Source: an optimization exercise on an open RTL-to-GDS flow (aim: small area). Production flows keep margins and buffers that such runs may drop.
Where RTL was checked, it was by simulation tests only, not by an equivalence proof against the original.
Not every run is shown, and edits may drop behaviour that the tests do not exercise.
Function not checked in run 8: the RTL went through the layout flow alone.
The clock port is modelled as an ideal driver, which makes a skipped or thinned clock tree look cheaper than it is; a real chip needs a root buffer or a tree.
Power figures rest on the tool's default switching activity, not on a simulated workload.

Figure 1. The worst timing path (run 1).
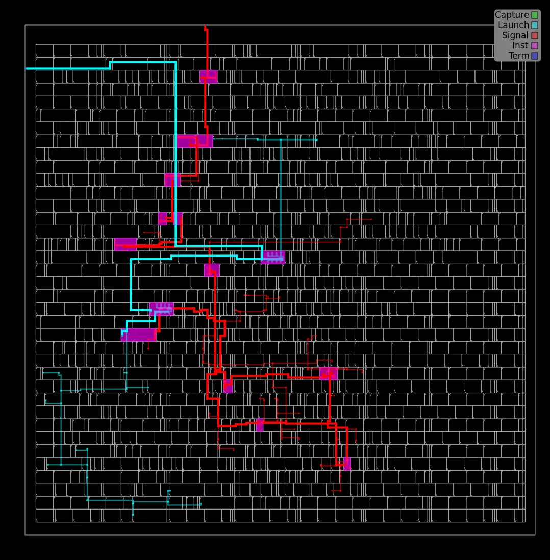
Figure 2. Close-up of the layout (run 1).
Region (66, 66) to (96, 96) um. Cells in gray, sequential cells in the stronger gray; small squares are vias.
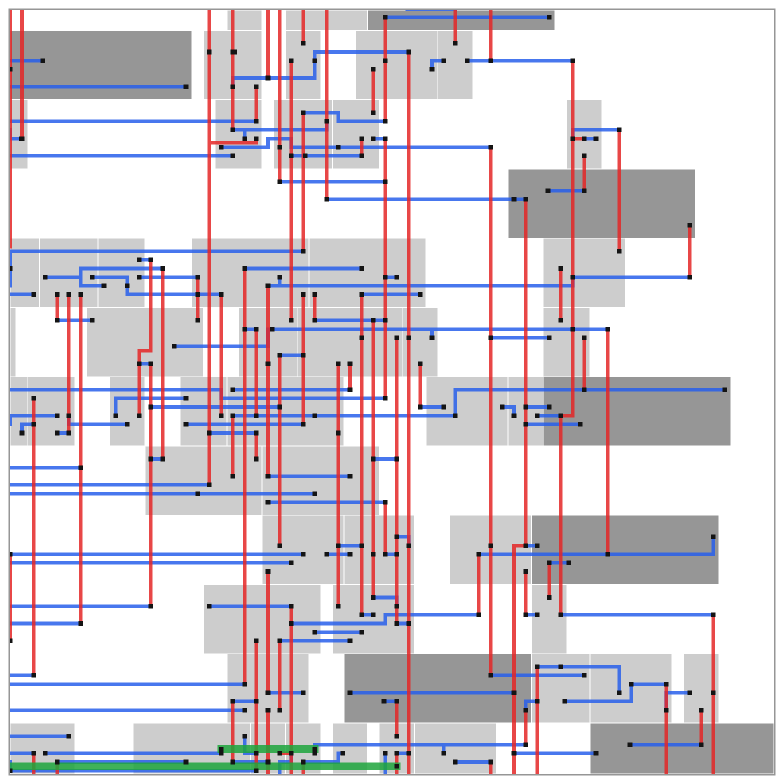
Figure 3. I/O nets highlighted (run 1).
Drawn at 3 px/um.
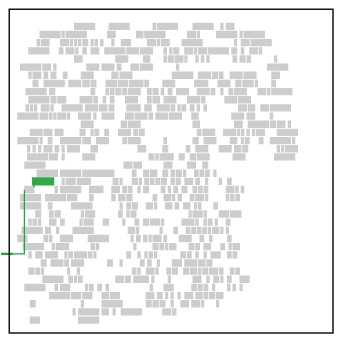
==> design.v <==
module Top_Level2(
	CLK,
	rst,
	ps2_clk,
	Data,
	out
);
input wire	CLK;
input wire	rst;
input wire	ps2_clk;
input wire	Data;
output wire	out;
reg	[2:0] kclk_s;
reg	[1:0] kdat_s;
always @(posedge CLK)
begin
	kdat_s <= {kdat_s[0], Data};
	kclk_s[2] <= kclk_s[1];
	if (rst)
		kclk_s[1:0] <= 2'b11;
	else
		kclk_s[1:0] <= {kclk_s[0], ps2_clk};
end
wire	kclk_fall = kclk_s[2] & ~kclk_s[1];
reg	[3:0] count;
reg	[8:1] inter;
reg	prev_f0;	 
reg	trigger;
wire	stop = count[3] & count[1];
always @(posedge CLK)
begin
	if (rst)
	begin
		count <= 4'd0;
		inter <= 8'd0;
		prev_f0 <= 1'b0;
		trigger <= 1'b0;
	end
	else if (kclk_fall)
	begin
		if (stop)
		begin
			count <= 4'd0;
			trigger <= prev_f0;
			prev_f0 <= (inter == 8'hF0);
		end
		else
		begin
			count <= count + 4'd1;
			if (~count[3] & (count[2:0] == 3'd1)) inter[1] <= kdat_s[1];
			if (~count[3] & (count[2:0] == 3'd2)) inter[2] <= kdat_s[1];
			if (~count[3] & (count[2:0] == 3'd3)) inter[3] <= kdat_s[1];
			if (~count[3] & (count[2:0] == 3'd4)) inter[4] <= kdat_s[1];
			if (~count[3] & (count[2:0] == 3'd5)) inter[5] <= kdat_s[1];
			if (~count[3] & (count[2:0] == 3'd6)) inter[6] <= kdat_s[1];
			if (~count[3] & (count[2:0] == 3'd7)) inter[7] <= kdat_s[1];
			if (count[3] & ~count[0]) inter[8] <= kdat_s[1];
		end
	end
end
wire	[7:0] code = trigger ? 8'd0 : inter;
reg	[14:0] y;
always @(*)
	case (code)
	28: y = 22727; 27: y = 21452; 35: y = 20248; 43: y = 19111;
	52: y = 18038; 51: y = 17026; 59: y = 16071; 66: y = 15169;
	75: y = 14317; 76: y = 13513; 82: y = 12755; 90: y = 12039;
	21: y = 23393; 29: y = 22080; 36: y = 20841; 45: y = 19671;
	44: y = 18567; 53: y = 17525; 60: y = 16543; 67: y = 15613;
	68: y = 14737; 77: y = 13910; 84: y = 13129; 91: y = 12392;
	18: y = 22080; 26: y = 20841; 34: y = 19671; 33: y = 18567;
	42: y = 17525; 50: y = 16542; 49: y = 15613; 58: y = 14736;
	65: y = 13910; 73: y = 13129; 74: y = 12391; 89: y = 11697;
	default: y = 0;
	endcase
reg	[15:0] a;
reg	[15:0] b;
wire	a_ge_2y = (a >= {y, 1'b0});
wire	b_gt_2y = (b > {y, 1'b0});
wire	a_le_y = (a <= {1'b0, y});
always @(posedge CLK)
begin
	if (rst | a_ge_2y)
		a <= 16'd0;
	else
		a <= a + 16'd1;
	if (rst | b_gt_2y)
		b <= 16'd0;
	else
		b <= b + 16'd1;
end
assign	out = a_le_y ? a_ge_2y : ~b_gt_2y;
endmodule
==> run.sh <==
#!/bin/bash
# synth_recipe.tcl (not shown) runs the flow's synth.tcl, then flattens the netlist and writes it again
# the make line also repeats each setting of config.mk as NAME=value (left out here)
make -C /OpenROAD-flow-scripts/flow DESIGN_CONFIG=/design/flow/config.mk WORK_HOME=/design/flow/orfs CLKGATE_MAP_FILE= SYNTH_SCRIPT=/design/flow/synth_recipe.tcl finish
==> config.mk <==
export PLATFORM = sky130hd
export DESIGN_NAME = Top_Level2
export DESIGN_NICKNAME = Top_Level2
export VERILOG_FILES = /design/flow/design.v
export SDC_FILE = /design/flow/constraint.sdc
export NUM_CORES = 4
export LEC_CHECK = 0
export CAP_MARGIN = 20
export CORE_MARGIN = 2
export CORE_UTILIZATION = 40
export PLACE_DENSITY = 0.6
export SLEW_MARGIN = 20
==> constraint.sdc <==
create_clock -name core_clock -period 10.0 [get_ports {CLK}]
set_input_delay 2.0000 -clock core_clock [delete_from_list [all_inputs] [get_ports {CLK}]]
set_output_delay 2.0000 -clock core_clock [all_outputs]
set_load 0.01 [all_outputs]
==> impl_metrics.toml, run 1 <==
[place]
post-dp-hpwl_um = 9060
io_buffer_count = 4
dp.cells = 677
dp_slack_ns = 3.36

[logic_synthesis]
syn_area_per_cell_sq_um = 7.62
synth_edf_count = 0
synth_adder_area_share_pct = 16.4
syn-num-nets = 622
async_flop_share_pct = 0
ys_seq_elements = 51
synth_ff_type = "dfxtp_1"
synth-xor-area-share_pct = 6.34
synthTopCellsByArea = "dfxtp_1, ha_1, nor2_1"

[floorplan]
taps = 136
dieArea_sq_mm = 0.0115
fp-row-count = 37

[routing]
wl_met1_um = 5420
wl_met3_um = 848
drtIter0Drc = 418
wl_per_cell_um = 17.4
antenna_left = 0

[clocking]
clk_latency_ns = 0.31

[cells_and_area]
final_cell_mix = "nor2_1, ha_1, nand2_1, dfxtp_1, a21oi_1"
buffer_area_share_pct = 1.23
finalNetCount = 608
clock_area_share_pct = 2.62
seq_cell_count = 51
drive_gt1_share_pct = 4.01

[power_and_ir_drop]
pg_comb_uw = 34.6
pwr-share-clk_pct = 37.6

[global_route]
grt_overflow_total = 0
grt_most_used_layer = "met2"
grtUsageMet2_pct = 31.4
gr-usage-met3_pct = 4.54

[critical_path]
reg2reg_depth = 13
reg2reg_setup_slack_ns = 5.28
cp-end-kind = "primary output"
worstReg2RegEnd = "b[2]"
cp_common_cell = "a21oi_1"

[outcome]
status = "finished clean"

[sta]
max_freq_mhz = 141
holdWs_ns = 0.337
setup_violations = 0
tightest_slew_ns = 0.944

[run]
drv_cap = 0
-- Figure 1 (at the start) --
Final Util: 43.3%
non-filler instance count after layout: 685
final worst path period need: 7.09 ns
setup TNS: 0 ns

-- Figure 2 (at the start) --
color	layer
blue	met1
red	met2
green	met3
cells with their middle in the window	50
sequential cells in the window	6
most frequent	ha_1 (9), nor2_1 (7), dfxtp_1 (6)
netlist names of flops here include	a (6)

-- Figure 3 (at the start) --
color	port	bits	direction	end cells	buffers	wire
green	Data	1	input	1	1	28.5 um

==> run 1 -> run 2 <==
==> flow/run.sh (new file) <==
#!/bin/bash
# Standard synthesis, then an area-oriented re-mapping of its combinational
# logic (registers untouched), then the standard layout from that netlist.
set -euo pipefail
R=orfs/results/${FLOW_PLATFORM}/Top_Level2/base
bash standard.sh synth > synth_std.log 2>&1
cp $R/1_2_yosys.v std.v
cp $FLOW_HOME/platforms/${FLOW_PLATFORM}/lib/sky130_fd_sc_hd__tt_025C_1v80.lib lib.lib
yosys -s flow/reopt.ys > reopt.log 2>&1
cp new.v $R/1_2_yosys.v
bash standard.sh finish > layout.log 2>&1
==> flow/deep.abc (new file) <==
strash
&get -n
&deepsyn -T 60
&put
dch -f
map -a
topo
==> flow/reopt.ys (new file) <==
# Re-map the combinational logic of the standard synthesis for area.
# Flip-flops (and tie cells) are kept as black boxes, so every register
# keeps its instance name and cell type.
read_liberty -ignore_miss_func lib.lib
blackbox sky130_fd_sc_hd__df* sky130_fd_sc_hd__sdf* sky130_fd_sc_hd__edf* sky130_fd_sc_hd__dl* sky130_fd_sc_hd__conb*
read_verilog std.v
hierarchy -top Top_Level2
flatten
opt -purge
abc -liberty lib.lib -dont_use sky130_fd_sc_hd__probe_p_8 -dont_use sky130_fd_sc_hd__probec_p_8 -dont_use sky130_fd_sc_hd__lpflow_bleeder_1 -dont_use sky130_fd_sc_hd__lpflow_clkbufkapwr_1 -dont_use sky130_fd_sc_hd__lpflow_clkbufkapwr_16 -dont_use sky130_fd_sc_hd__lpflow_clkbufkapwr_2 -dont_use sky130_fd_sc_hd__lpflow_clkbufkapwr_4 -dont_use sky130_fd_sc_hd__lpflow_clkbufkapwr_8 -dont_use sky130_fd_sc_hd__lpflow_clkinvkapwr_1 -dont_use sky130_fd_sc_hd__lpflow_clkinvkapwr_16 -dont_use sky130_fd_sc_hd__lpflow_clkinvkapwr_2 -dont_use sky130_fd_sc_hd__lpflow_clkinvkapwr_4 -dont_use sky130_fd_sc_hd__lpflow_clkinvkapwr_8 -dont_use sky130_fd_sc_hd__lpflow_decapkapwr_12 -dont_use sky130_fd_sc_hd__lpflow_decapkapwr_3 -dont_use sky130_fd_sc_hd__lpflow_decapkapwr_4 -dont_use sky130_fd_sc_hd__lpflow_decapkapwr_6 -dont_use sky130_fd_sc_hd__lpflow_decapkapwr_8 -dont_use sky130_fd_sc_hd__lpflow_inputiso0n_1 -dont_use sky130_fd_sc_hd__lpflow_inputiso0p_1 -dont_use sky130_fd_sc_hd__lpflow_inputiso1n_1 -dont_use sky130_fd_sc_hd__lpflow_inputiso1p_1 -dont_use sky130_fd_sc_hd__lpflow_inputisolatch_1 -dont_use sky130_fd_sc_hd__lpflow_isobufsrc_1 -dont_use sky130_fd_sc_hd__lpflow_isobufsrc_16 -dont_use sky130_fd_sc_hd__lpflow_isobufsrc_2 -dont_use sky130_fd_sc_hd__lpflow_isobufsrc_4 -dont_use sky130_fd_sc_hd__lpflow_isobufsrc_8 -dont_use sky130_fd_sc_hd__lpflow_isobufsrckapwr_16 -dont_use sky130_fd_sc_hd__lpflow_lsbuf_lh_hl_isowell_tap_1 -dont_use sky130_fd_sc_hd__lpflow_lsbuf_lh_hl_isowell_tap_2 -dont_use sky130_fd_sc_hd__lpflow_lsbuf_lh_hl_isowell_tap_4 -dont_use sky130_fd_sc_hd__lpflow_lsbuf_lh_isowell_4 -dont_use sky130_fd_sc_hd__lpflow_lsbuf_lh_isowell_tap_1 -dont_use sky130_fd_sc_hd__lpflow_lsbuf_lh_isowell_tap_2 -dont_use sky130_fd_sc_hd__lpflow_lsbuf_lh_isowell_tap_4  -script flow/deep.abc
opt_clean -purge
hilomap -singleton -hicell sky130_fd_sc_hd__conb_1 HI -locell sky130_fd_sc_hd__conb_1 LO
splitnets
opt_clean -purge
stat -liberty lib.lib
write_verilog -noattr -nohex -nodec new.v
==> standard.sh (new file) <==
#!/bin/bash
# synth_recipe.tcl (not shown) runs the flow's synth.tcl, then flattens the netlist and writes it again
# the make line also repeats each setting of config.mk as NAME=value (left out here)
make -C /OpenROAD-flow-scripts/flow DESIGN_CONFIG=/design/flow/config.mk WORK_HOME=/design/flow/orfs CLKGATE_MAP_FILE= SYNTH_SCRIPT=/design/flow/synth_recipe.tcl "${@:-finish}"
removed: run.sh
Figure 4. Close-up of the layout (run 2).
Region (54, 54) to (84, 84) um. Cells in gray, sequential cells in the stronger gray; small squares are vias.
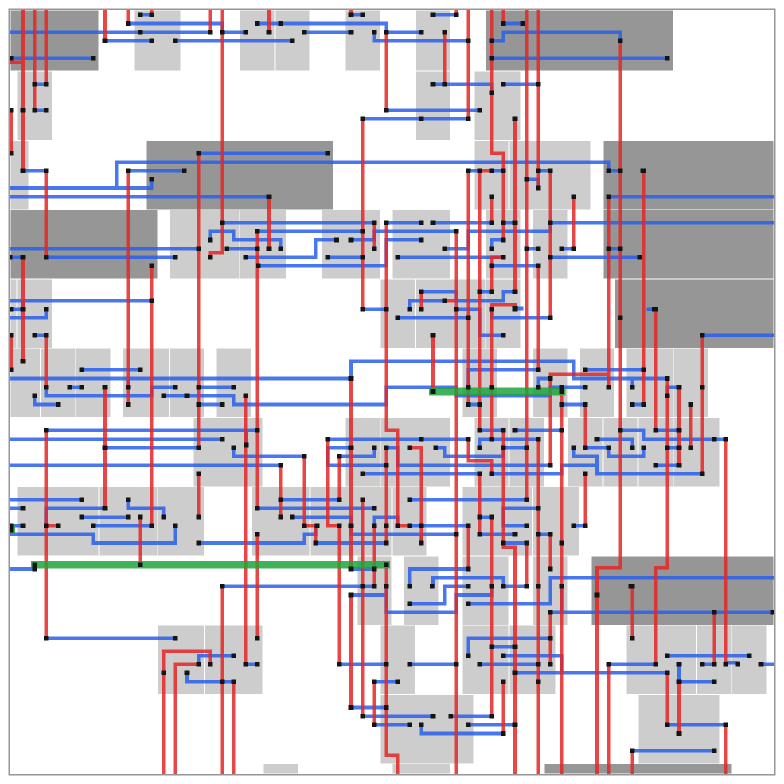
color	layer
green	met3
blue	met1
red	met2
cells with their middle in the window	70
most frequent	nand2_1 (14), nor2_1 (12), clkinv_1 (8)
sequential cells in the window	7
netlist names of flops here include	a (5), b (2)

Figure 5. The worst timing path (run 2).
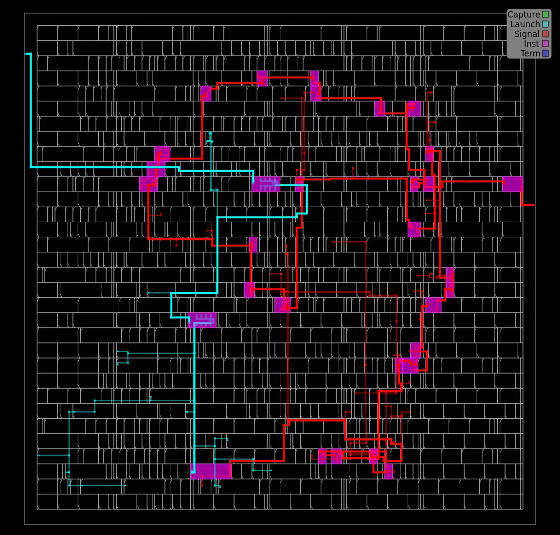
non-filler instance count after layout: 608
final worst path period need: 7.94 ns
Final Util: 43.9%
PnR worst setup slack: 2.06 ns

Figure 6. Clock network drawn from the DEF (run 2).
Drawn at 6 px/um.
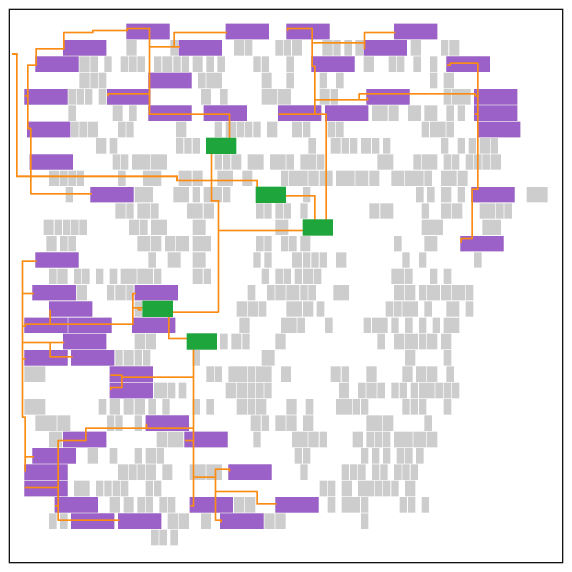
[purple] flip-flops | count: 51
[orange] clock wires | length: 612 um
[green] cells driving clock nets | count: 5
flops lie	all over the die

Figure 7. Cells by drive strength (run 2).
Drawn at 4 px/um.
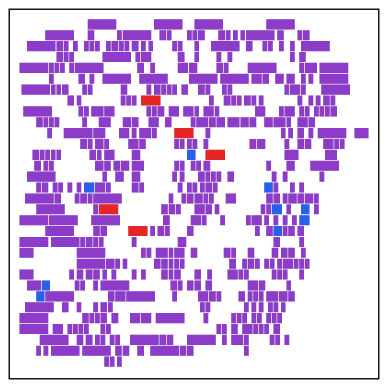
color	size	cells
purple	drive 1 or less	492
blue	drive 2	9
red	drive 6 and up	5

==> run 2 against run 1 <==
  * Largest power group unchanged
  * Clock skew fell by 0.0021 ns
  * Register-to-register slack worse by 0.96 ns
  * Synthesized cell count down 12%
  * Die area shrank 27%
  * Combinational power shrank 12%
  * Still clean
  * Critical endpoint unchanged
  * Global-route usage shrank 0.099 points
==> impl_metrics.toml, run 2 <==
[outcome]
status = "finished clean"

[floorplan]
fp-row-count = 32
dieArea_sq_mm = 0.00846
taps = 102

[hold_path]
hold_class = "flip-flop to flip-flop"
worstHoldEndpoint = "kdat_s[1]"

[clocking]
clk_latency_ns = 0.30
clkSinkCount = 51

[place]
dp.cells = 602
post-dp-hpwl_um = 6840
dp_slack_ns = 2.58
io_buffer_count = 4

[cells_and_area]
seq_cell_count = 51
syn_to_final_growth_pct = 7.76
final_cell_mix = "nor2_1, clkinv_1, nand2_1"
clock_area_share_pct = 2.17
fillerInstances = 828
drive_gt1_share_pct = 2.77

[sta]
holdWs_ns = 0.329
max_freq_mhz = 126
tns_ns = 0
setup_violations = 0
tightest_slew_ns = 0.645

[global_route]
grt_overflow_total = 0
grt_most_used_layer = "met2"
grtUsageMet2_pct = 32.8
gr-usage-met3_pct = 3.70

[routing]
antenna_left = 0
wl_met1_um = 4090
wl_per_cell_um = 14.1
drtIter0Drc = 198
viasPerCell = 5.49
wl_met3_um = 571

[critical_path]
worstReg2RegEnd = "a[4]"
reg2reg_depth = 28
reg2reg_setup_slack_ns = 4.32
cp-end-kind = "primary output"

[power_and_ir_drop]
p_per_area_mw_per_mm2 = 104
pwr-share-clk_pct = 30.9
swShare_pct = 23.8

[logic_synthesis]
syn-num-nets = 500
syn_area_per_cell_sq_um = 6.24

[run]
drv_cap = 0
==> run 2 -> run 3 <==
==> flow/run.sh (replaced) <==
#!/bin/bash
# Standard synthesis; an area search over ABC resynthesis of its
# combinational logic (registers untouched, checked equivalent); then the
# standard layout from that netlist.
set -euo pipefail
R=orfs/results/${FLOW_PLATFORM}/Top_Level2/base
bash standard.sh synth > synth_std.log 2>&1
cp $R/1_2_yosys.v std.v
cp $FLOW_HOME/platforms/${FLOW_PLATFORM}/lib/sky130_fd_sc_hd__tt_025C_1v80.lib lib.lib
yosys -s flow/p1.ys > p1.log 2>&1
python3 flow/search.py lib.lib 3 40 ${NUM_CORES:-4} > search.log 2>&1
yosys -s flow/p2.ys > p2.log 2>&1
yosys -s flow/equiv.ys > equiv.log 2>&1
cp new.v $R/1_2_yosys.v
bash standard.sh finish > layout.log 2>&1
rm -f lib.lib
==> flow/dont_use.txt (new file) <==
sky130_fd_sc_hd__probe_p_8 sky130_fd_sc_hd__probec_p_8 sky130_fd_sc_hd__lpflow_bleeder_1 sky130_fd_sc_hd__lpflow_clkbufkapwr_1 sky130_fd_sc_hd__lpflow_clkbufkapwr_16 sky130_fd_sc_hd__lpflow_clkbufkapwr_2 sky130_fd_sc_hd__lpflow_clkbufkapwr_4 sky130_fd_sc_hd__lpflow_clkbufkapwr_8 sky130_fd_sc_hd__lpflow_clkinvkapwr_1 sky130_fd_sc_hd__lpflow_clkinvkapwr_16 sky130_fd_sc_hd__lpflow_clkinvkapwr_2 sky130_fd_sc_hd__lpflow_clkinvkapwr_4 sky130_fd_sc_hd__lpflow_clkinvkapwr_8 sky130_fd_sc_hd__lpflow_decapkapwr_12 sky130_fd_sc_hd__lpflow_decapkapwr_3 sky130_fd_sc_hd__lpflow_decapkapwr_4 sky130_fd_sc_hd__lpflow_decapkapwr_6 sky130_fd_sc_hd__lpflow_decapkapwr_8 sky130_fd_sc_hd__lpflow_inputiso0n_1 sky130_fd_sc_hd__lpflow_inputiso0p_1 sky130_fd_sc_hd__lpflow_inputiso1n_1 sky130_fd_sc_hd__lpflow_inputiso1p_1 sky130_fd_sc_hd__lpflow_inputisolatch_1 sky130_fd_sc_hd__lpflow_isobufsrc_1 sky130_fd_sc_hd__lpflow_isobufsrc_16 sky130_fd_sc_hd__lpflow_isobufsrc_2 sky130_fd_sc_hd__lpflow_isobufsrc_4 sky130_fd_sc_hd__lpflow_isobufsrc_8 sky130_fd_sc_hd__lpflow_isobufsrckapwr_16 sky130_fd_sc_hd__lpflow_lsbuf_lh_hl_isowell_tap_1 sky130_fd_sc_hd__lpflow_lsbuf_lh_hl_isowell_tap_2 sky130_fd_sc_hd__lpflow_lsbuf_lh_hl_isowell_tap_4 sky130_fd_sc_hd__lpflow_lsbuf_lh_isowell_4 sky130_fd_sc_hd__lpflow_lsbuf_lh_isowell_tap_1 sky130_fd_sc_hd__lpflow_lsbuf_lh_isowell_tap_2 sky130_fd_sc_hd__lpflow_lsbuf_lh_isowell_tap_4 
==> flow/dump.abc (new file) <==
strash
write_blif raw.blif
==> flow/equiv.ys (new file) <==
# Check that the re-mapped netlist does what the standard netlist does
# (registers are matched by name).
read_liberty -ignore_miss_func lib.lib
read_verilog std.v
rename Top_Level2 gold
read_verilog new.v
rename Top_Level2 gate
hierarchy -check
flatten
opt_clean
equiv_make gold gate equiv
hierarchy -top equiv
equiv_simple -seq 1
equiv_induct
equiv_status -assert
==> flow/load.abc (new file) <==
read_blif best.blif
==> flow/p1.ys (new file) <==
# Pass 1: the standard synthesis's netlist, with flip-flops and tie cells as
# black boxes; ABC only writes out the combinational logic between them.
read_liberty -ignore_miss_func lib.lib
blackbox sky130_fd_sc_hd__df* sky130_fd_sc_hd__sdf* sky130_fd_sc_hd__edf* sky130_fd_sc_hd__dl* sky130_fd_sc_hd__conb*
read_verilog std.v
hierarchy -top Top_Level2
flatten
opt -purge
stat -liberty lib.lib
abc -liberty lib.lib -script flow/dump.abc
==> flow/p2.ys (new file) <==
# Pass 2: the same extraction, with ABC returning the searched netlist
# (best.blif); registers keep their instance names and cell types.
read_liberty -ignore_miss_func lib.lib
blackbox sky130_fd_sc_hd__df* sky130_fd_sc_hd__sdf* sky130_fd_sc_hd__edf* sky130_fd_sc_hd__dl* sky130_fd_sc_hd__conb*
read_verilog std.v
hierarchy -top Top_Level2
flatten
opt -purge
abc -liberty lib.lib -script flow/load.abc
opt_clean -purge
hilomap -singleton -hicell sky130_fd_sc_hd__conb_1 HI -locell sky130_fd_sc_hd__conb_1 LO
splitnets
opt_clean -purge
stat -liberty lib.lib
write_verilog -noattr -nohex -nodec new.v
==> flow/search.py (new file) <==
#!/usr/bin/env python3
"""Area search over ABC resynthesis of the combinational logic.

Reads raw.blif (the standard synthesis's combinational logic, written by
p1.ys), runs rounds of parallel ABC jobs (deepsyn with different seeds, then
area mapping) starting from the best netlist so far, and writes best.blif.
Each ABC run's output goes to abc_R_S.log in the current folder.
"""
import os, re, subprocess, sys
from concurrent.futures import ThreadPoolExecutor

lib, rounds, secs, jobs = sys.argv[1], int(sys.argv[2]), int(sys.argv[3]), int(sys.argv[4])
dont_use = open(os.path.join(os.path.dirname(__file__), "dont_use.txt")).read().split()
readlib = "read_lib " + " ".join("-X " + c for c in dont_use) + " -w " + lib

def run(src, dst, script, log):
    cmd = f"{readlib}; read_blif {src}; {script}; print_stats; write_blif {dst}"
    out = subprocess.run(["yosys-abc", "-c", cmd], capture_output=True, text=True).stdout
    open(log, "w").write(out)
    m = re.findall(r"area =\s*([0-9.]+)", out)
    return float(m[-1]) if m and os.path.exists(dst) else float("inf")

best, best_area = "raw.blif", float("inf")
# plain area mapping of the input as a fallback
a = run("raw.blif", "cand_0_0.blif", "strash; dch -f; map -a", "abc_0_0.log")
best, best_area = "cand_0_0.blif", a
print(f"start: {a}", flush=True)
for r in range(1, rounds + 1):
    def job(s):
        dst = f"cand_{r}_{s}.blif"
        script = f"strash; &get -n; &deepsyn -T {secs} -S {s + r * jobs}; &dch -f; &nf -R 1000; &put"
        return run(best, dst, script, f"abc_{r}_{s}.log"), dst
    with ThreadPoolExecutor(jobs) as ex:
        res = list(ex.map(job, range(1, jobs + 1)))
    a, dst = min(res)
    print(f"round {r}: " + " ".join(f"{x:.1f}" for x, _ in res), flush=True)
    if a < best_area:
        best, best_area = dst, a
print(f"best: {best} {best_area}", flush=True)
subprocess.run(["cp", best, "best.blif"], check=True)
removed: flow/deep.abc
removed: flow/reopt.ys
Figure 8. I/O nets highlighted (run 3).
Drawn at 4 px/um.
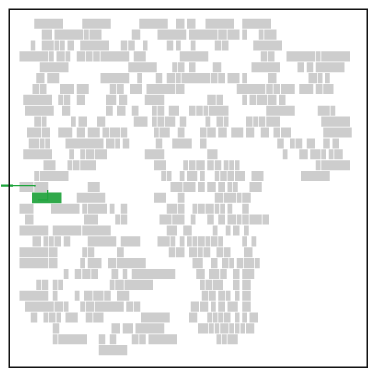
color	port	bits	direction	end cells	buffers	wire
green	Data	1	input	1	1	10.6 um

Figure 9. Clock network drawn from the DEF (run 3).
Drawn at 6 px/um.
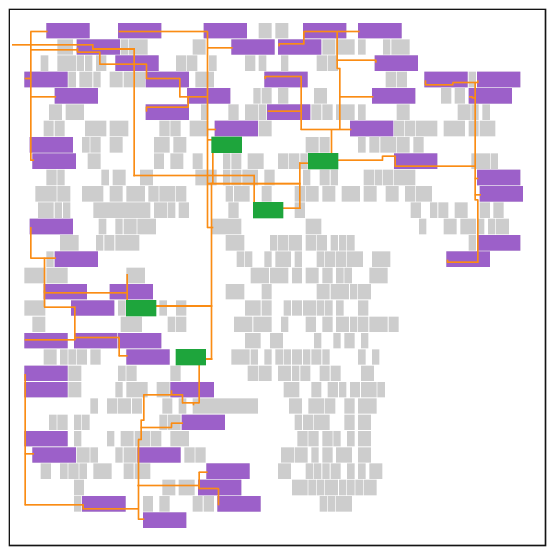
[purple] flip-flops | count: 51
[green] cells driving clock nets | count: 5
[orange] clock wires | length: 634 um
routed clock nets	6

Figure 10. Cells by drive strength (run 3).
Drawn at 6 px/um.
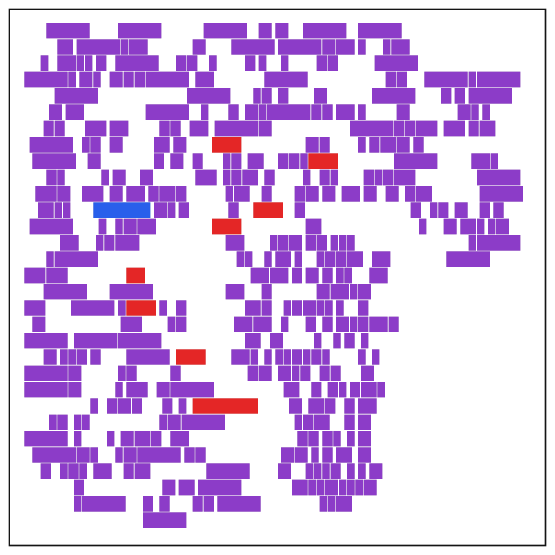
color	size	cells
purple	drive 1 or less	397
blue	drive 3 to 4	1
red	drive 6 and up	8

Figure 11. The worst timing path (run 3).
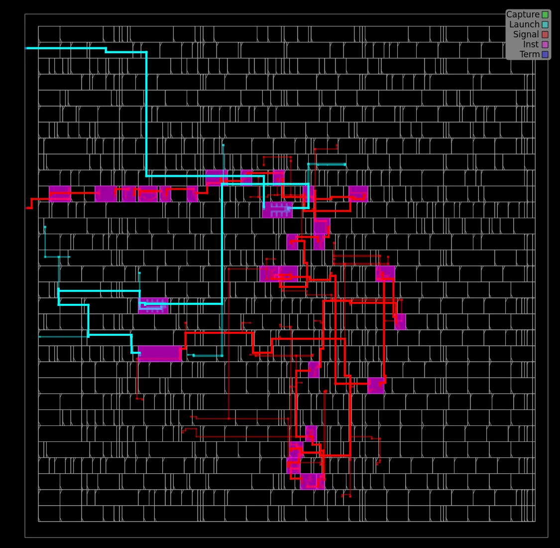
Final Util: 44.8%
final worst path period need: 8.75 ns
non-filler instance count after layout: 505
PnR worst setup slack: 1.25 ns

==> run 3 against run 2 <==
  * Still clean
  * Critical path depth fell by 3
  * Maximum frequency down 9.3%
  * Clock power grew 43%
  * Highest routed layer unchanged
==> impl_metrics.toml, run 3 <==
[global_route]
grtUsageMet2_pct = 30.4
gr-usage-met3_pct = 3.79
first_global_vias = 2587
grt_most_used_layer = "met2"
grt_overflow_total = 0

[power_and_ir_drop]
p_leak_uw = 0.00109
p_per_area_mw_per_mm2 = 129
seqPwrFrac_pct = 51.5
swShare_pct = 24.8
pwr-share-clk_pct = 37.0
pg_comb_uw = 47.5

[clocking]
clk_latency_ns = 0.31
cts_htree_levels = 2
path_clk_slew_ns = 0.08

[routing]
wl_met1_um = 3620
antenna_left = 0
wl_met3_um = 438
drtIter0Drc = 291
drc = 0
wl_per_cell_um = 15.3
wl_met2_um = 3380
viasPerCell = 5.90

[critical_path]
reg2reg_depth = 24
cp-end-kind = "primary output"
worstReg2RegEnd = "b[10]"
reg2reg_setup_slack_ns = 3.80

[cells_and_area]
clock_area_share_pct = 3.79
seq_cell_count = 51
syn_to_final_growth_pct = 10.4
drive_gt1_share_pct = 2.22
fillerInstances = 754
final_cell_mix = "nor2_1, dfxtp_1, nand2_1"

[place]
io_buffer_count = 4
post-dp-hpwl_um = 5610
dp.cells = 497
dp_slack_ns = 1.75

[floorplan]
taps = 99
fp-row-count = 31
dieArea_sq_mm = 0.00794

[run]
drv_cap = 0

[sta]
holdWs_ns = 0.331
setup_violations = 0
max_freq_mhz = 114
tightest_slew_ns = 0.805
tns_ns = 0
skew_ns = 0.0163

[outcome]
status = "finished clean"

[logic_synthesis]
syn_area_per_cell_sq_um = 7.35
syn-num-nets = 398

[hold_path]
worstHoldEndpoint = "kdat_s[1]"
hold_class = "flip-flop to flip-flop"
==> run 3 -> run 4 <==
--- a/flow/run.sh
+++ b/flow/run.sh
@@ -12,5 +12,6 @@
 yosys -s flow/p2.ys > p2.log 2>&1
 yosys -s flow/equiv.ys > equiv.log 2>&1
 cp new.v $R/1_2_yosys.v
+export BUFFER_PORTS_ARGS="-buffer_cell sky130_fd_sc_hd__buf_1"
 bash standard.sh finish > layout.log 2>&1
 rm -f lib.lib
--- a/config.mk
+++ b/config.mk
@@ -8,5 +8,7 @@
 export CAP_MARGIN = 20
 export CORE_MARGIN = 2
 export CORE_UTILIZATION = 40
+export CTS_CLUSTER_DIAMETER = 500
+export CTS_CLUSTER_SIZE = 100
 export PLACE_DENSITY = 0.6
 export SLEW_MARGIN = 20
Figure 12. Cells by drive strength (run 4).
Drawn at 6 px/um.
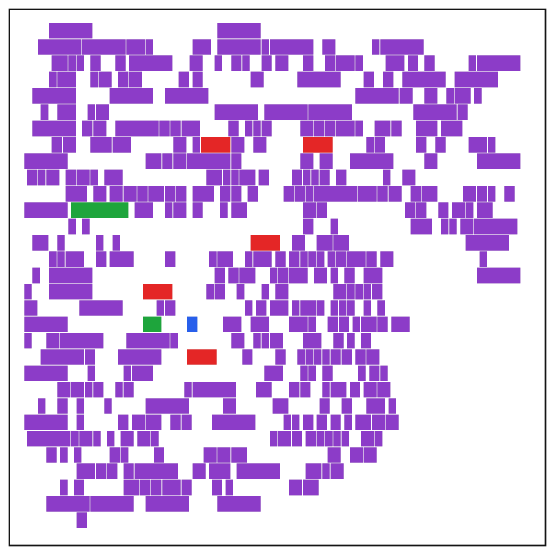
color	size	cells
green	drive 3 to 4	2
purple	drive 1 or less	397
red	drive 6 and up	5
blue	drive 2	1

Figure 13. The worst timing path (run 4).
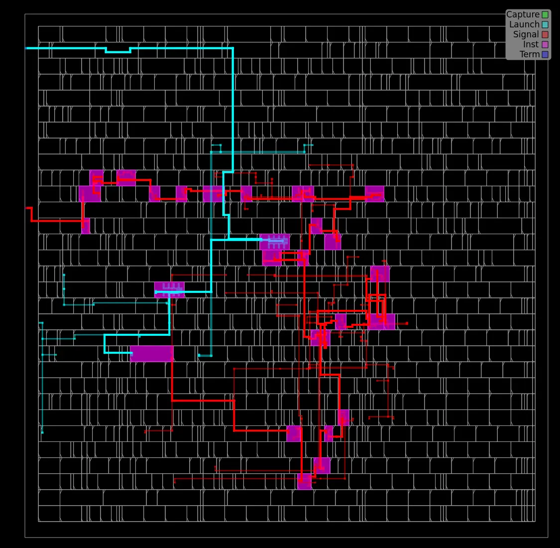
Final Util: 44.0%
final worst path period need: 8.53 ns
PnR worst setup slack: 1.47 ns

Figure 14. Close-up of the layout (run 4).
Region (52, 52) to (82, 82) um. Cells in gray, sequential cells in the stronger gray; small squares are vias.
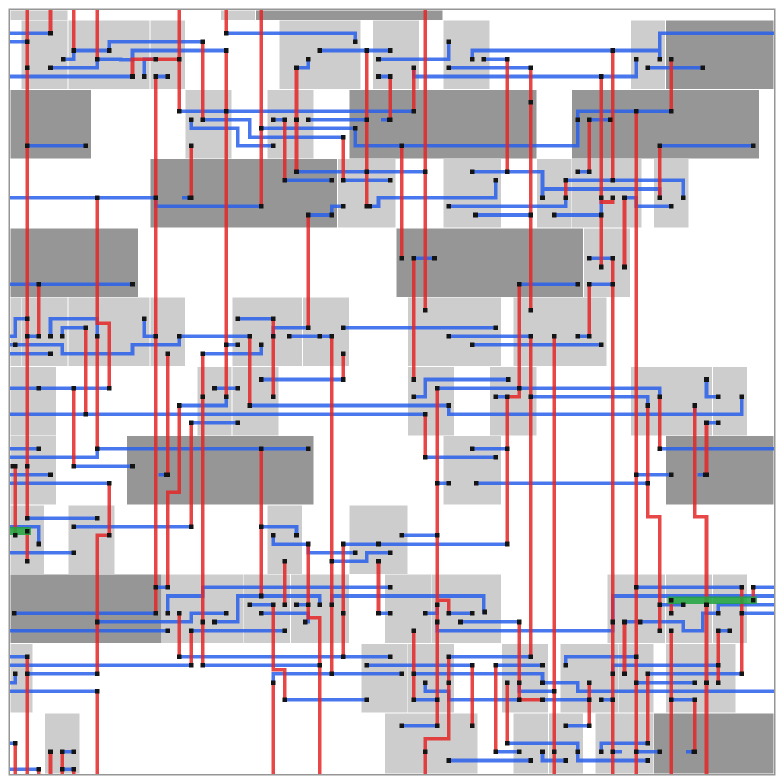
color	layer
blue	met1
red	met2
green	met3
netlist names of flops here include	a (5), b (5)
cells with their middle in the window	63
sequential cells in the window	10
most frequent	dfxtp_1 (10), a21oi_1 (9), nor2_1 (8)

Figure 15. Clock network drawn from the DEF (run 4).
Drawn at 6 px/um.
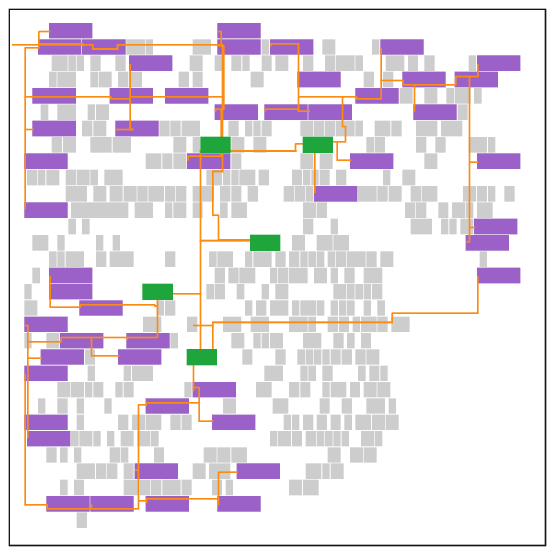
[purple] flip-flops | count: 51
[green] cells driving clock nets | count: 5
[orange] clock wires | length: 662 um
flops lie	all over the die
routed clock nets	6

==> run 4 against run 3 <==
  * Maximum frequency grew 2.6%
  * Non-clock buffer count is the same
  * Via count is the same
  * Sequential share of layout area grew 0.65 points
  * Still clean
  * Total power shrank 8.9%
  * Utilization shrank 0.89 points
  * Final area shrank 2.0%
  * Worst hold slack gained 0.00076 ns
  * Worst setup slack gained 0.22 ns
==> impl_metrics.toml, run 4 <==
[critical_path]
cp-end-kind = "primary output"

[clocking]
cts_htree_levels = 2
path_clk_slew_ns = 0.08
clk_latency_ns = 0.31

[routing]
antenna_left = 0
wl_met2_um = 3430
drtIter0Drc = 321
wl_met3_um = 391
wl_per_cell_um = 15.1
viasPerCell = 5.91
wl_met1_um = 3580

[cells_and_area]
syn_to_final_growth_pct = 8.25
clock_area_share_pct = 2.63
fillerInstances = 754

[floorplan]
fp-row-count = 31
dieArea_sq_mm = 0.00794

[power_and_ir_drop]
p_per_area_mw_per_mm2 = 120
pg_comb_uw = 46.4
pwr-share-clk_pct = 31.0

[run]
drv_cap = 0

[place]
io_buffer_count = 4
dp.cells = 497
post-dp-hpwl_um = 5630

[sta]
skew_ns = 0.0219
max_freq_mhz = 117
holdWs_ns = 0.332
setup_violations = 0

[global_route]
grt_overflow_total = 0
grt_most_used_layer = "met2"
gr-usage-met3_pct = 3.42

[outcome]
status = "finished clean"

[logic_synthesis]
syn_area_per_cell_sq_um = 7.35

[hold_path]
hold_class = "flip-flop to flip-flop"
==> run 4 -> run 5 <==
--- a/flow/run.sh
+++ b/flow/run.sh
@@ -8,10 +8,10 @@
 cp $R/1_2_yosys.v std.v
 cp $FLOW_HOME/platforms/${FLOW_PLATFORM}/lib/sky130_fd_sc_hd__tt_025C_1v80.lib lib.lib
 yosys -s flow/p1.ys > p1.log 2>&1
-python3 flow/search.py lib.lib 3 40 ${NUM_CORES:-4} > search.log 2>&1
+python3 flow/search.py lib.lib 4 90 ${NUM_CORES:-4} > search.log 2>&1
 yosys -s flow/p2.ys > p2.log 2>&1
 yosys -s flow/equiv.ys > equiv.log 2>&1
 cp new.v $R/1_2_yosys.v
 export BUFFER_PORTS_ARGS="-buffer_cell sky130_fd_sc_hd__buf_1"
-bash standard.sh finish > layout.log 2>&1
+bash standard.sh POST_CTS_TCL=$PWD/flow/post_cts.tcl finish > layout.log 2>&1
 rm -f lib.lib
==> flow/post_cts.tcl (new file) <==
set block [ord::get_db_block]
set clk_net [$block findNet CLK]
set root ""
set n 0
foreach it [$clk_net getITerms] { set root [$it getInst]; incr n }
if { $n == 1 && [string match "*clkbuf*" [[$root getMaster] getName]] } {
  set root_out [[$root findITerm X] getNet]
  set leaves {}
  set others 0
  foreach it [$root_out getITerms] {
    set l [$it getInst]
    if { $l == $root || [string match "clkload*" [$l getName]] } { continue }
    if { [string match "*clkbuf*" [[$l getMaster] getName]] && [$it isInputSignal] } {
      lappend leaves $l
    } else {
      incr others
    }
  }
  if { $others == 0 && [llength $leaves] >= 1 && [llength $leaves] <= 4 } {
    foreach it [$root_out getITerms] {
      set l [$it getInst]
      if { [string match "clkload*" [$l getName]] } { odb::dbInst_destroy $l }
    }
    foreach l $leaves {
      set it [$l findITerm A]
      $it disconnect
      $it connect $clk_net
      foreach lit [[[$l findITerm X] getNet] getITerms] {
        if { [string match "clkload*" [[$lit getInst] getName]] } {
          odb::dbInst_destroy [$lit getInst]
        }
      }
    }
    odb::dbInst_destroy $root
    odb::dbNet_destroy $root_out
    puts "post_cts: removed the root buffer; [llength $leaves] leaf buffers on the clock port"
    foreach l $leaves {
      set name [$l getName]
      set pins [get_pins -of_objects [get_nets -of_objects [get_pins $name/X]] -filter "direction == input"]
      foreach c {clkbuf_4 clkbuf_8 clkbuf_16} {
        replace_cell $name sky130_fd_sc_hd__$c
        estimate_parasitics -placement
        set mx 0
        foreach p $pins {
          set s [get_property $p slew_max]
          if { $s > $mx } { set mx $s }
        }
        if { $mx < 0.105 } { break }
      }
      puts "post_cts: $name -> $c ([llength $pins] sinks, slew $mx)"
    }
    detailed_placement
    check_placement -verbose
    estimate_parasitics -placement
    report_clock_skew
  }
}
Figure 16. Close-up of the layout (run 5).
Region (51, 51) to (81, 81) um. Cells in gray, sequential cells in the stronger gray; small squares are vias.
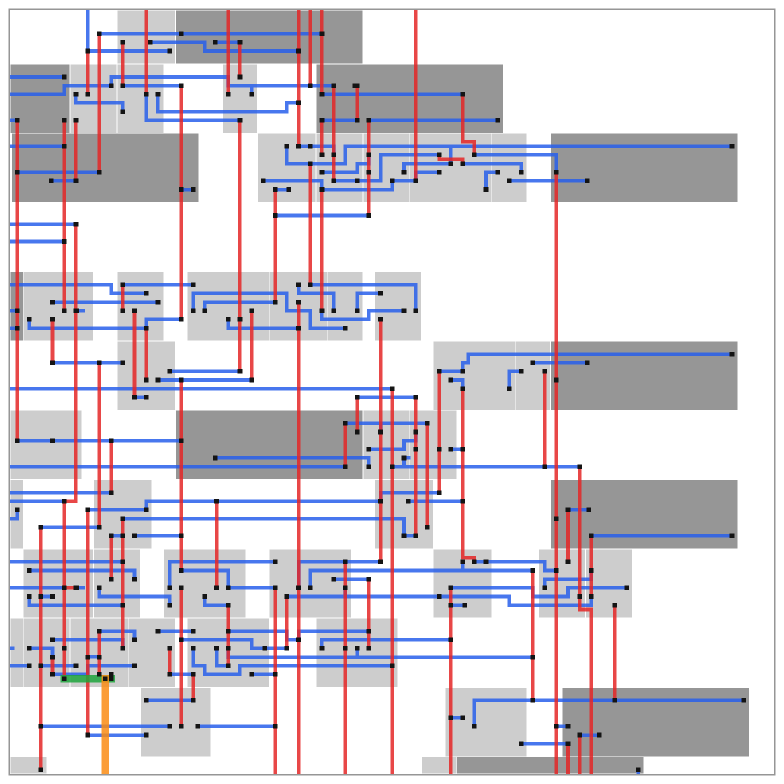
color	layer
blue	met1
red	met2
green	met3
orange	met4
most frequent	dfxtp_1 (8), a21oi_1 (7)
sequential cells in the window	8
cells with their middle in the window	45
netlist names of flops here include	a (4), b (4)

Figure 17. The worst timing path (run 5).
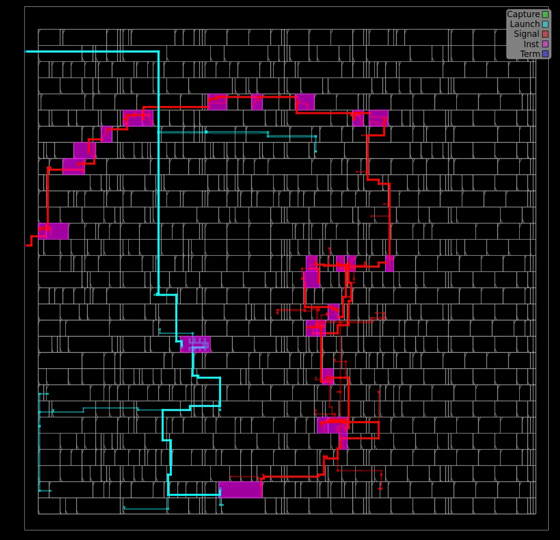
final worst path period need: 7.37 ns
PnR worst setup slack: 2.63 ns
Final Util: 44.1%
non-filler instance count after layout: 472

Figure 18. Cells by drive strength (run 5).
Drawn at 6 px/um.
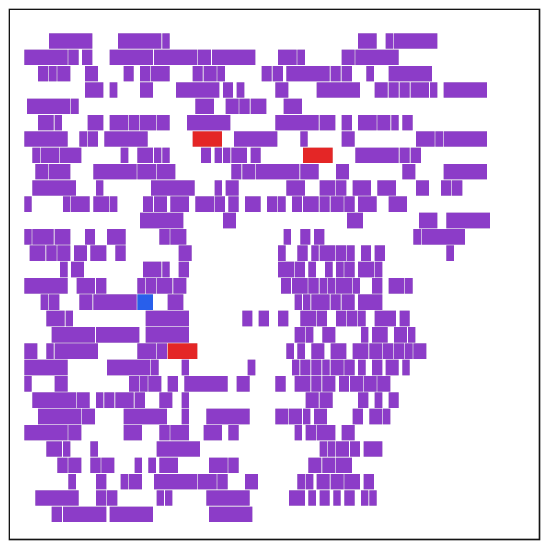
color	size	cells
purple	drive 1 or less	372
red	drive 6 and up	3
blue	drive 3 to 4	1

Figure 19. I/O nets highlighted (run 5).
Drawn at 4 px/um.
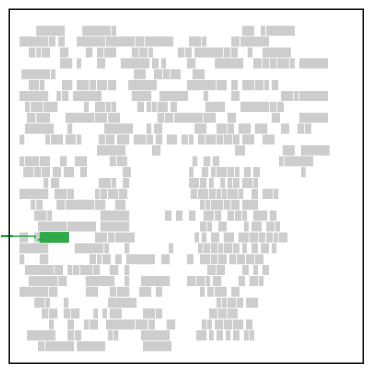
color	port	bits	direction	end cells	buffers	wire
green	Data	1	input	1	1	8.30 um

==> run 5 against run 4 <==
  * Final cell count shrank 6.3%
  * Largest cell class unchanged
  * Sequential power is essentially flat
  * Maximum frequency grew 16%
  * Final area shrank 3.9%
  * Critical path depth shrank 1
  * Flip-flop and latch count is the same
  * Worst setup slack gained 1.2 ns
  * Synthesized area shrank 2.3%
  * Utilization grew 0.19 points
  * Clock power shrank 29%
==> impl_metrics.toml, run 5 <==
[logic_synthesis]
syn_area_per_cell_sq_um = 7.69

[routing]
top_layer = "met4"
wl_met2_um = 3050
wl_met1_um = 3450
drtIter0Drc = 313
wl_met3_um = 336
wl_per_cell_um = 14.9
antenna_left = 0

[cells_and_area]
syn_to_final_growth_pct = 6.50
final_area_sq_mm = 0.00302
largest_class = "multi-input combinational cells"
drive_gt1_share_pct = 1.06
clock_area_share_pct = 1.62
buffers = 4
fillerInstances = 705

[power_and_ir_drop]
p_per_area_mw_per_mm2 = 113
pwr-share-clk_pct = 24.4
pg_comb_uw = 43.2

[run]
drv_cap = 0

[place]
io_buffer_count = 4
post-dp-hpwl_um = 5190

[global_route]
grt_overflow_total = 0
grt_most_used_layer = "met2"
grtUsageTotal_pct = 18.9
first_global_vias = 2603

[critical_path]
startpoint_type = "flip-flop"
cp-end-kind = "primary output"

[sta]
holdWs_ns = 0.348
setup_violations = 0
tns_ns = 0

[outcome]
status = "finished clean"

[clocking]
clk_latency_ns = 0.16
path_clk_slew_ns = 0.10

[hold_path]
hold_class = "flip-flop to flip-flop"

[floorplan]
fp-row-count = 30
==> run 5 -> run 6 <==
--- a/flow/run.sh
+++ b/flow/run.sh
@@ -8,7 +8,7 @@
 cp $R/1_2_yosys.v std.v
 cp $FLOW_HOME/platforms/${FLOW_PLATFORM}/lib/sky130_fd_sc_hd__tt_025C_1v80.lib lib.lib
 yosys -s flow/p1.ys > p1.log 2>&1
-python3 flow/search.py lib.lib 4 90 ${NUM_CORES:-4} > search.log 2>&1
+python3 flow/search.py lib.lib 4 60 ${NUM_CORES:-4} > search.log 2>&1
 yosys -s flow/p2.ys > p2.log 2>&1
 yosys -s flow/equiv.ys > equiv.log 2>&1
 cp new.v $R/1_2_yosys.v
--- a/flow/search.py
+++ b/flow/search.py
@@ -10,17 +10,30 @@
 from concurrent.futures import ThreadPoolExecutor
 
 lib, rounds, secs, jobs = sys.argv[1], int(sys.argv[2]), int(sys.argv[3]), int(sys.argv[4])
+remaps = int(sys.argv[5]) if len(sys.argv) > 5 else 8
 dont_use = open(os.path.join(os.path.dirname(__file__), "dont_use.txt")).read().split()
 readlib = "read_lib " + " ".join("-X " + c for c in dont_use) + " -w " + lib
 
-def run(src, dst, script, log):
-    cmd = f"{readlib}; read_blif {src}; {script}; print_stats; write_blif {dst}"
+MAP = "&get -n; &dch -f; &nf -R 1000; &put"
+
+def run(src, dst, script, log, remaps=0):
+    """Run script on src, then remap the result remaps times; every mapped
+    netlist is written out, and the smallest is copied to dst. Returns its area."""
+    cmd = f"{readlib}; read_blif {src}; {script}; print_stats; write_blif {dst}.0"
+    for i in range(1, remaps + 1):
+        cmd += f"; strash; {MAP}; print_stats; write_blif {dst}.{i}"
     out = subprocess.run(["yosys-abc", "-c", cmd], capture_output=True, text=True).stdout
     open(log, "w").write(out)
-    m = re.findall(r"area =\s*([0-9.]+)", out)
-    return float(m[-1]) if m and os.path.exists(dst) else float("inf")
+    areas = [float(x) for x in re.findall(r"area =\s*([0-9.]+)", out)]
+    best = None
+    for i, a in enumerate(areas):
+        if os.path.exists(f"{dst}.{i}") and (best is None or a < areas[best]):
+            best = i
+    if best is None:
+        return float("inf")
+    subprocess.run(["cp", f"{dst}.{best}", dst], check=True)
+    return areas[best]
 
-best, best_area = "raw.blif", float("inf")
 # plain area mapping of the input as a fallback
 a = run("raw.blif", "cand_0_0.blif", "strash; dch -f; map -a", "abc_0_0.log")
 best, best_area = "cand_0_0.blif", a
@@ -28,8 +41,8 @@
 for r in range(1, rounds + 1):
     def job(s):
         dst = f"cand_{r}_{s}.blif"
-        script = f"strash; &get -n; &deepsyn -T {secs} -S {s + r * jobs}; &dch -f; &nf -R 1000; &put"
-        return run(best, dst, script, f"abc_{r}_{s}.log"), dst
+        script = f"strash; &get -n; &deepsyn -T {secs} -S {s + r * jobs}; {MAP}"
+        return run(best, dst, script, f"abc_{r}_{s}.log", remaps), dst
     with ThreadPoolExecutor(jobs) as ex:
         res = list(ex.map(job, range(1, jobs + 1)))
     a, dst = min(res)
Figure 20. Close-up of the layout (run 6).
Region (51, 51) to (81, 81) um. Cells in gray, sequential cells in the stronger gray; small squares are vias.
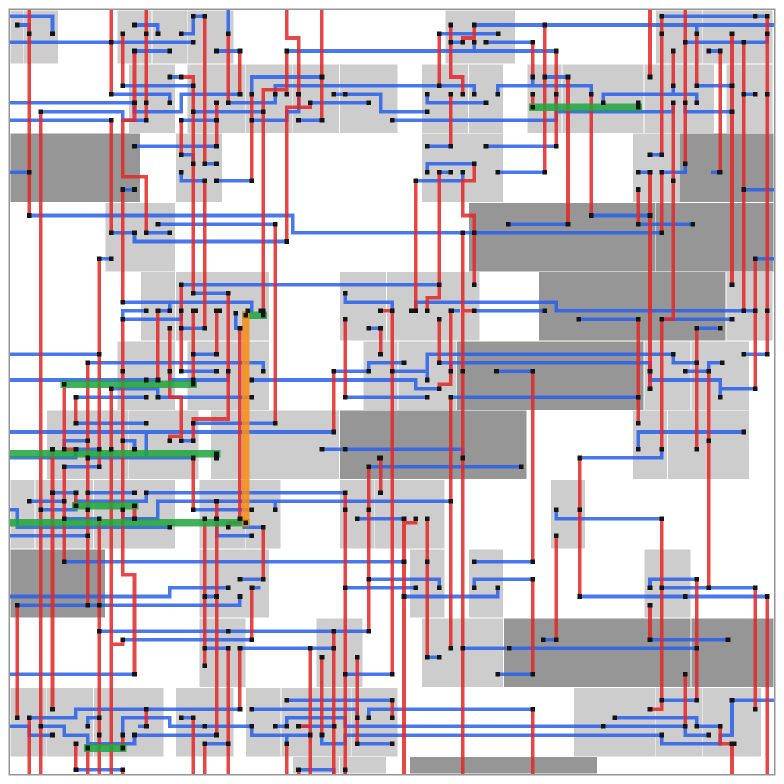
color	layer
blue	met1
green	met3
red	met2
orange	met4
cells with their middle in the window	72
sequential cells in the window	9
netlist names of flops here include	b (5), a (4)
most frequent	a21oi_1 (11), nor2_1 (9), dfxtp_1 (9)

Figure 21. Cells by drive strength (run 6).
Drawn at 6 px/um.
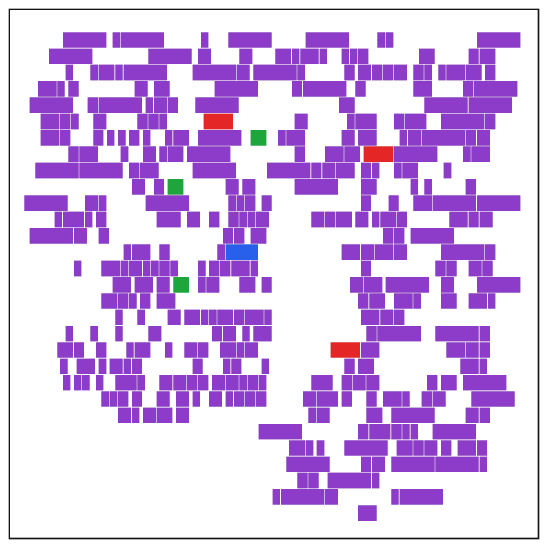
color	size	cells
purple	drive 1 or less	370
blue	drive 2	1
red	drive 6 and up	3
green	drive 3 to 4	3

Figure 22. I/O nets highlighted (run 6).
Drawn at 4 px/um.
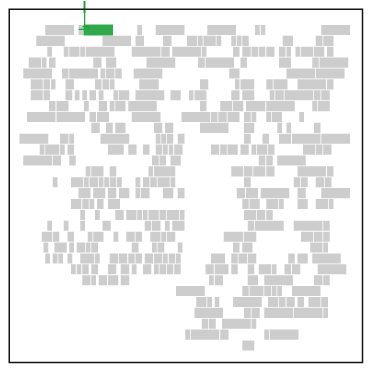
color	port	bits	direction	end cells	buffers	wire
green	Data	1	input	1	1	8.00 um

Figure 23. Clock network drawn from the DEF (run 6).
Drawn at 6 px/um.
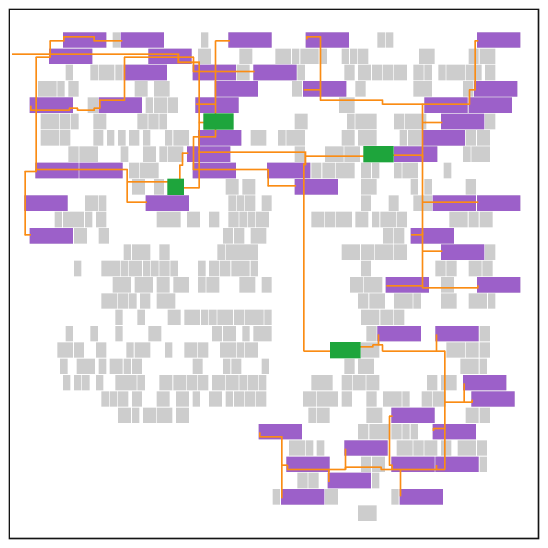
[green] cells driving clock nets | count: 4
[purple] flip-flops | count: 51
[orange] clock wires | length: 554 um
flops lie	all over the die
routed clock nets	5

==> run 6 against run 5 <==
  * Still clean on timing, DRC and antenna
  * Final area is 0.29% higher
  * Non-clock buffer count is 2 higher
  * First-iteration DRC count is 61% lower
  * Utilization is 0.37 points higher
  * Worst hold slack better by 0.0080 ns
  * Sequential power is 2% lower
==> impl_metrics.toml, run 6 <==
[routing]
wl_met2_um = 3230
top_layer = "met4"
wl_per_cell_um = 14.8
antenna_left = 0
drtIter0Drc = 121
wl_met1_um = 3390

[sta]
relSlewSlack_pct = 40.9
rsz0062_at_grt = "no"
setup_violations = 0
tns_ns = 0
holdWs_ns = 0.356
min_period_ns = 8.91
fin_ws_ns = 1.09

[power_and_ir_drop]
p_per_area_mw_per_mm2 = 108
pwr-share-clk_pct = 25.4
worst_ir_drop_vdd_mv = 0.0537
pg_seq_uw = 211
p_clk_uw = 82.6
pg_comb_uw = 32.5

[cells_and_area]
instances_no_fill = 473
top_regs = "a (16), b (16), inter (8)"
fillerInstances = 687
syn_to_final_growth_pct = 7.28
largest_class = "multi-input combinational cells"
clock_area_share_pct = 1.61
final_area_sq_mm = 0.00302
buffers = 6
final_cell_mix = "nor2_1, dfxtp_1, a21oi_1"
drive_gt1_share_pct = 1.86
final_core_util_pct = 44.5

[critical_path]
startpoint_type = "flip-flop"
cp-end-kind = "primary output"

[run]
drv_cap = 0

[clocking]
clk_latency_ns = 0.16
path_clk_slew_ns = 0.10

[global_route]
first_global_vias = 2422
grtUsageTotal_pct = 18.2
grt_most_used_layer = "met2"

[logic_synthesis]
syn_area_per_cell_sq_um = 7.68

[outcome]
status = "finished clean"

[floorplan]
initial_core_util_pct = 41.5
fp-row-count = 30

[hold_path]
hold_class = "flip-flop to flip-flop"

[place]
post-dp-hpwl_um = 5260
==> run 6 -> run 7 <==
--- a/flow/run.sh
+++ b/flow/run.sh
@@ -8,7 +8,7 @@
 cp $R/1_2_yosys.v std.v
 cp $FLOW_HOME/platforms/${FLOW_PLATFORM}/lib/sky130_fd_sc_hd__tt_025C_1v80.lib lib.lib
 yosys -s flow/p1.ys > p1.log 2>&1
-python3 flow/search.py lib.lib 4 60 ${NUM_CORES:-4} > search.log 2>&1
+python3 flow/search.py lib.lib 6 60 ${NUM_CORES:-4} > search.log 2>&1
 yosys -s flow/p2.ys > p2.log 2>&1
 yosys -s flow/equiv.ys > equiv.log 2>&1
 cp new.v $R/1_2_yosys.v
--- a/flow/search.py
+++ b/flow/search.py
@@ -36,18 +36,21 @@
 
 # plain area mapping of the input as a fallback
 a = run("raw.blif", "cand_0_0.blif", "strash; dch -f; map -a", "abc_0_0.log")
-best, best_area = "cand_0_0.blif", a
+pool = [(a, "cand_0_0.blif")]
 print(f"start: {a}", flush=True)
 for r in range(1, rounds + 1):
+    # half the jobs start from the best netlist so far, the rest from the
+    # next best ones, so that the search does not stall in one optimum
+    srcs = [pool[0][1] if s % 2 == 1 or len(pool) == 1 else pool[min(s // 2, len(pool) - 1)][1]
+            for s in range(1, jobs + 1)]
     def job(s):
         dst = f"cand_{r}_{s}.blif"
         script = f"strash; &get -n; &deepsyn -T {secs} -S {s + r * jobs}; {MAP}"
-        return run(best, dst, script, f"abc_{r}_{s}.log", remaps), dst
+        return run(srcs[s - 1], dst, script, f"abc_{r}_{s}.log", remaps), dst
     with ThreadPoolExecutor(jobs) as ex:
         res = list(ex.map(job, range(1, jobs + 1)))
-    a, dst = min(res)
     print(f"round {r}: " + " ".join(f"{x:.1f}" for x, _ in res), flush=True)
-    if a < best_area:
-        best, best_area = dst, a
+    pool = sorted(pool + [x for x in res if x[0] < float("inf")])[:jobs]
+best_area, best = pool[0]
 print(f"best: {best} {best_area}", flush=True)
 subprocess.run(["cp", best, "best.blif"], check=True)
Figure 24. The worst timing path (run 7).
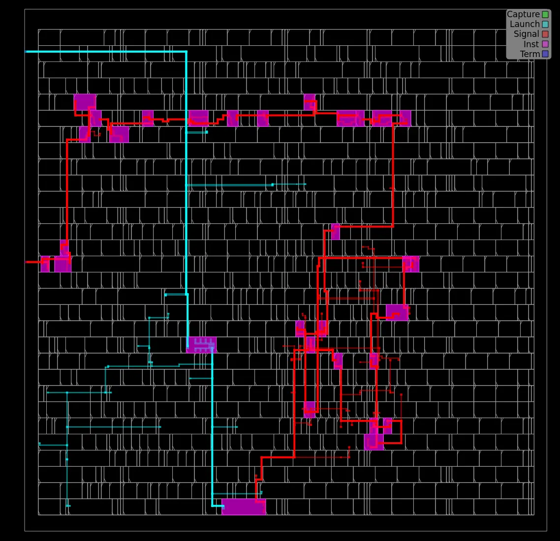
final worst path period need: 7.17 ns
PnR worst setup slack: 2.83 ns
non-filler instance count after layout: 478

Figure 25. Close-up of the layout (run 7).
Region (51, 51) to (81, 81) um. Cells in gray, sequential cells in the stronger gray; small squares are vias.
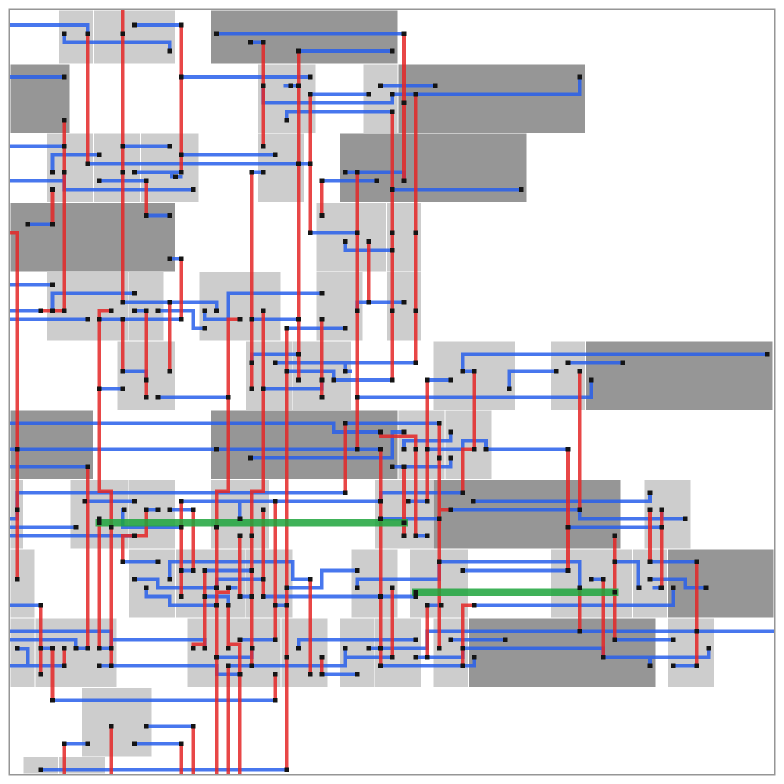
color	layer
red	met2
green	met3
blue	met1
most frequent	dfxtp_1 (9), a21oi_1 (8), nor2_1 (7)
cells with their middle in the window	51
netlist names of flops here include	a (5), b (4)
sequential cells in the window	9

Figure 26. I/O nets highlighted (run 7).
Drawn at 4 px/um.
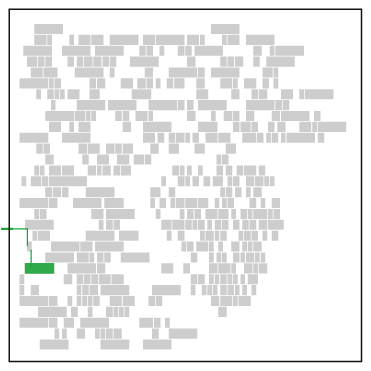
color	port	bits	direction	end cells	buffers	wire
green	Data	1	input	1	1	12.3 um

Figure 27. Clock network drawn from the DEF (run 7).
Drawn at 6 px/um.
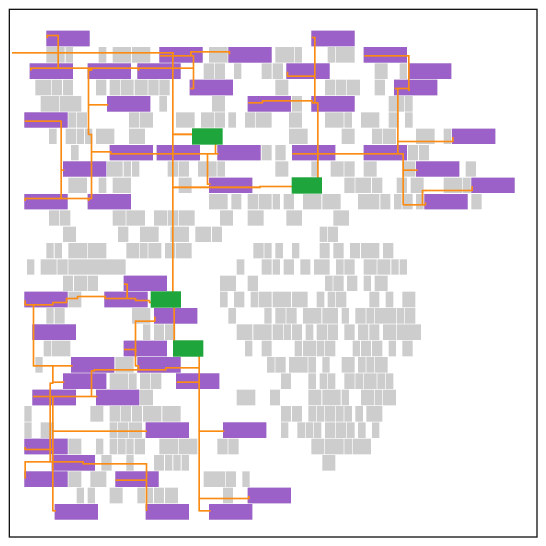
[green] cells driving clock nets | count: 4
[purple] flip-flops | count: 51
[orange] clock wires | length: 604 um
routed clock nets	5

==> run 7 against run 6 <==
  * Largest cell class unchanged
  * Critical path depth fell by 2
  * Total power up 2.4%
  * Clock power is 9.1% higher
  * Final cell count up 1.1%
  * Global-route usage rose by 0.30 points
  * Non-clock buffer count down 1
  * Worst setup slack improved by 1.7 ns
  * Worst hold slack got worse by 0.0078 ns
  * Still clean
  * Wire length shrank 3.7%
==> impl_metrics.toml, run 7 <==
[outcome]
status = "finished clean"

[cells_and_area]
final_cell_mix = "nor2_1, dfxtp_1, nand2_1, a21oi_1, o21ai_0"
buffer_area_share_pct = 0.746
buffers = 5
final_area_sq_mm = 0.00302
finalNetCount = 388
largest_class = "multi-input combinational cells"
final_core_util_pct = 44.4
syn_to_final_growth_pct = 7.68
top_regs = "a (16), b (16), inter (8)"
fillerInstances = 697
clock_area_share_pct = 1.82
drive_gt1_share_pct = 1.57

[floorplan]
taps = 96
initial_core_util_pct = 41.3
coreArea_sq_mm = 0.00679
fp-row-count = 30

[power_and_ir_drop]
p_leak_uw = 0.000974
pwr-share-clk_pct = 27.0
worst_ir_drop_vdd_mv = 0.0678
pg_seq_uw = 211
combinationalPowerShare_pct = 9.6
p_per_area_mw_per_mm2 = 111
pg_comb_uw = 32.2
p_clk_uw = 90.1

[critical_path]
crit_required_ns = 8.00
r2r-start = "inter[2]"
startpoint_type = "flip-flop"
cp-end-kind = "primary output"
endpoint = "out"
worstReg2RegEnd = "b[1]"
reg2reg_depth = 28

[routing]
wl_per_cell_um = 14.1
wl_met3_um = 373
top_layer = "met4"
antenna_left = 0
wl_met1_um = 3290
wl_met2_um = 2930
drtIter0Drc = 293

[logic_synthesis]
syn-cell-area_sq_mm = 0.00280
syn_area_per_cell_sq_um = 7.51
syn_inst = 373

[sta]
setup_violations = 0
holdWs_ns = 0.349
tns_ns = 0
rsz0062_at_grt = "no"
relSlewSlack_pct = 50.5

[run]
drv_cap = 0

[global_route]
first_global_vias = 2476
grt_most_used_layer = "met2"
grtUsageTotal_pct = 18.5
grt_util_met1_pct = 26.5

[clocking]
clk_latency_ns = 0.15
path_clk_slew_ns = 0.09

[place]
dp_slack_ns = 3.10
place_area_sq_mm = 0.00295
post-dp-hpwl_um = 5020
globalplace.congestion = 1.04

[hold_path]
hold_depth = 0
hold_class = "flip-flop to flip-flop"
==> run 8: a larger rewrite; changed files in full <==
removed: flow/run.sh
removed: flow/dont_use.txt
removed: flow/dump.abc
removed: flow/equiv.ys
removed: flow/load.abc
removed: flow/p1.ys
removed: flow/p2.ys
removed: flow/post_cts.tcl
removed: flow/search.py
removed: standard.sh
==> design.v <==
module clr_mux(input logic d0,
					input logic sel,
					input logic d1,
					output logic y);
					assign y= sel? d1:d0;
endmodule
module comparator #(parameter N = 8, M = 17, F = 2)
							(input logic [N-1:0] a,
							 input logic [M-1:0]c,
							output logic eq, neq, lt, lte, gt, gte);
			assign eq = (a == c);
			assign neq = (a != c);
			assign lt = (a < c);
			assign lte = (a <= F*c);
			assign gt = (a > c);
			assign gte = (a >= F*c);
endmodule
module counter #(parameter N = 8)
						(input logic clk,
						input logic reset,
						output logic [N-1:0] q);
				always_ff @(posedge clk)
					if (reset)		q <= 0;
					else				q <= q + 1;
endmodule
module decoder #(parameter N = 8, M = 10)(input logic [N-1:0] in,
														 output logic [16:0] y);
			always_comb	
			case(in)
			28: y = 22727;  
			27: y = 21452;  
			35: y = 20248;  
			43: y = 19111;  
			52: y = 18038;  
			51: y = 17026;  
			59: y = 16071;  
			66: y = 15169;  
			75: y = 14317;  
			76: y = 13513;  
			82: y = 12755;  
			90: y = 12039;  
			21: y = 23393;  
			29: y = 22080;  
			36: y = 20841;  
			45: y = 19671;  
			44: y = 18567;  
			53: y = 17525;  
			60: y = 16543;  
			67: y = 15613;  
			68: y = 14737;  
			77: y = 13910;  
			84: y = 13129;  
			91: y = 12392;  
			18: y = 22080;  
			26: y = 20841;  
			34: y = 19671;  
			33: y = 18567;  
			42: y = 17525;  
			50: y = 16542;  
			49: y = 15613;  
			58: y = 14736;  
			65: y = 13910;  
			73: y = 13129;  
			74: y = 12391;  
			89: y = 11697;  
			default: y=0;
			endcase
endmodule
				module SIPO2 #(parameter N = 10) (input logic in, clk, en, res,
										   output logic [7:0] out);
				logic [3:0] count;
				logic [N-1: 0] inter;
				logic [7:0] previous; 
				logic trigger;
				always_ff @ (posedge clk)
				begin 
					if (res)
					begin
						count <= 0;
						trigger <= 1'b0;
						previous <= 8'b0;
						inter <= '0;
					end
					else if (en)
					begin
						if (count == N)
						begin
							count <= 0;
							trigger <= (previous == 8'b11110000);
							previous <= inter[8:1];
						end
						else
						begin
							inter[count] <= in;
							count <= count + 1;
						end
					end
				end
				always_comb
				case(trigger)
				0: out = inter[8:1];
				1: out = 8'b0;
				endcase
endmodule
module Top_Level2(
	CLK,
	rst,
	ps2_clk,
	Data,
	out
);
input wire	CLK;
input wire	rst;
input wire	ps2_clk;
input wire	Data;
output wire	out;
wire	wire_1;
wire	wire_2;
wire	[16:0] y;
wire	SYNTHESIZED_WIRE_7;
wire	[16:0] SYNTHESIZED_WIRE_8;
wire	[16:0] SYNTHESIZED_WIRE_3;
wire	[7:0] SYNTHESIZED_WIRE_4;
wire	SYNTHESIZED_WIRE_6;
reg	[2:0] kclk_s;
reg	[1:0] kdat_s;
wire	kclk_fall;
always @(posedge CLK)
begin
	if (rst)
	begin
		kclk_s <= 3'b111;
		kdat_s <= 2'b11;
	end
	else
	begin
		kclk_s <= {kclk_s[1:0], ps2_clk};
		kdat_s <= {kdat_s[0], Data};
	end
end
assign	kclk_fall = kclk_s[2] & ~kclk_s[1];
SIPO2	b2v_inst(
	.in(kdat_s[1]),
	.clk(CLK),
	.en(kclk_fall),
	.res(rst),
	.out(SYNTHESIZED_WIRE_4));
	defparam	b2v_inst.N = 10;
assign	wire_2 =  ~SYNTHESIZED_WIRE_7;
comparator	b2v_inst14(
	.a(SYNTHESIZED_WIRE_8),
	.c(y),
	.lte(SYNTHESIZED_WIRE_6)
	);
	defparam	b2v_inst14.F = 1;
	defparam	b2v_inst14.M = 17;
	defparam	b2v_inst14.N = 17;
comparator	b2v_inst15(
	.a(SYNTHESIZED_WIRE_8),
	.c(y),
	.gte(wire_1));
	defparam	b2v_inst15.F = 2;
	defparam	b2v_inst15.M = 17;
	defparam	b2v_inst15.N = 17;
comparator	b2v_inst16(
	.a(SYNTHESIZED_WIRE_3),
	.c(y),
	.lte(SYNTHESIZED_WIRE_7)
	);
	defparam	b2v_inst16.F = 2;
	defparam	b2v_inst16.M = 17;
	defparam	b2v_inst16.N = 17;
counter	b2v_inst3(
	.clk(CLK),
	.reset(wire_1 | rst),
	.q(SYNTHESIZED_WIRE_8));
	defparam	b2v_inst3.N = 17;
counter	b2v_inst5(
	.clk(CLK),
	.reset(wire_2 | rst),
	.q(SYNTHESIZED_WIRE_3));
	defparam	b2v_inst5.N = 17;
decoder	b2v_inst8(
	.in(SYNTHESIZED_WIRE_4),
	.y(y));
	defparam	b2v_inst8.M = 10;
	defparam	b2v_inst8.N = 8;
clr_mux	b2v_inst9(
	.d0(SYNTHESIZED_WIRE_7),
	.sel(SYNTHESIZED_WIRE_6),
	.d1(wire_1),
	.y(out));
endmodule
==> run.sh <==
#!/bin/bash
# synth_recipe.tcl (not shown) runs the flow's synth.tcl, then flattens the netlist and writes it again
# the make line also repeats each setting of config.mk as NAME=value (left out here)
make -C /OpenROAD-flow-scripts/flow DESIGN_CONFIG=/design/flow/config.mk WORK_HOME=/design/flow/orfs CLKGATE_MAP_FILE= SYNTH_SCRIPT=/design/flow/synth_recipe.tcl finish
==> config.mk <==
export PLATFORM = sky130hd
export DESIGN_NAME = Top_Level2
export DESIGN_NICKNAME = Top_Level2
export VERILOG_FILES = /design/flow/design.v
export SDC_FILE = /design/flow/constraint.sdc
export NUM_CORES = 4
export LEC_CHECK = 0
export CAP_MARGIN = 20
export CORE_MARGIN = 2
export CORE_UTILIZATION = 40
export PLACE_DENSITY = 0.6
export SLEW_MARGIN = 20
Figure 28. Cells by drive strength (run 8).
Drawn at 4 px/um.
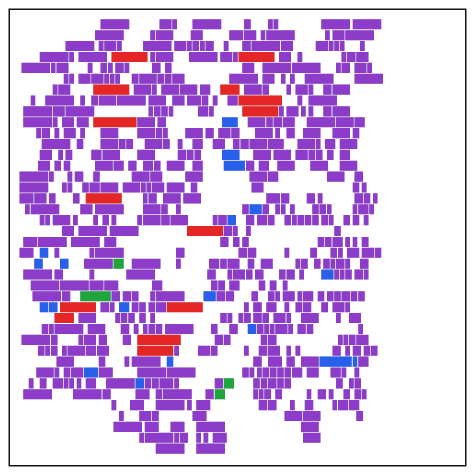
color	size	cells
green	drive 3 to 4	4
blue	drive 2	19
purple	drive 1 or less	582
red	drive 6 and up	14

Figure 29. I/O nets highlighted (run 8).
Drawn at 3 px/um.
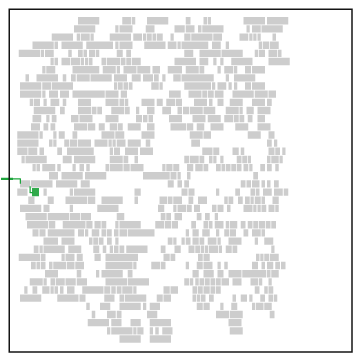
color	port	bits	direction	end cells	buffers	wire
green	Data	1	input	1	1	7.50 um

Figure 30. Close-up of the layout (run 8).
Region (70, 70) to (100, 100) um. Cells in gray, sequential cells in the stronger gray; small squares are vias.
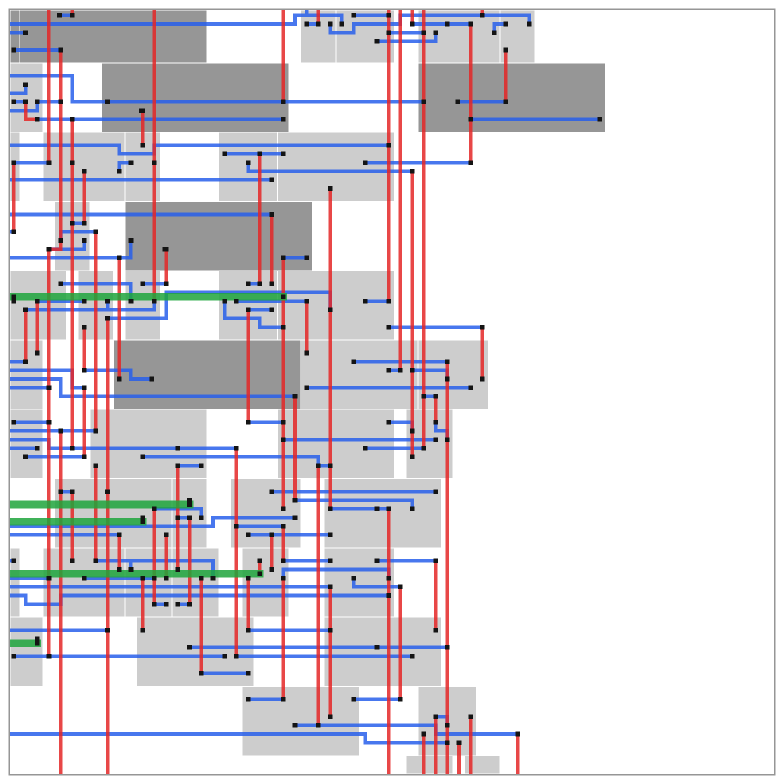
color	layer
green	met3
blue	met1
red	met2
cells with their middle in the window	39
sequential cells in the window	5
netlist names of flops here include	b2v_inst3.q (4), b2v_inst5.q (1)
most frequent	ha_1 (10), nor2_1 (5), dfxtp_1 (5)

Figure 31. The worst timing path (run 8).
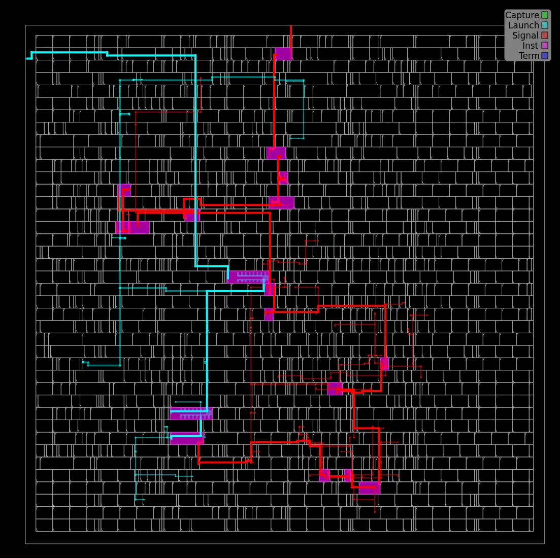
final worst path period need: 7.53 ns
non-filler instance count after layout: 766
Final Util: 44.3%

==> run 8 against run 7 <==
  * Critical path depth shrank 14
  * Die area up 68%
  * Maximum frequency decreased by 4.9%
  * Global-route usage rose by 3.3 points
  * Register-to-register slack improved by 0.38 ns
  * Critical path type unchanged
  * Critical endpoint unchanged
  * Largest power group is now the clock network
==> impl_metrics.toml, run 8 <==
[critical_path]
r2r-start = "b2v_inst.trigger"
crit_required_ns = 8.00
startpoint_type = "flip-flop"
worstReg2RegEnd = "b2v_inst3.q[12]"

[clocking]
path_clk_slew_ns = 0.05

[routing]
antenna_left = 0
top_layer = "met4"
wl_met1_um = 6150
drtIter0Drc = 310
wl_met3_um = 875

[global_route]
grt_most_used_layer = "met2"
grtUsageTotal_pct = 21.8

[cells_and_area]
final_cell_mix = "nor2_1, dfxtp_1, ha_1"
buffer_area_share_pct = 1.19
largest_class = "multi-input combinational cells"
buffers = 7

[outcome]
status = "finished clean"

[power_and_ir_drop]
p_clk_uw = 363
pg_comb_uw = 34.8
worst_ir_drop_vdd_mv = 0.116
p_per_area_mw_per_mm2 = 123

[floorplan]
initial_core_util_pct = 40.6

[logic_synthesis]
syn_inst = 630

[place]
dp_slack_ns = 2.89

[sta]
holdWs_ns = 0.412

[hold_path]
hold_class = "flip-flop to flip-flop"
hold_depth = 1
## Run 9: large edit since run 8, in outline
design.v: 193 -> 93 lines; modules unchanged: 0
  Top_Level2: edited, 89 -> 93 lines
  removed: clr_mux, comparator, counter, decoder, SIPO2
==> module Top_Level2 as of run 9 <==
module Top_Level2(
	CLK,
	rst,
	ps2_clk,
	Data,
	out
);
input wire	CLK;
input wire	rst;
input wire	ps2_clk;
input wire	Data;
output wire	out;
reg	[2:0] kclk_s;
reg	[1:0] kdat_s;
always @(posedge CLK)
begin
	kdat_s <= {kdat_s[0], Data};
	kclk_s[2] <= kclk_s[1];
	if (rst)
		kclk_s[1:0] <= 2'b11;
	else
		kclk_s[1:0] <= {kclk_s[0], ps2_clk};
end
wire	kclk_fall = kclk_s[2] & ~kclk_s[1];
reg	[3:0] count;
reg	[8:1] inter;
reg	prev_f0;	 
reg	trigger;
wire	stop = count[3] & count[1];
always @(posedge CLK)
begin
	if (rst)
	begin
		count <= 4'd0;
		inter <= 8'd0;
		prev_f0 <= 1'b0;
		trigger <= 1'b0;
	end
	else if (kclk_fall)
	begin
		if (stop)
		begin
			count <= 4'd0;
			trigger <= prev_f0;
			prev_f0 <= (inter == 8'hF0);
		end
		else
		begin
			count <= count + 4'd1;
			if (~count[3] & (count[2:0] == 3'd1)) inter[1] <= kdat_s[1];
			if (~count[3] & (count[2:0] == 3'd2)) inter[2] <= kdat_s[1];
			if (~count[3] & (count[2:0] == 3'd3)) inter[3] <= kdat_s[1];
			if (~count[3] & (count[2:0] == 3'd4)) inter[4] <= kdat_s[1];
			if (~count[3] & (count[2:0] == 3'd5)) inter[5] <= kdat_s[1];
			if (~count[3] & (count[2:0] == 3'd6)) inter[6] <= kdat_s[1];
			if (~count[3] & (count[2:0] == 3'd7)) inter[7] <= kdat_s[1];
			if (count[3] & ~count[0]) inter[8] <= kdat_s[1];
		end
	end
end
wire	[7:0] code = trigger ? 8'd0 : inter;
reg	[14:0] y;
always @(*)
	case (code)
	28: y = 22727; 27: y = 21452; 35: y = 20248; 43: y = 19111;
	52: y = 18038; 51: y = 17026; 59: y = 16071; 66: y = 15169;
	75: y = 14317; 76: y = 13513; 82: y = 12755; 90: y = 12039;
	21: y = 23393; 29: y = 22080; 36: y = 20841; 45: y = 19671;
	44: y = 18567; 53: y = 17525; 60: y = 16543; 67: y = 15613;
	68: y = 14737; 77: y = 13910; 84: y = 13129; 91: y = 12392;
	18: y = 22080; 26: y = 20841; 34: y = 19671; 33: y = 18567;
	42: y = 17525; 50: y = 16542; 49: y = 15613; 58: y = 14736;
	65: y = 13910; 73: y = 13129; 74: y = 12391; 89: y = 11697;
	default: y = 0;
	endcase
reg	[15:0] a;
reg	[15:0] b;
wire	a_ge_2y = (a >= {y, 1'b0});
wire	b_gt_2y = (b > {y, 1'b0});
wire	a_le_y = (a <= {1'b0, y});
always @(posedge CLK)
begin
	if (rst | a_ge_2y)
		a <= 16'd0;
	else
		a <= a + 16'd1;
	if (rst | b_gt_2y)
		b <= 16'd0;
	else
		b <= b + 16'd1;
end
assign	out = a_le_y ? a_ge_2y : ~b_gt_2y;
endmodule
new, not shown: flow/run.sh
new, not shown: flow/dont_use.txt
new, not shown: flow/dump.abc
new, not shown: flow/equiv.ys
new, not shown: flow/load.abc
new, not shown: flow/p1.ys
new, not shown: flow/p2.ys
new, not shown: flow/post_cts.tcl
new, not shown: flow/search.py
new, not shown: flow/seed1.blif
new, not shown: standard.sh
removed: run.sh
--- a/config.mk
+++ b/config.mk
@@ -9,4 +9,7 @@
 export CORE_MARGIN = 2
 export CORE_UTILIZATION = 40
+export CTS_CLUSTER_DIAMETER = 500
+export CTS_CLUSTER_SIZE = 100
+export GPL_TIMING_DRIVEN = 0
 export PLACE_DENSITY = 0.6
 export SLEW_MARGIN = 20
Figure 32. Close-up of the layout (run 9).
Region (51, 51) to (81, 81) um. Cells in gray, sequential cells in the stronger gray; small squares are vias.
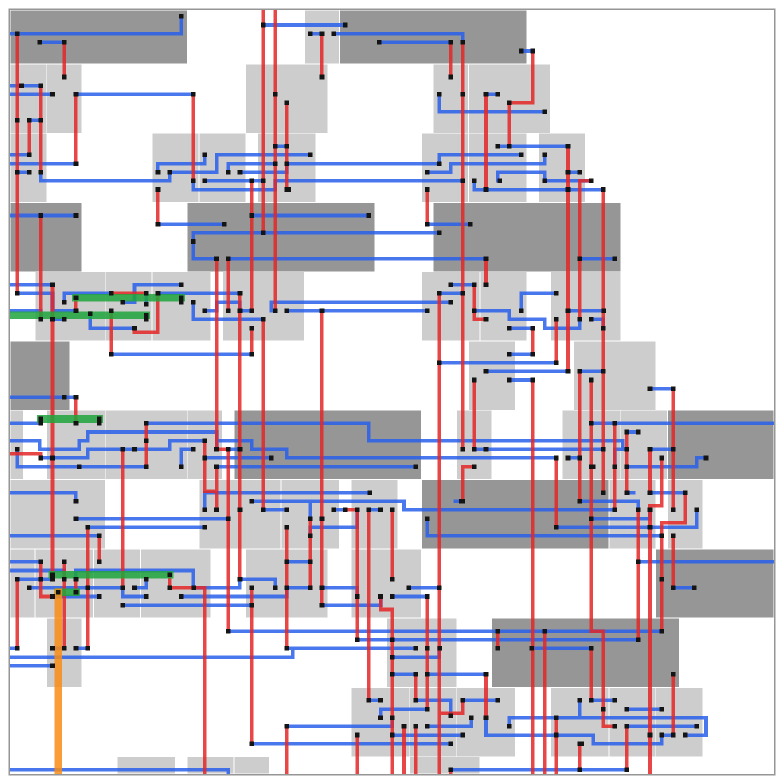
color	layer
green	met3
blue	met1
orange	met4
red	met2
netlist names of flops here include	b (5), a (4)
cells with their middle in the window	56
most frequent	dfxtp_1 (9), a21oi_1 (8), nor2_1 (7)
sequential cells in the window	9

Figure 33. Clock network drawn from the DEF (run 9).
Drawn at 6 px/um.
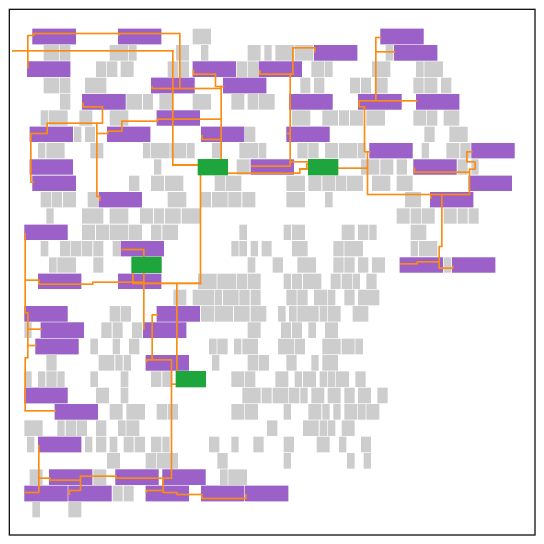
[orange] clock wires | length: 591 um
[green] cells driving clock nets | count: 4
[purple] flip-flops | count: 51
flops lie	all over the die
routed clock nets	5

Figure 34. I/O nets highlighted (run 9).
Drawn at 4 px/um.
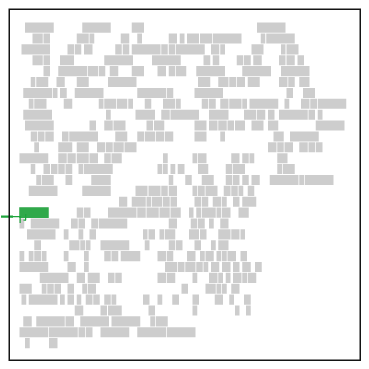
color	port	bits	direction	end cells	buffers	wire
green	Data	1	input	1	1	5.50 um

Figure 35. Cells by drive strength (run 9).
Drawn at 6 px/um.
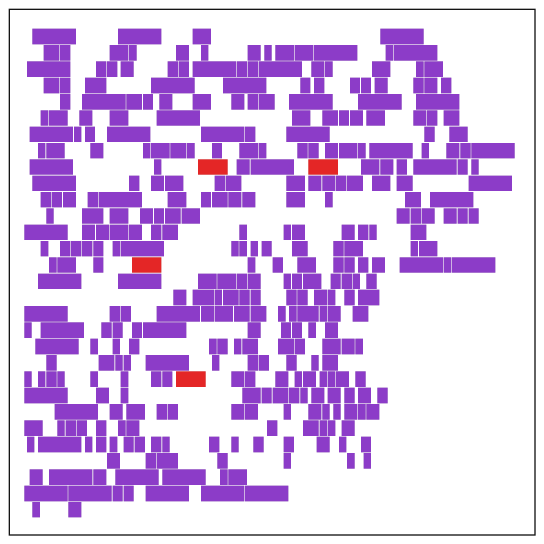
color	size	cells
purple	drive 1 or less	362
red	drive 6 and up	4

==> run 9 against run 8 <==
  * Clock power is 75% lower
  * Synthesized cell count down 43%
  * Critical path depth is 9 higher
  * Flip-flop and latch count fell by 9
  * Final area fell by 44%
  * Global-route usage is 3.4 points lower
  * Largest power group is now registers
  * Largest cell class unchanged
  * Clock-buffer cell count shrank 8
  * Highest routed layer unchanged
  * Synthesized area decreased by 42%
  * Utilization is 0.68 points lower
  * Wire length is 49% lower
  * Still clean
  * Sequential share of layout area rose by 12 points
==> impl_metrics.toml, run 9 <==
[critical_path]
r2r-start = "inter[1]"
cp_slowest_cell = "dfxtp_1"
crit_required_ns = 8.00
startpoint_type = "flip-flop"
worstReg2RegEnd = "b[13]"

[floorplan]
initial_core_util_pct = 41.1
die_h_um = 87.4

[routing]
viasPerCell = 6.16
wl_met1_um = 3370
drtIter0Drc = 326
antenna_left = 0
vias = 2747
top_layer = "met4"
wl_met3_um = 340

[outcome]
status = "finished clean"

[logic_synthesis]
syn_inst = 358

[hold_path]
hold_depth = 0
hold_class = "flip-flop to flip-flop"

[global_route]
grtUsageTotal_pct = 18.5

[power_and_ir_drop]
p_clk_uw = 89.3
pg_comb_uw = 41.9
worst_ir_drop_vdd_mv = 0.0718
p_per_area_mw_per_mm2 = 117

[clocking]
path_clk_slew_ns = 0.07

[cells_and_area]
instances_no_fill = 446
buffers = 4
buffer_area_share_pct = 0.509
final_cell_mix = "dfxtp_1, nor2_1, o21ai_0"

[sta]
holdWs_ns = 0.331
min_period_ns = 7.98

[place]
dp_slack_ns = 2.13
==> run 9 -> run 10 <==
--- a/flow/post_cts.tcl
+++ b/flow/post_cts.tcl
@@ -33,6 +33,49 @@
     }
     odb::dbInst_destroy $root
     odb::dbNet_destroy $root_out
+    # with 4 leaves, hand the smallest leaf's registers to the nearest of
+    # the others and move each remaining leaf to the middle of its registers
+    if { [llength $leaves] == 4 } {
+      set small ""
+      set nsmall 1000000
+      foreach l $leaves {
+        set k [expr {[llength [[[$l findITerm X] getNet] getITerms]] - 1}]
+        if { $k < $nsmall } { set small $l; set nsmall $k }
+      }
+      set rest {}
+      foreach l $leaves { if { $l != $small } { lappend rest $l } }
+      set small_out [[$small findITerm X] getNet]
+      foreach it [$small_out getITerms] {
+        if { [$it getInst] == $small } { continue }
+        set xy [[$it getInst] getLocation]
+        set best ""
+        set bd 1e18
+        foreach l $rest {
+          set lxy [$l getLocation]
+          set d [expr {abs([lindex $xy 0] - [lindex $lxy 0]) + abs([lindex $xy 1] - [lindex $lxy 1])}]
+          if { $d < $bd } { set bd $d; set best $l }
+        }
+        $it disconnect
+        $it connect [[$best findITerm X] getNet]
+      }
+      odb::dbInst_destroy $small
+      odb::dbNet_destroy $small_out
+      set leaves $rest
+      foreach l $leaves {
+        set sx 0
+        set sy 0
+        set n 0
+        foreach it [[[$l findITerm X] getNet] getITerms] {
+          if { [$it getInst] == $l } { continue }
+          set xy [[$it getInst] getLocation]
+          set sx [expr {$sx + [lindex $xy 0]}]
+          set sy [expr {$sy + [lindex $xy 1]}]
+          incr n
+        }
+        $l setLocation [expr {$sx / $n}] [expr {$sy / $n}]
+      }
+      puts "post_cts: merged the smallest leaf into the other [llength $leaves]"
+    }
     puts "post_cts: removed the root buffer; [llength $leaves] leaf buffers on the clock port"
     foreach l $leaves {
       set name [$l getName]
@@ -45,7 +88,7 @@
           set s [get_property $p slew_max]
           if { $s > $mx } { set mx $s }
         }
-        if { $mx < 0.105 } { break }
+        if { $mx < 0.115 } { break }
       }
       puts "post_cts: $name -> $c ([llength $pins] sinks, slew $mx)"
     }
Figure 36. Close-up of the layout (run 10).
Region (51, 51) to (81, 81) um. Cells in gray, sequential cells in the stronger gray; small squares are vias.
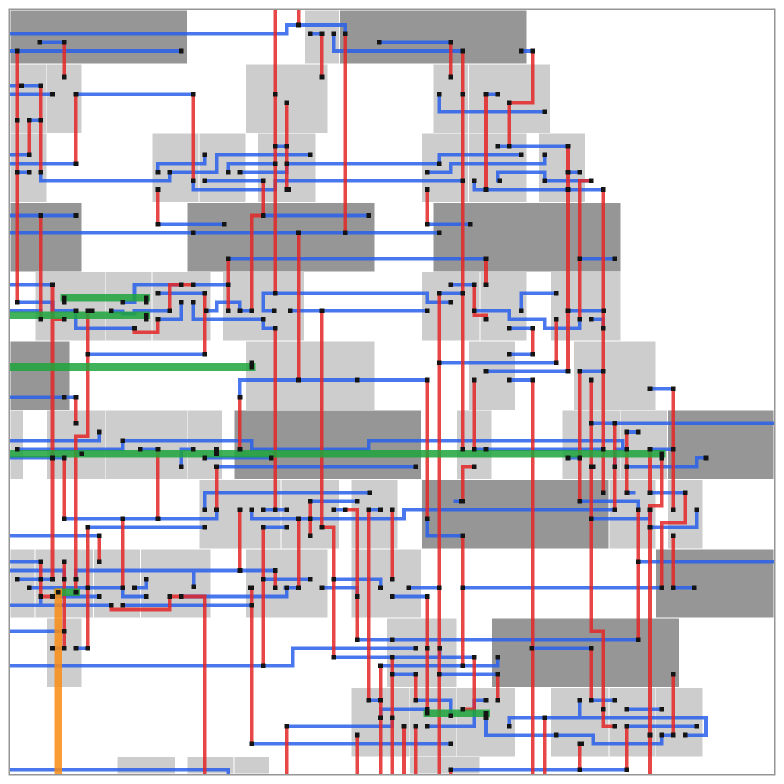
color	layer
orange	met4
blue	met1
green	met3
red	met2
cells with their middle in the window	56
most frequent	dfxtp_1 (9), a21oi_1 (8), nor2_1 (7)
netlist names of flops here include	b (5), a (4)
sequential cells in the window	9

Figure 37. I/O nets highlighted (run 10).
Drawn at 4 px/um.
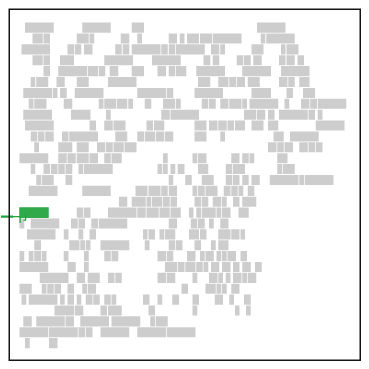
color	port	bits	direction	end cells	buffers	wire
green	Data	1	input	1	1	5.50 um

Figure 38. Clock network drawn from the DEF (run 10).
Drawn at 6 px/um.
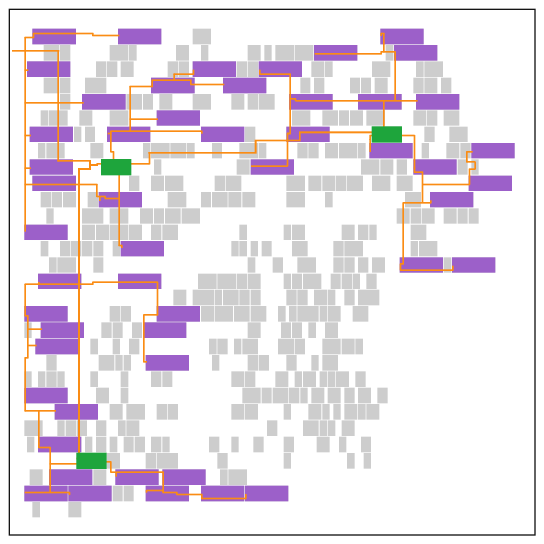
[purple] flip-flops | count: 51
[orange] clock wires | length: 571 um
[green] cells driving clock nets | count: 3
flops lie	all over the die
routed clock nets	4

Figure 39. Cells by drive strength (run 10).
Drawn at 6 px/um.
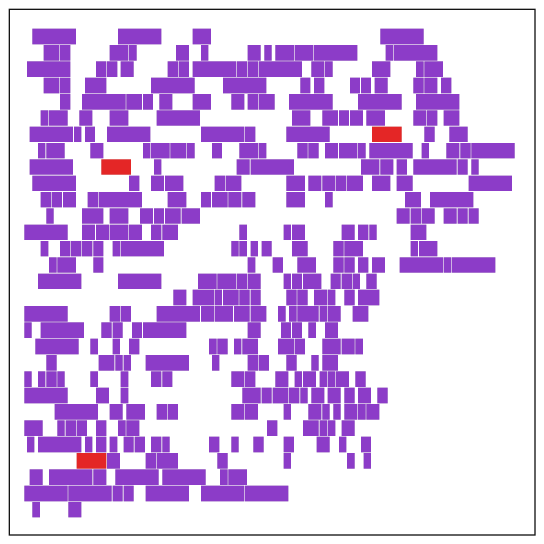
color	size	cells
purple	drive 1 or less	362
red	drive 6 and up	3

==> run 10 against run 9 <==
  * Via count down 0.15%
  * Die area did not move
  * Combinational power about the same
  * First-iteration DRC count up 18%
  * Maximum frequency down 0.62%
  * Sequential power is essentially flat
==> impl_metrics.toml, run 10 <==
[sta]
fin_ws_ns = 1.97
finalHoldViolations = 0
min_period_ns = 8.03
holdWs_ns = 0.340
tightest_slew_ns = 0.824

[critical_path]
r2r-start = "inter[1]"
reg2reg_setup_slack_ns = 3.62
cp_cell_sequence = "xnor2_1 -> or3_1 -> a21oi_1 -> clkinv_1 -> a21oi_1 -> a31oi_1 -> mux2i_1 -> a21oi_1 -> o21ai_0 -> o21ai_0 -> clkinv_1 -> o21ai_0 -> a22oi_1 -> o21ai_0 -> o221ai_1 -> a21oi_1 -> a221oi_1 -> o21ai_0 -> o221ai_1 -> a21oi_1 -> a221oi_1 -> o21ai_0 -> mux2i_1 -> buf_1"
startpoint_type = "flip-flop"
cp-end-kind = "primary output"
reg2reg_depth = 25
crit_required_ns = 8.00
worstSetupPathType = "flip-flop to primary output"
cp_slowest_cell = "dfxtp_1"
cp_common_cell = "o21ai_0"
worstReg2RegEnd = "b[13]"

[global_route]
grt_max_degree = 20
gr-usage-met3_pct = 3.41
grtUsageTotal_pct = 18.5
grt_overflow_total = 0
grt_first_pass_wirelength_um = 11400

[clocking]
clk_latency_ns = 0.16
path_clk_slew_ns = 0.10
clkSinkCount = 51

[routing]
wl_met3_um = 341
viasPerCell = 6.16
antenna_left = 0
wl_met1_um = 3340
top_layer = "met4"
vias = 2743
drtIter0Drc = 386

[hold_path]
hold_depth = 0
worstHoldEndpoint = "kdat_s[1]"
hold_class = "flip-flop to flip-flop"

[power_and_ir_drop]
worst_ir_drop_vdd_mv = 0.123
finalPower_uw = 334
p_clk_uw = 77.8
p_per_area_mw_per_mm2 = 114
pg_comb_uw = 42.0

[floorplan]
die_x_um = 87.4
top_level_ports = 5
die_h_um = 87.4
initial_core_util_pct = 41.1

[logic_synthesis]
yosysWarnings = 1
syn_inst = 358
syn_area_per_cell_sq_um = 7.77
syn-cell-area_sq_mm = 0.00278

[cells_and_area]
multi_input_area_share_pct = 59.3
final_cell_mix = "dfxtp_1, nor2_1, o21ai_0"
finalNetCount = 371
buffer_area_share_pct = 0.511
layout_commonest_cell = "dfxtp_1"
top_regs = "a (16), b (16), inter (8)"
largest_class = "multi-input combinational cells"
drive_gt1_share_pct = 0.822
buffers = 4
instances_no_fill = 445

[place]
post-dp-hpwl_um = 4940
dp_slack_ns = 2.13

[outcome]
status = "finished clean"
## Run 11: large edit since run 10, in outline
changed, not shown: flow/run.sh
changed, not shown: flow/seed1.blif
Figure 40. Close-up of the layout (run 11).
Region (50, 50) to (80, 80) um. Cells in gray, sequential cells in the stronger gray; small squares are vias.
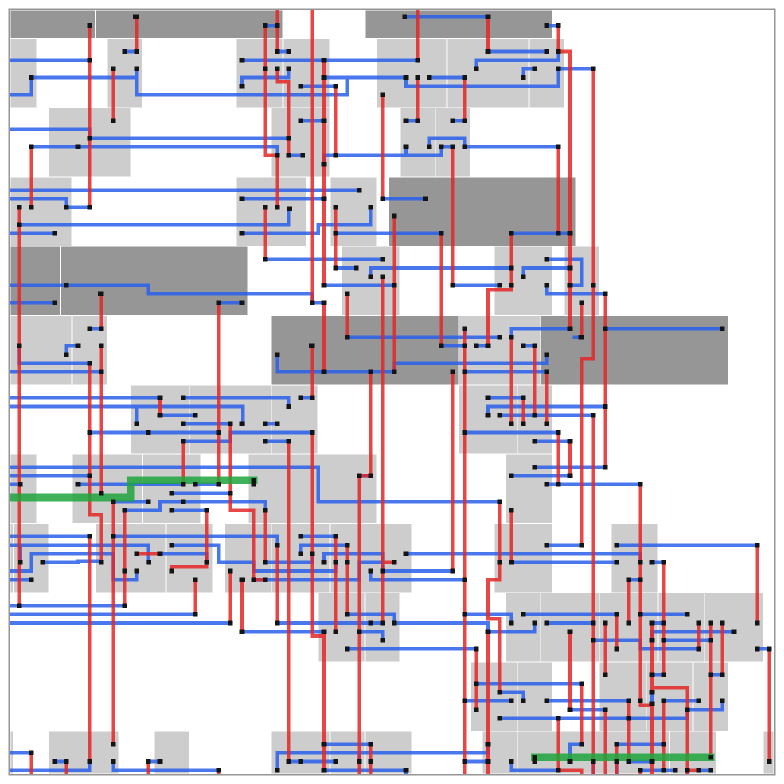
color	layer
red	met2
green	met3
blue	met1
sequential cells in the window	4
most frequent	nor2_1 (10), a21oi_1 (9), nor3_1 (5)
netlist names of flops here include	a (2), b (2)
cells with their middle in the window	61

Figure 41. Cells by drive strength (run 11).
Drawn at 6 px/um.
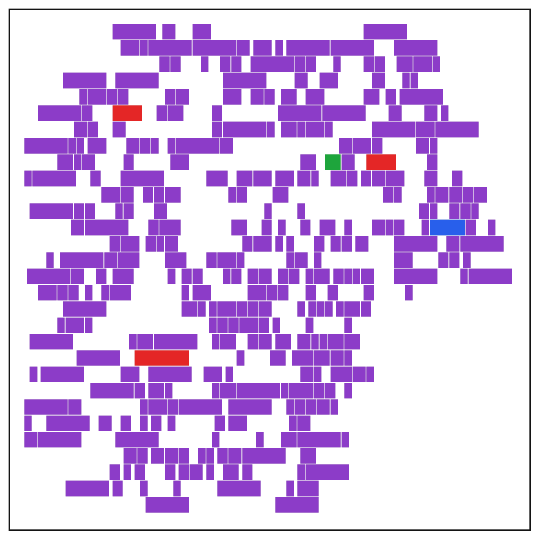
color	size	cells
red	drive 6 and up	3
green	drive 3 to 4	1
blue	drive 2	1
purple	drive 1 or less	357

Figure 42. Clock network drawn from the DEF (run 11).
Drawn at 6 px/um.
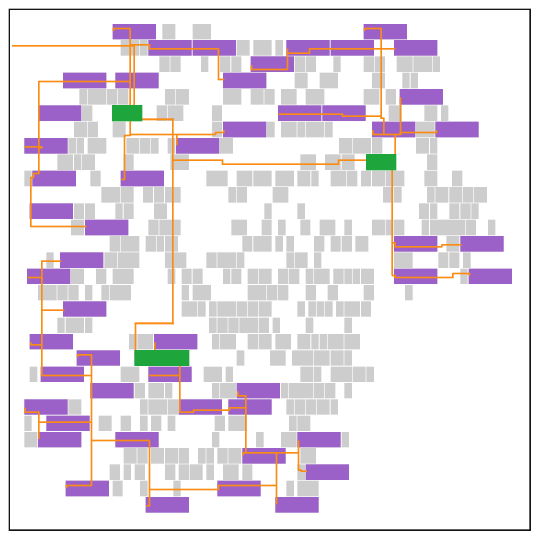
[green] cells driving clock nets | count: 3
[orange] clock wires | length: 577 um
[purple] flip-flops | count: 51
flops lie	all over the die

Figure 43. The worst timing path (run 11).
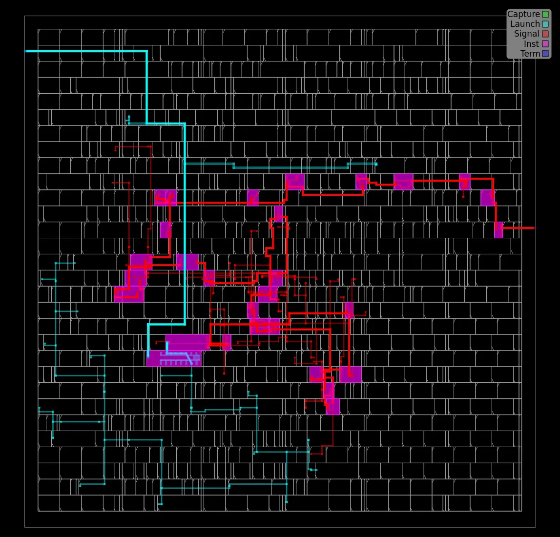
non-filler instance count after layout: 442
final worst path period need: 8.99 ns
Final Util: 43.5%
PnR worst setup slack: 1.01 ns

==> run 11 against run 10 <==
  * Register-to-register slack worse by 0.47 ns
  * Final area is 0.94% lower
  * Combinational power is 27% lower
  * Flip-flop and latch count stayed put
  * Clock-buffer cell count stayed put
  * Synthesized cell count is 1.1% lower
  * Maximum frequency is 11% lower
  * Sequential power hardly changed
  * Total power is 1.2% lower
  * Non-clock buffer count is 1 higher
  * Critical endpoint unchanged
  * Largest cell class unchanged
==> impl_metrics.toml, run 11 <==
[critical_path]
cp_slowest_cell = "a221oi_1"
reg2reg_setup_slack_ns = 3.15
r2r-start = "inter[2]"
cp.arrival_ns = 6.99
cp_common_cell = "a21oi_1"
crit_required_ns = 8.00
worstReg2RegEnd = "a[4]"
worstSetupPathType = "flip-flop to primary output"
cp-end-kind = "primary output"
reg2reg_depth = 27
startpoint_type = "flip-flop"

[cells_and_area]
buffer_area_share_pct = 0.774
final_cell_mix = "nor2_1, dfxtp_1, a21oi_1"
largest_class = "multi-input combinational cells"
multi_input_area_share_pct = 57.1
layout_commonest_cell = "nor2_1"
top_regs = "a (16), b (16), inter (8)"
finalNetCount = 368
drive_gt1_share_pct = 1.38
buffers = 5

[routing]
antenna_left = 0
drtIter0Drc = 246
viasPerCell = 5.88
wl_met1_um = 3270
vias = 2600
wl_met3_um = 232
top_layer = "met4"

[clocking]
clk_latency_ns = 0.15
clkSinkCount = 51
path_clk_slew_ns = 0.09

[logic_synthesis]
yosysWarnings = 1
syn-cell-area_sq_mm = 0.00273
syn_area_per_cell_sq_um = 7.70
syn_inst = 354

[place]
post-dp-hpwl_um = 4450
globalplace.congestion = 0.891
dp_slack_ns = 1.29
place_area_sq_mm = 0.00286

[power_and_ir_drop]
pg_comb_uw = 30.5
p_per_area_mw_per_mm2 = 113
worst_ir_drop_vdd_mv = 0.0954
p_clk_uw = 88.0
finalPower_uw = 330

[global_route]
grt_overflow_total = 0
gr-usage-met3_pct = 3.43
grt_first_pass_wirelength_um = 10800
antenna_found_initial = 0
grt_max_degree = 24

[sta]
finalHoldViolations = 0
tightest_slew_ns = 1.04
holdWs_ns = 0.334
relSlewSlack_pct = 30.6
rsz0062_at_grt = "no"

[hold_path]
worstHoldEndpoint = "kdat_s[1]"
hold_class = "flip-flop to flip-flop"
hold_depth = 0

[floorplan]
die_h_um = 86.6
initial_core_util_pct = 40.8
top_level_ports = 5

[outcome]
status = "finished clean"
--- run 12: outline of the changes from run 11 ---
changed, not shown: flow/search.py
changed, not shown: flow/seed1.blif
Figure 44. I/O nets highlighted (run 12).
Drawn at 4 px/um.
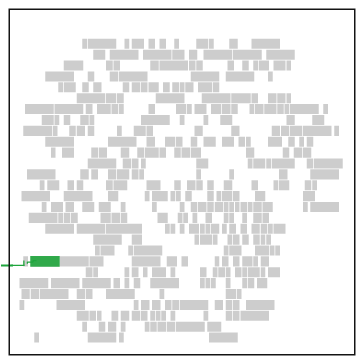
color	port	bits	direction	end cells	buffers	wire
green	Data	1	input	1	1	7.10 um

Figure 45. The worst timing path (run 12).
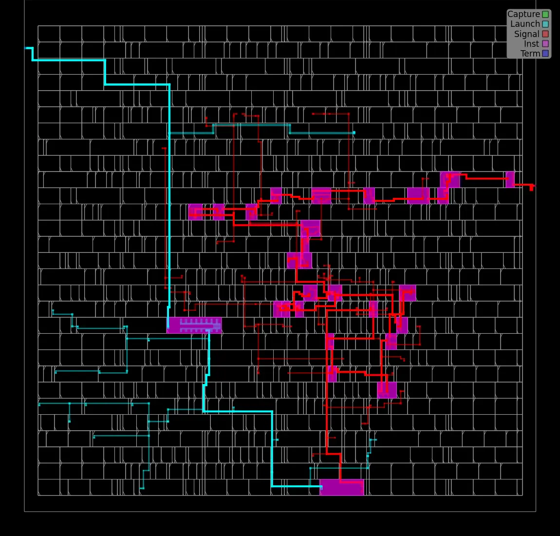
non-filler instance count after layout: 436
final worst path period need: 8.40 ns
PnR worst setup slack: 1.60 ns
Final Util: 44.6%

Figure 46. Clock network drawn from the DEF (run 12).
Drawn at 6 px/um.
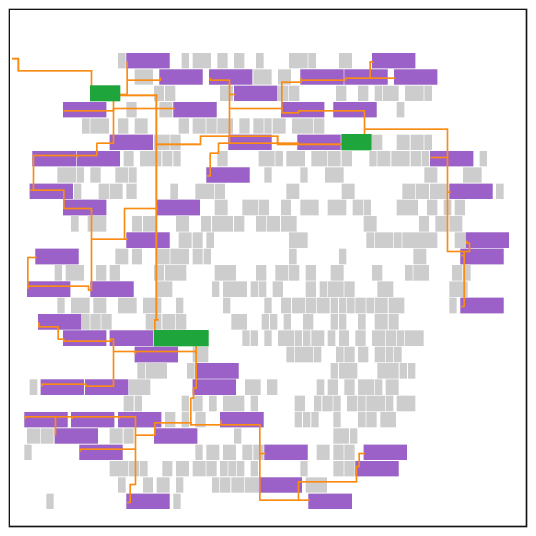
[orange] clock wires | length: 552 um
[purple] flip-flops | count: 51
[green] cells driving clock nets | count: 3
flops lie	all over the die
routed clock nets	4

Figure 47. Cells by drive strength (run 12).
Drawn at 6 px/um.
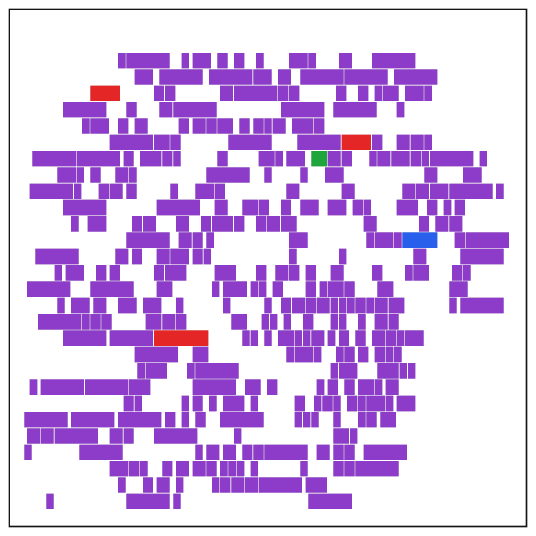
color	size	cells
purple	drive 1 or less	354
red	drive 6 and up	3
green	drive 3 to 4	1
blue	drive 2	1

==> run 12 against run 11 <==
  * Die area is 1.4% lower
  * Register-to-register slack better by 0.12 ns
  * Flip-flop and latch count is the same
  * Synthesized cell count shrank 0.85%
  * Clock-buffer cell count is the same
  * Critical endpoint unchanged
  * Maximum frequency up 7.0%
  * Sequential power up 3%
==> impl_metrics.toml, run 12 <==
[sta]
holdWs_ns = 0.333
rsz0062_at_grt = "no"
relSlewSlack_pct = 31.6
finalHoldViolations = 0

[cells_and_area]
layout_commonest_cell = "dfxtp_1"
multi_input_area_share_pct = 57.7
buffers = 5
final_cell_mix = "dfxtp_1, nand2_1, nor2_1"
buffer_area_share_pct = 0.786
drive_gt1_share_pct = 1.39
top_regs = "a (16), b (16), inter (8)"

[critical_path]
worstReg2RegEnd = "b[2]"
crit_required_ns = 8.00
reg2reg_setup_slack_ns = 3.27
cp-end-kind = "primary output"
crit_start = "inter[2]"
startpoint_type = "flip-flop"
r2r-start = "inter[2]"
worstSetupPathType = "flip-flop to primary output"
reg2reg_depth = 27
path_depth = 26
cp.arrival_ns = 6.40

[hold_path]
worstHoldEndpoint = "kdat_s[1]"
hold_class = "flip-flop to flip-flop"

[logic_synthesis]
syn_inst = 351
yosysWarnings = 1
syn-cell-area_sq_mm = 0.00269
syn_area_per_cell_sq_um = 7.66

[power_and_ir_drop]
worst_ir_drop_vdd_mv = 0.0969
pg_comb_uw = 49.2
p_per_area_mw_per_mm2 = 123
p_clk_uw = 87.8
finalPower_uw = 354

[global_route]
grt_first_pass_wirelength_um = 10600
grt_max_degree = 22
grt_overflow_total = 0
antenna_found_initial = 0
grt_util_met1_pct = 25.0
first_global_vias = 2256
grt_most_used_layer = "met2"

[routing]
antenna_left = 0
wl_met3_um = 133
drt-pass1-iter-count = 5
wl_met1_um = 3240
vias = 2557
viasPerCell = 5.86

[place]
dp_slack_ns = 1.89
place_area_sq_mm = 0.00281
post-dp-hpwl_um = 4440
globalplace.congestion = 0.910

[floorplan]
die_h_um = 86.0
taps = 77
initial_core_util_pct = 41.8
fp-row-count = 29

[clocking]
path_clk_slew_ns = 0.08
clk_latency_ns = 0.16
clkSinkCount = 51

[outcome]
status = "finished clean"
==> run 13: too many edits to list; what changed since run 12 <==
changed, not shown: flow/seed1.blif
Figure 48. Clock network drawn from the DEF (run 13).
Drawn at 6 px/um.
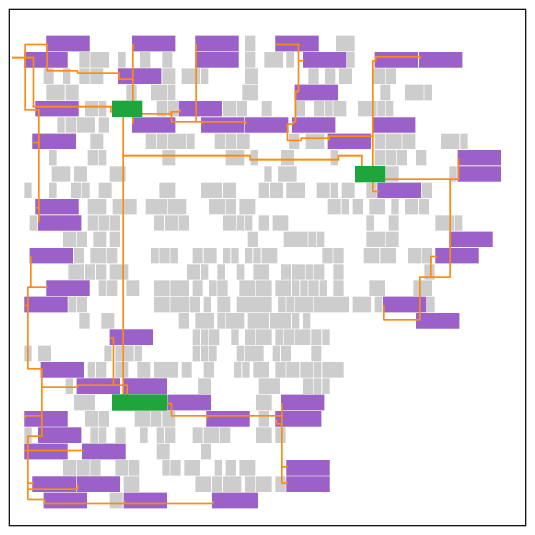
[green] cells driving clock nets | count: 3
[purple] flip-flops | count: 51
[orange] clock wires | length: 534 um
routed clock nets	4
flops lie	all over the die

Figure 49. Cells by drive strength (run 13).
Drawn at 6 px/um.
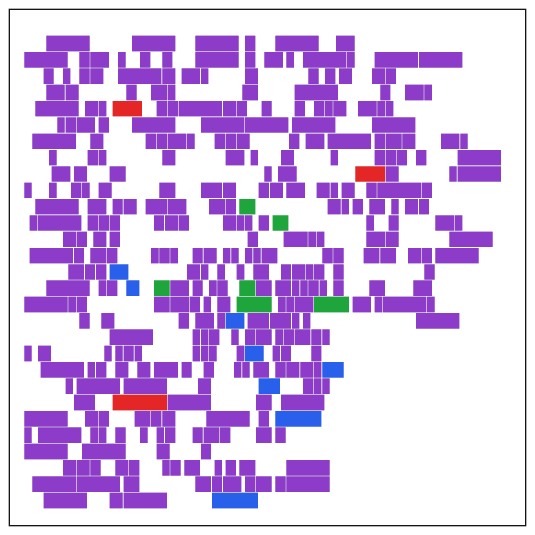
color	size	cells
red	drive 6 and up	3
green	drive 3 to 4	6
purple	drive 1 or less	343
blue	drive 2	8

Figure 50. Close-up of the layout (run 13).
Region (49, 49) to (79, 79) um. Cells in gray, sequential cells in the stronger gray; small squares are vias.
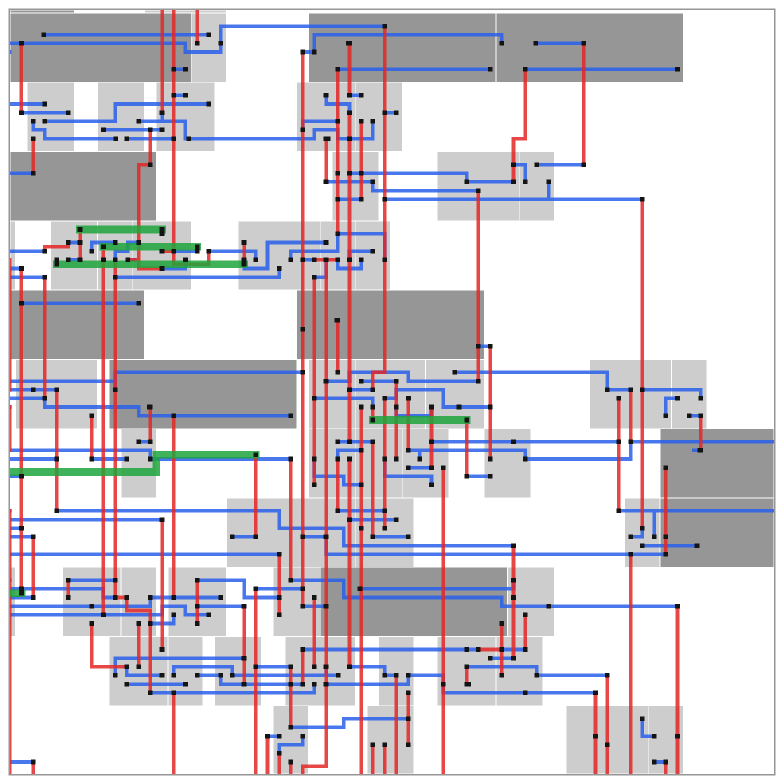
color	layer
blue	met1
red	met2
green	met3
sequential cells in the window	10
most frequent	dfxtp_1 (10), nor2_1 (8), a21oi_1 (7)
netlist names of flops here include	b (7), a (3)
cells with their middle in the window	55

Figure 51. I/O nets highlighted (run 13).
Drawn at 4 px/um.
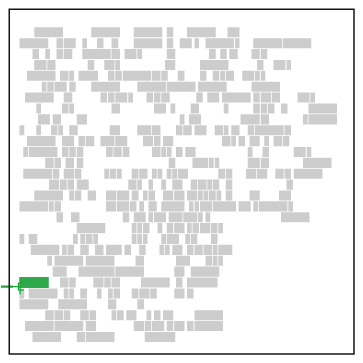
color	port	bits	direction	end cells	buffers	wire
green	Data	1	input	1	1	9.10 um

==> run 13 against run 12 <==
  * Still clean on timing, DRC and antenna
  * Die area shrank 0.36%
  * Sequential share of layout area shrank 0.57 points
  * Via count grew 2.7%
  * Total power shrank 2.2%
  * Utilization grew 0.84 points
  * Worst hold slack gained 0.0040 ns
  * Register-to-register slack lost 0.98 ns
  * Synthesized area shrank 0.37%
  * Maximum frequency shrank 8.6%
  * Worst setup slack lost 0.79 ns
  * Combinational power shrank 6.5%
  * Non-clock buffer count grew 3
==> impl_metrics.toml, run 13 <==
[hold_path]
hold_class = "flip-flop to flip-flop"
worstHoldEndpoint = "kdat_s[1]"

[global_route]
grt_most_used_layer = "met2"
grt_max_degree = 23
antenna_found_initial = 0

[routing]
antenna_left = 0
wl_met1_um = 3160
wl_met3_um = 272
vias = 2626

[logic_synthesis]
yosysWarnings = 1
syn_inst = 349
syn_area_per_cell_sq_um = 7.67

[critical_path]
worstReg2RegEnd = "b[8]"
worstSetupPathType = "flip-flop to primary output"
cp-end-kind = "primary output"
crit_required_ns = 8.00
r2r-start = "inter[3]"
reg2reg_depth = 36
path_depth = 38

[cells_and_area]
final_cell_mix = "dfxtp_1, nor2_1, a21oi_1"
final_core_util_pct = 45.5
instances_no_fill = 437
multi_input_area_share_pct = 57.3
top_regs = "a (16), b (16), inter (8)"

[clocking]
clkSinkCount = 51

[floorplan]
initial_core_util_pct = 41.7
fp-row-count = 29
taps = 77

[sta]
fin_ws_ns = 0.804
finalHoldViolations = 0

[power_and_ir_drop]
worst_ir_drop_vdd_mv = 0.0989
p_per_area_mw_per_mm2 = 118
finalPower_uw = 346

[outcome]
status = "finished clean"

[re-timing with driven ports]
The flow's constraints put no driver on any port. The routed layouts listed below were extracted and timed again, unchanged, in two steps.
Step 1, drivers: a clkbuf_16 drives CLK and a buf_2 each remaining input, both assumed.
Step 2, shift: input delay + t, output delay - t, t = (earliest + latest rising clock arrival at the registers) / 2. This alone moves slack from input paths to output paths.
Slacks: ideal / step 1 / step 2; pairs: ideal / step 1.
| run | t (ns) | setup slack, ns | hold WS [ns] | worst register clock-pin slew, ns |
|---|---|---|---|---|
| run 1 | 0.337 | 2.907 / 2.872 / 3.209 | 0.337 / 0.337 / 0.337 | 0.10 / 0.10 |
| run 2 | 0.316 | 2.062 / 2.036 / 2.352 | 0.329 / 0.329 / 0.329 | 0.09 / 0.09 |
| run 3 | 0.332 | 1.250 / 1.221 / 1.553 | 0.331 / 0.331 / 0.331 | 0.10 / 0.10 |
| run 4 | 0.331 | 1.471 / 1.442 / 1.773 | 0.332 / 0.332 / 0.332 | 0.11 / 0.11 |
| run 5 | 0.197 | 2.628 / 2.580 / 2.777 | 0.348 / 0.348 / 0.348 | 0.10 / 0.10 |
| run 6 | 0.197 | 1.086 / 1.038 / 1.235 | 0.356 / 0.356 / 0.356 | 0.10 / 0.10 |
| run 7 | 0.192 | 2.834 / 2.785 / 2.976 | 0.349 / 0.348 / 0.348 | 0.10 / 0.10 |
| run 8 | 0.366 | 2.466 / 2.427 / 2.793 | 0.412 / 0.412 / 0.412 | 0.05 / 0.05 |
| run 9 | 0.196 | 2.017 / 1.964 / 2.160 | 0.331 / 0.331 / 0.331 | 0.11 / 0.11 |
| run 10 | 0.206 | 1.967 / 1.919 / 2.125 | 0.340 / 0.340 / 0.340 | 0.10 / 0.10 |
| run 11 | 0.202 | 1.007 / 0.955 / 1.157 | 0.334 / 0.334 / 0.334 | 0.09 / 0.09 |
| run 12 | 0.199 | 1.598 / 1.549 / 1.747 | 0.333 / 0.333 / 0.333 | 0.10 / 0.10 |
| run 13 | 0.201 | 0.804 / 0.751 / 0.952 | 0.337 / 0.337 / 0.337 | 0.09 / 0.09 |
After both steps setup and hold are still met in every run listed.
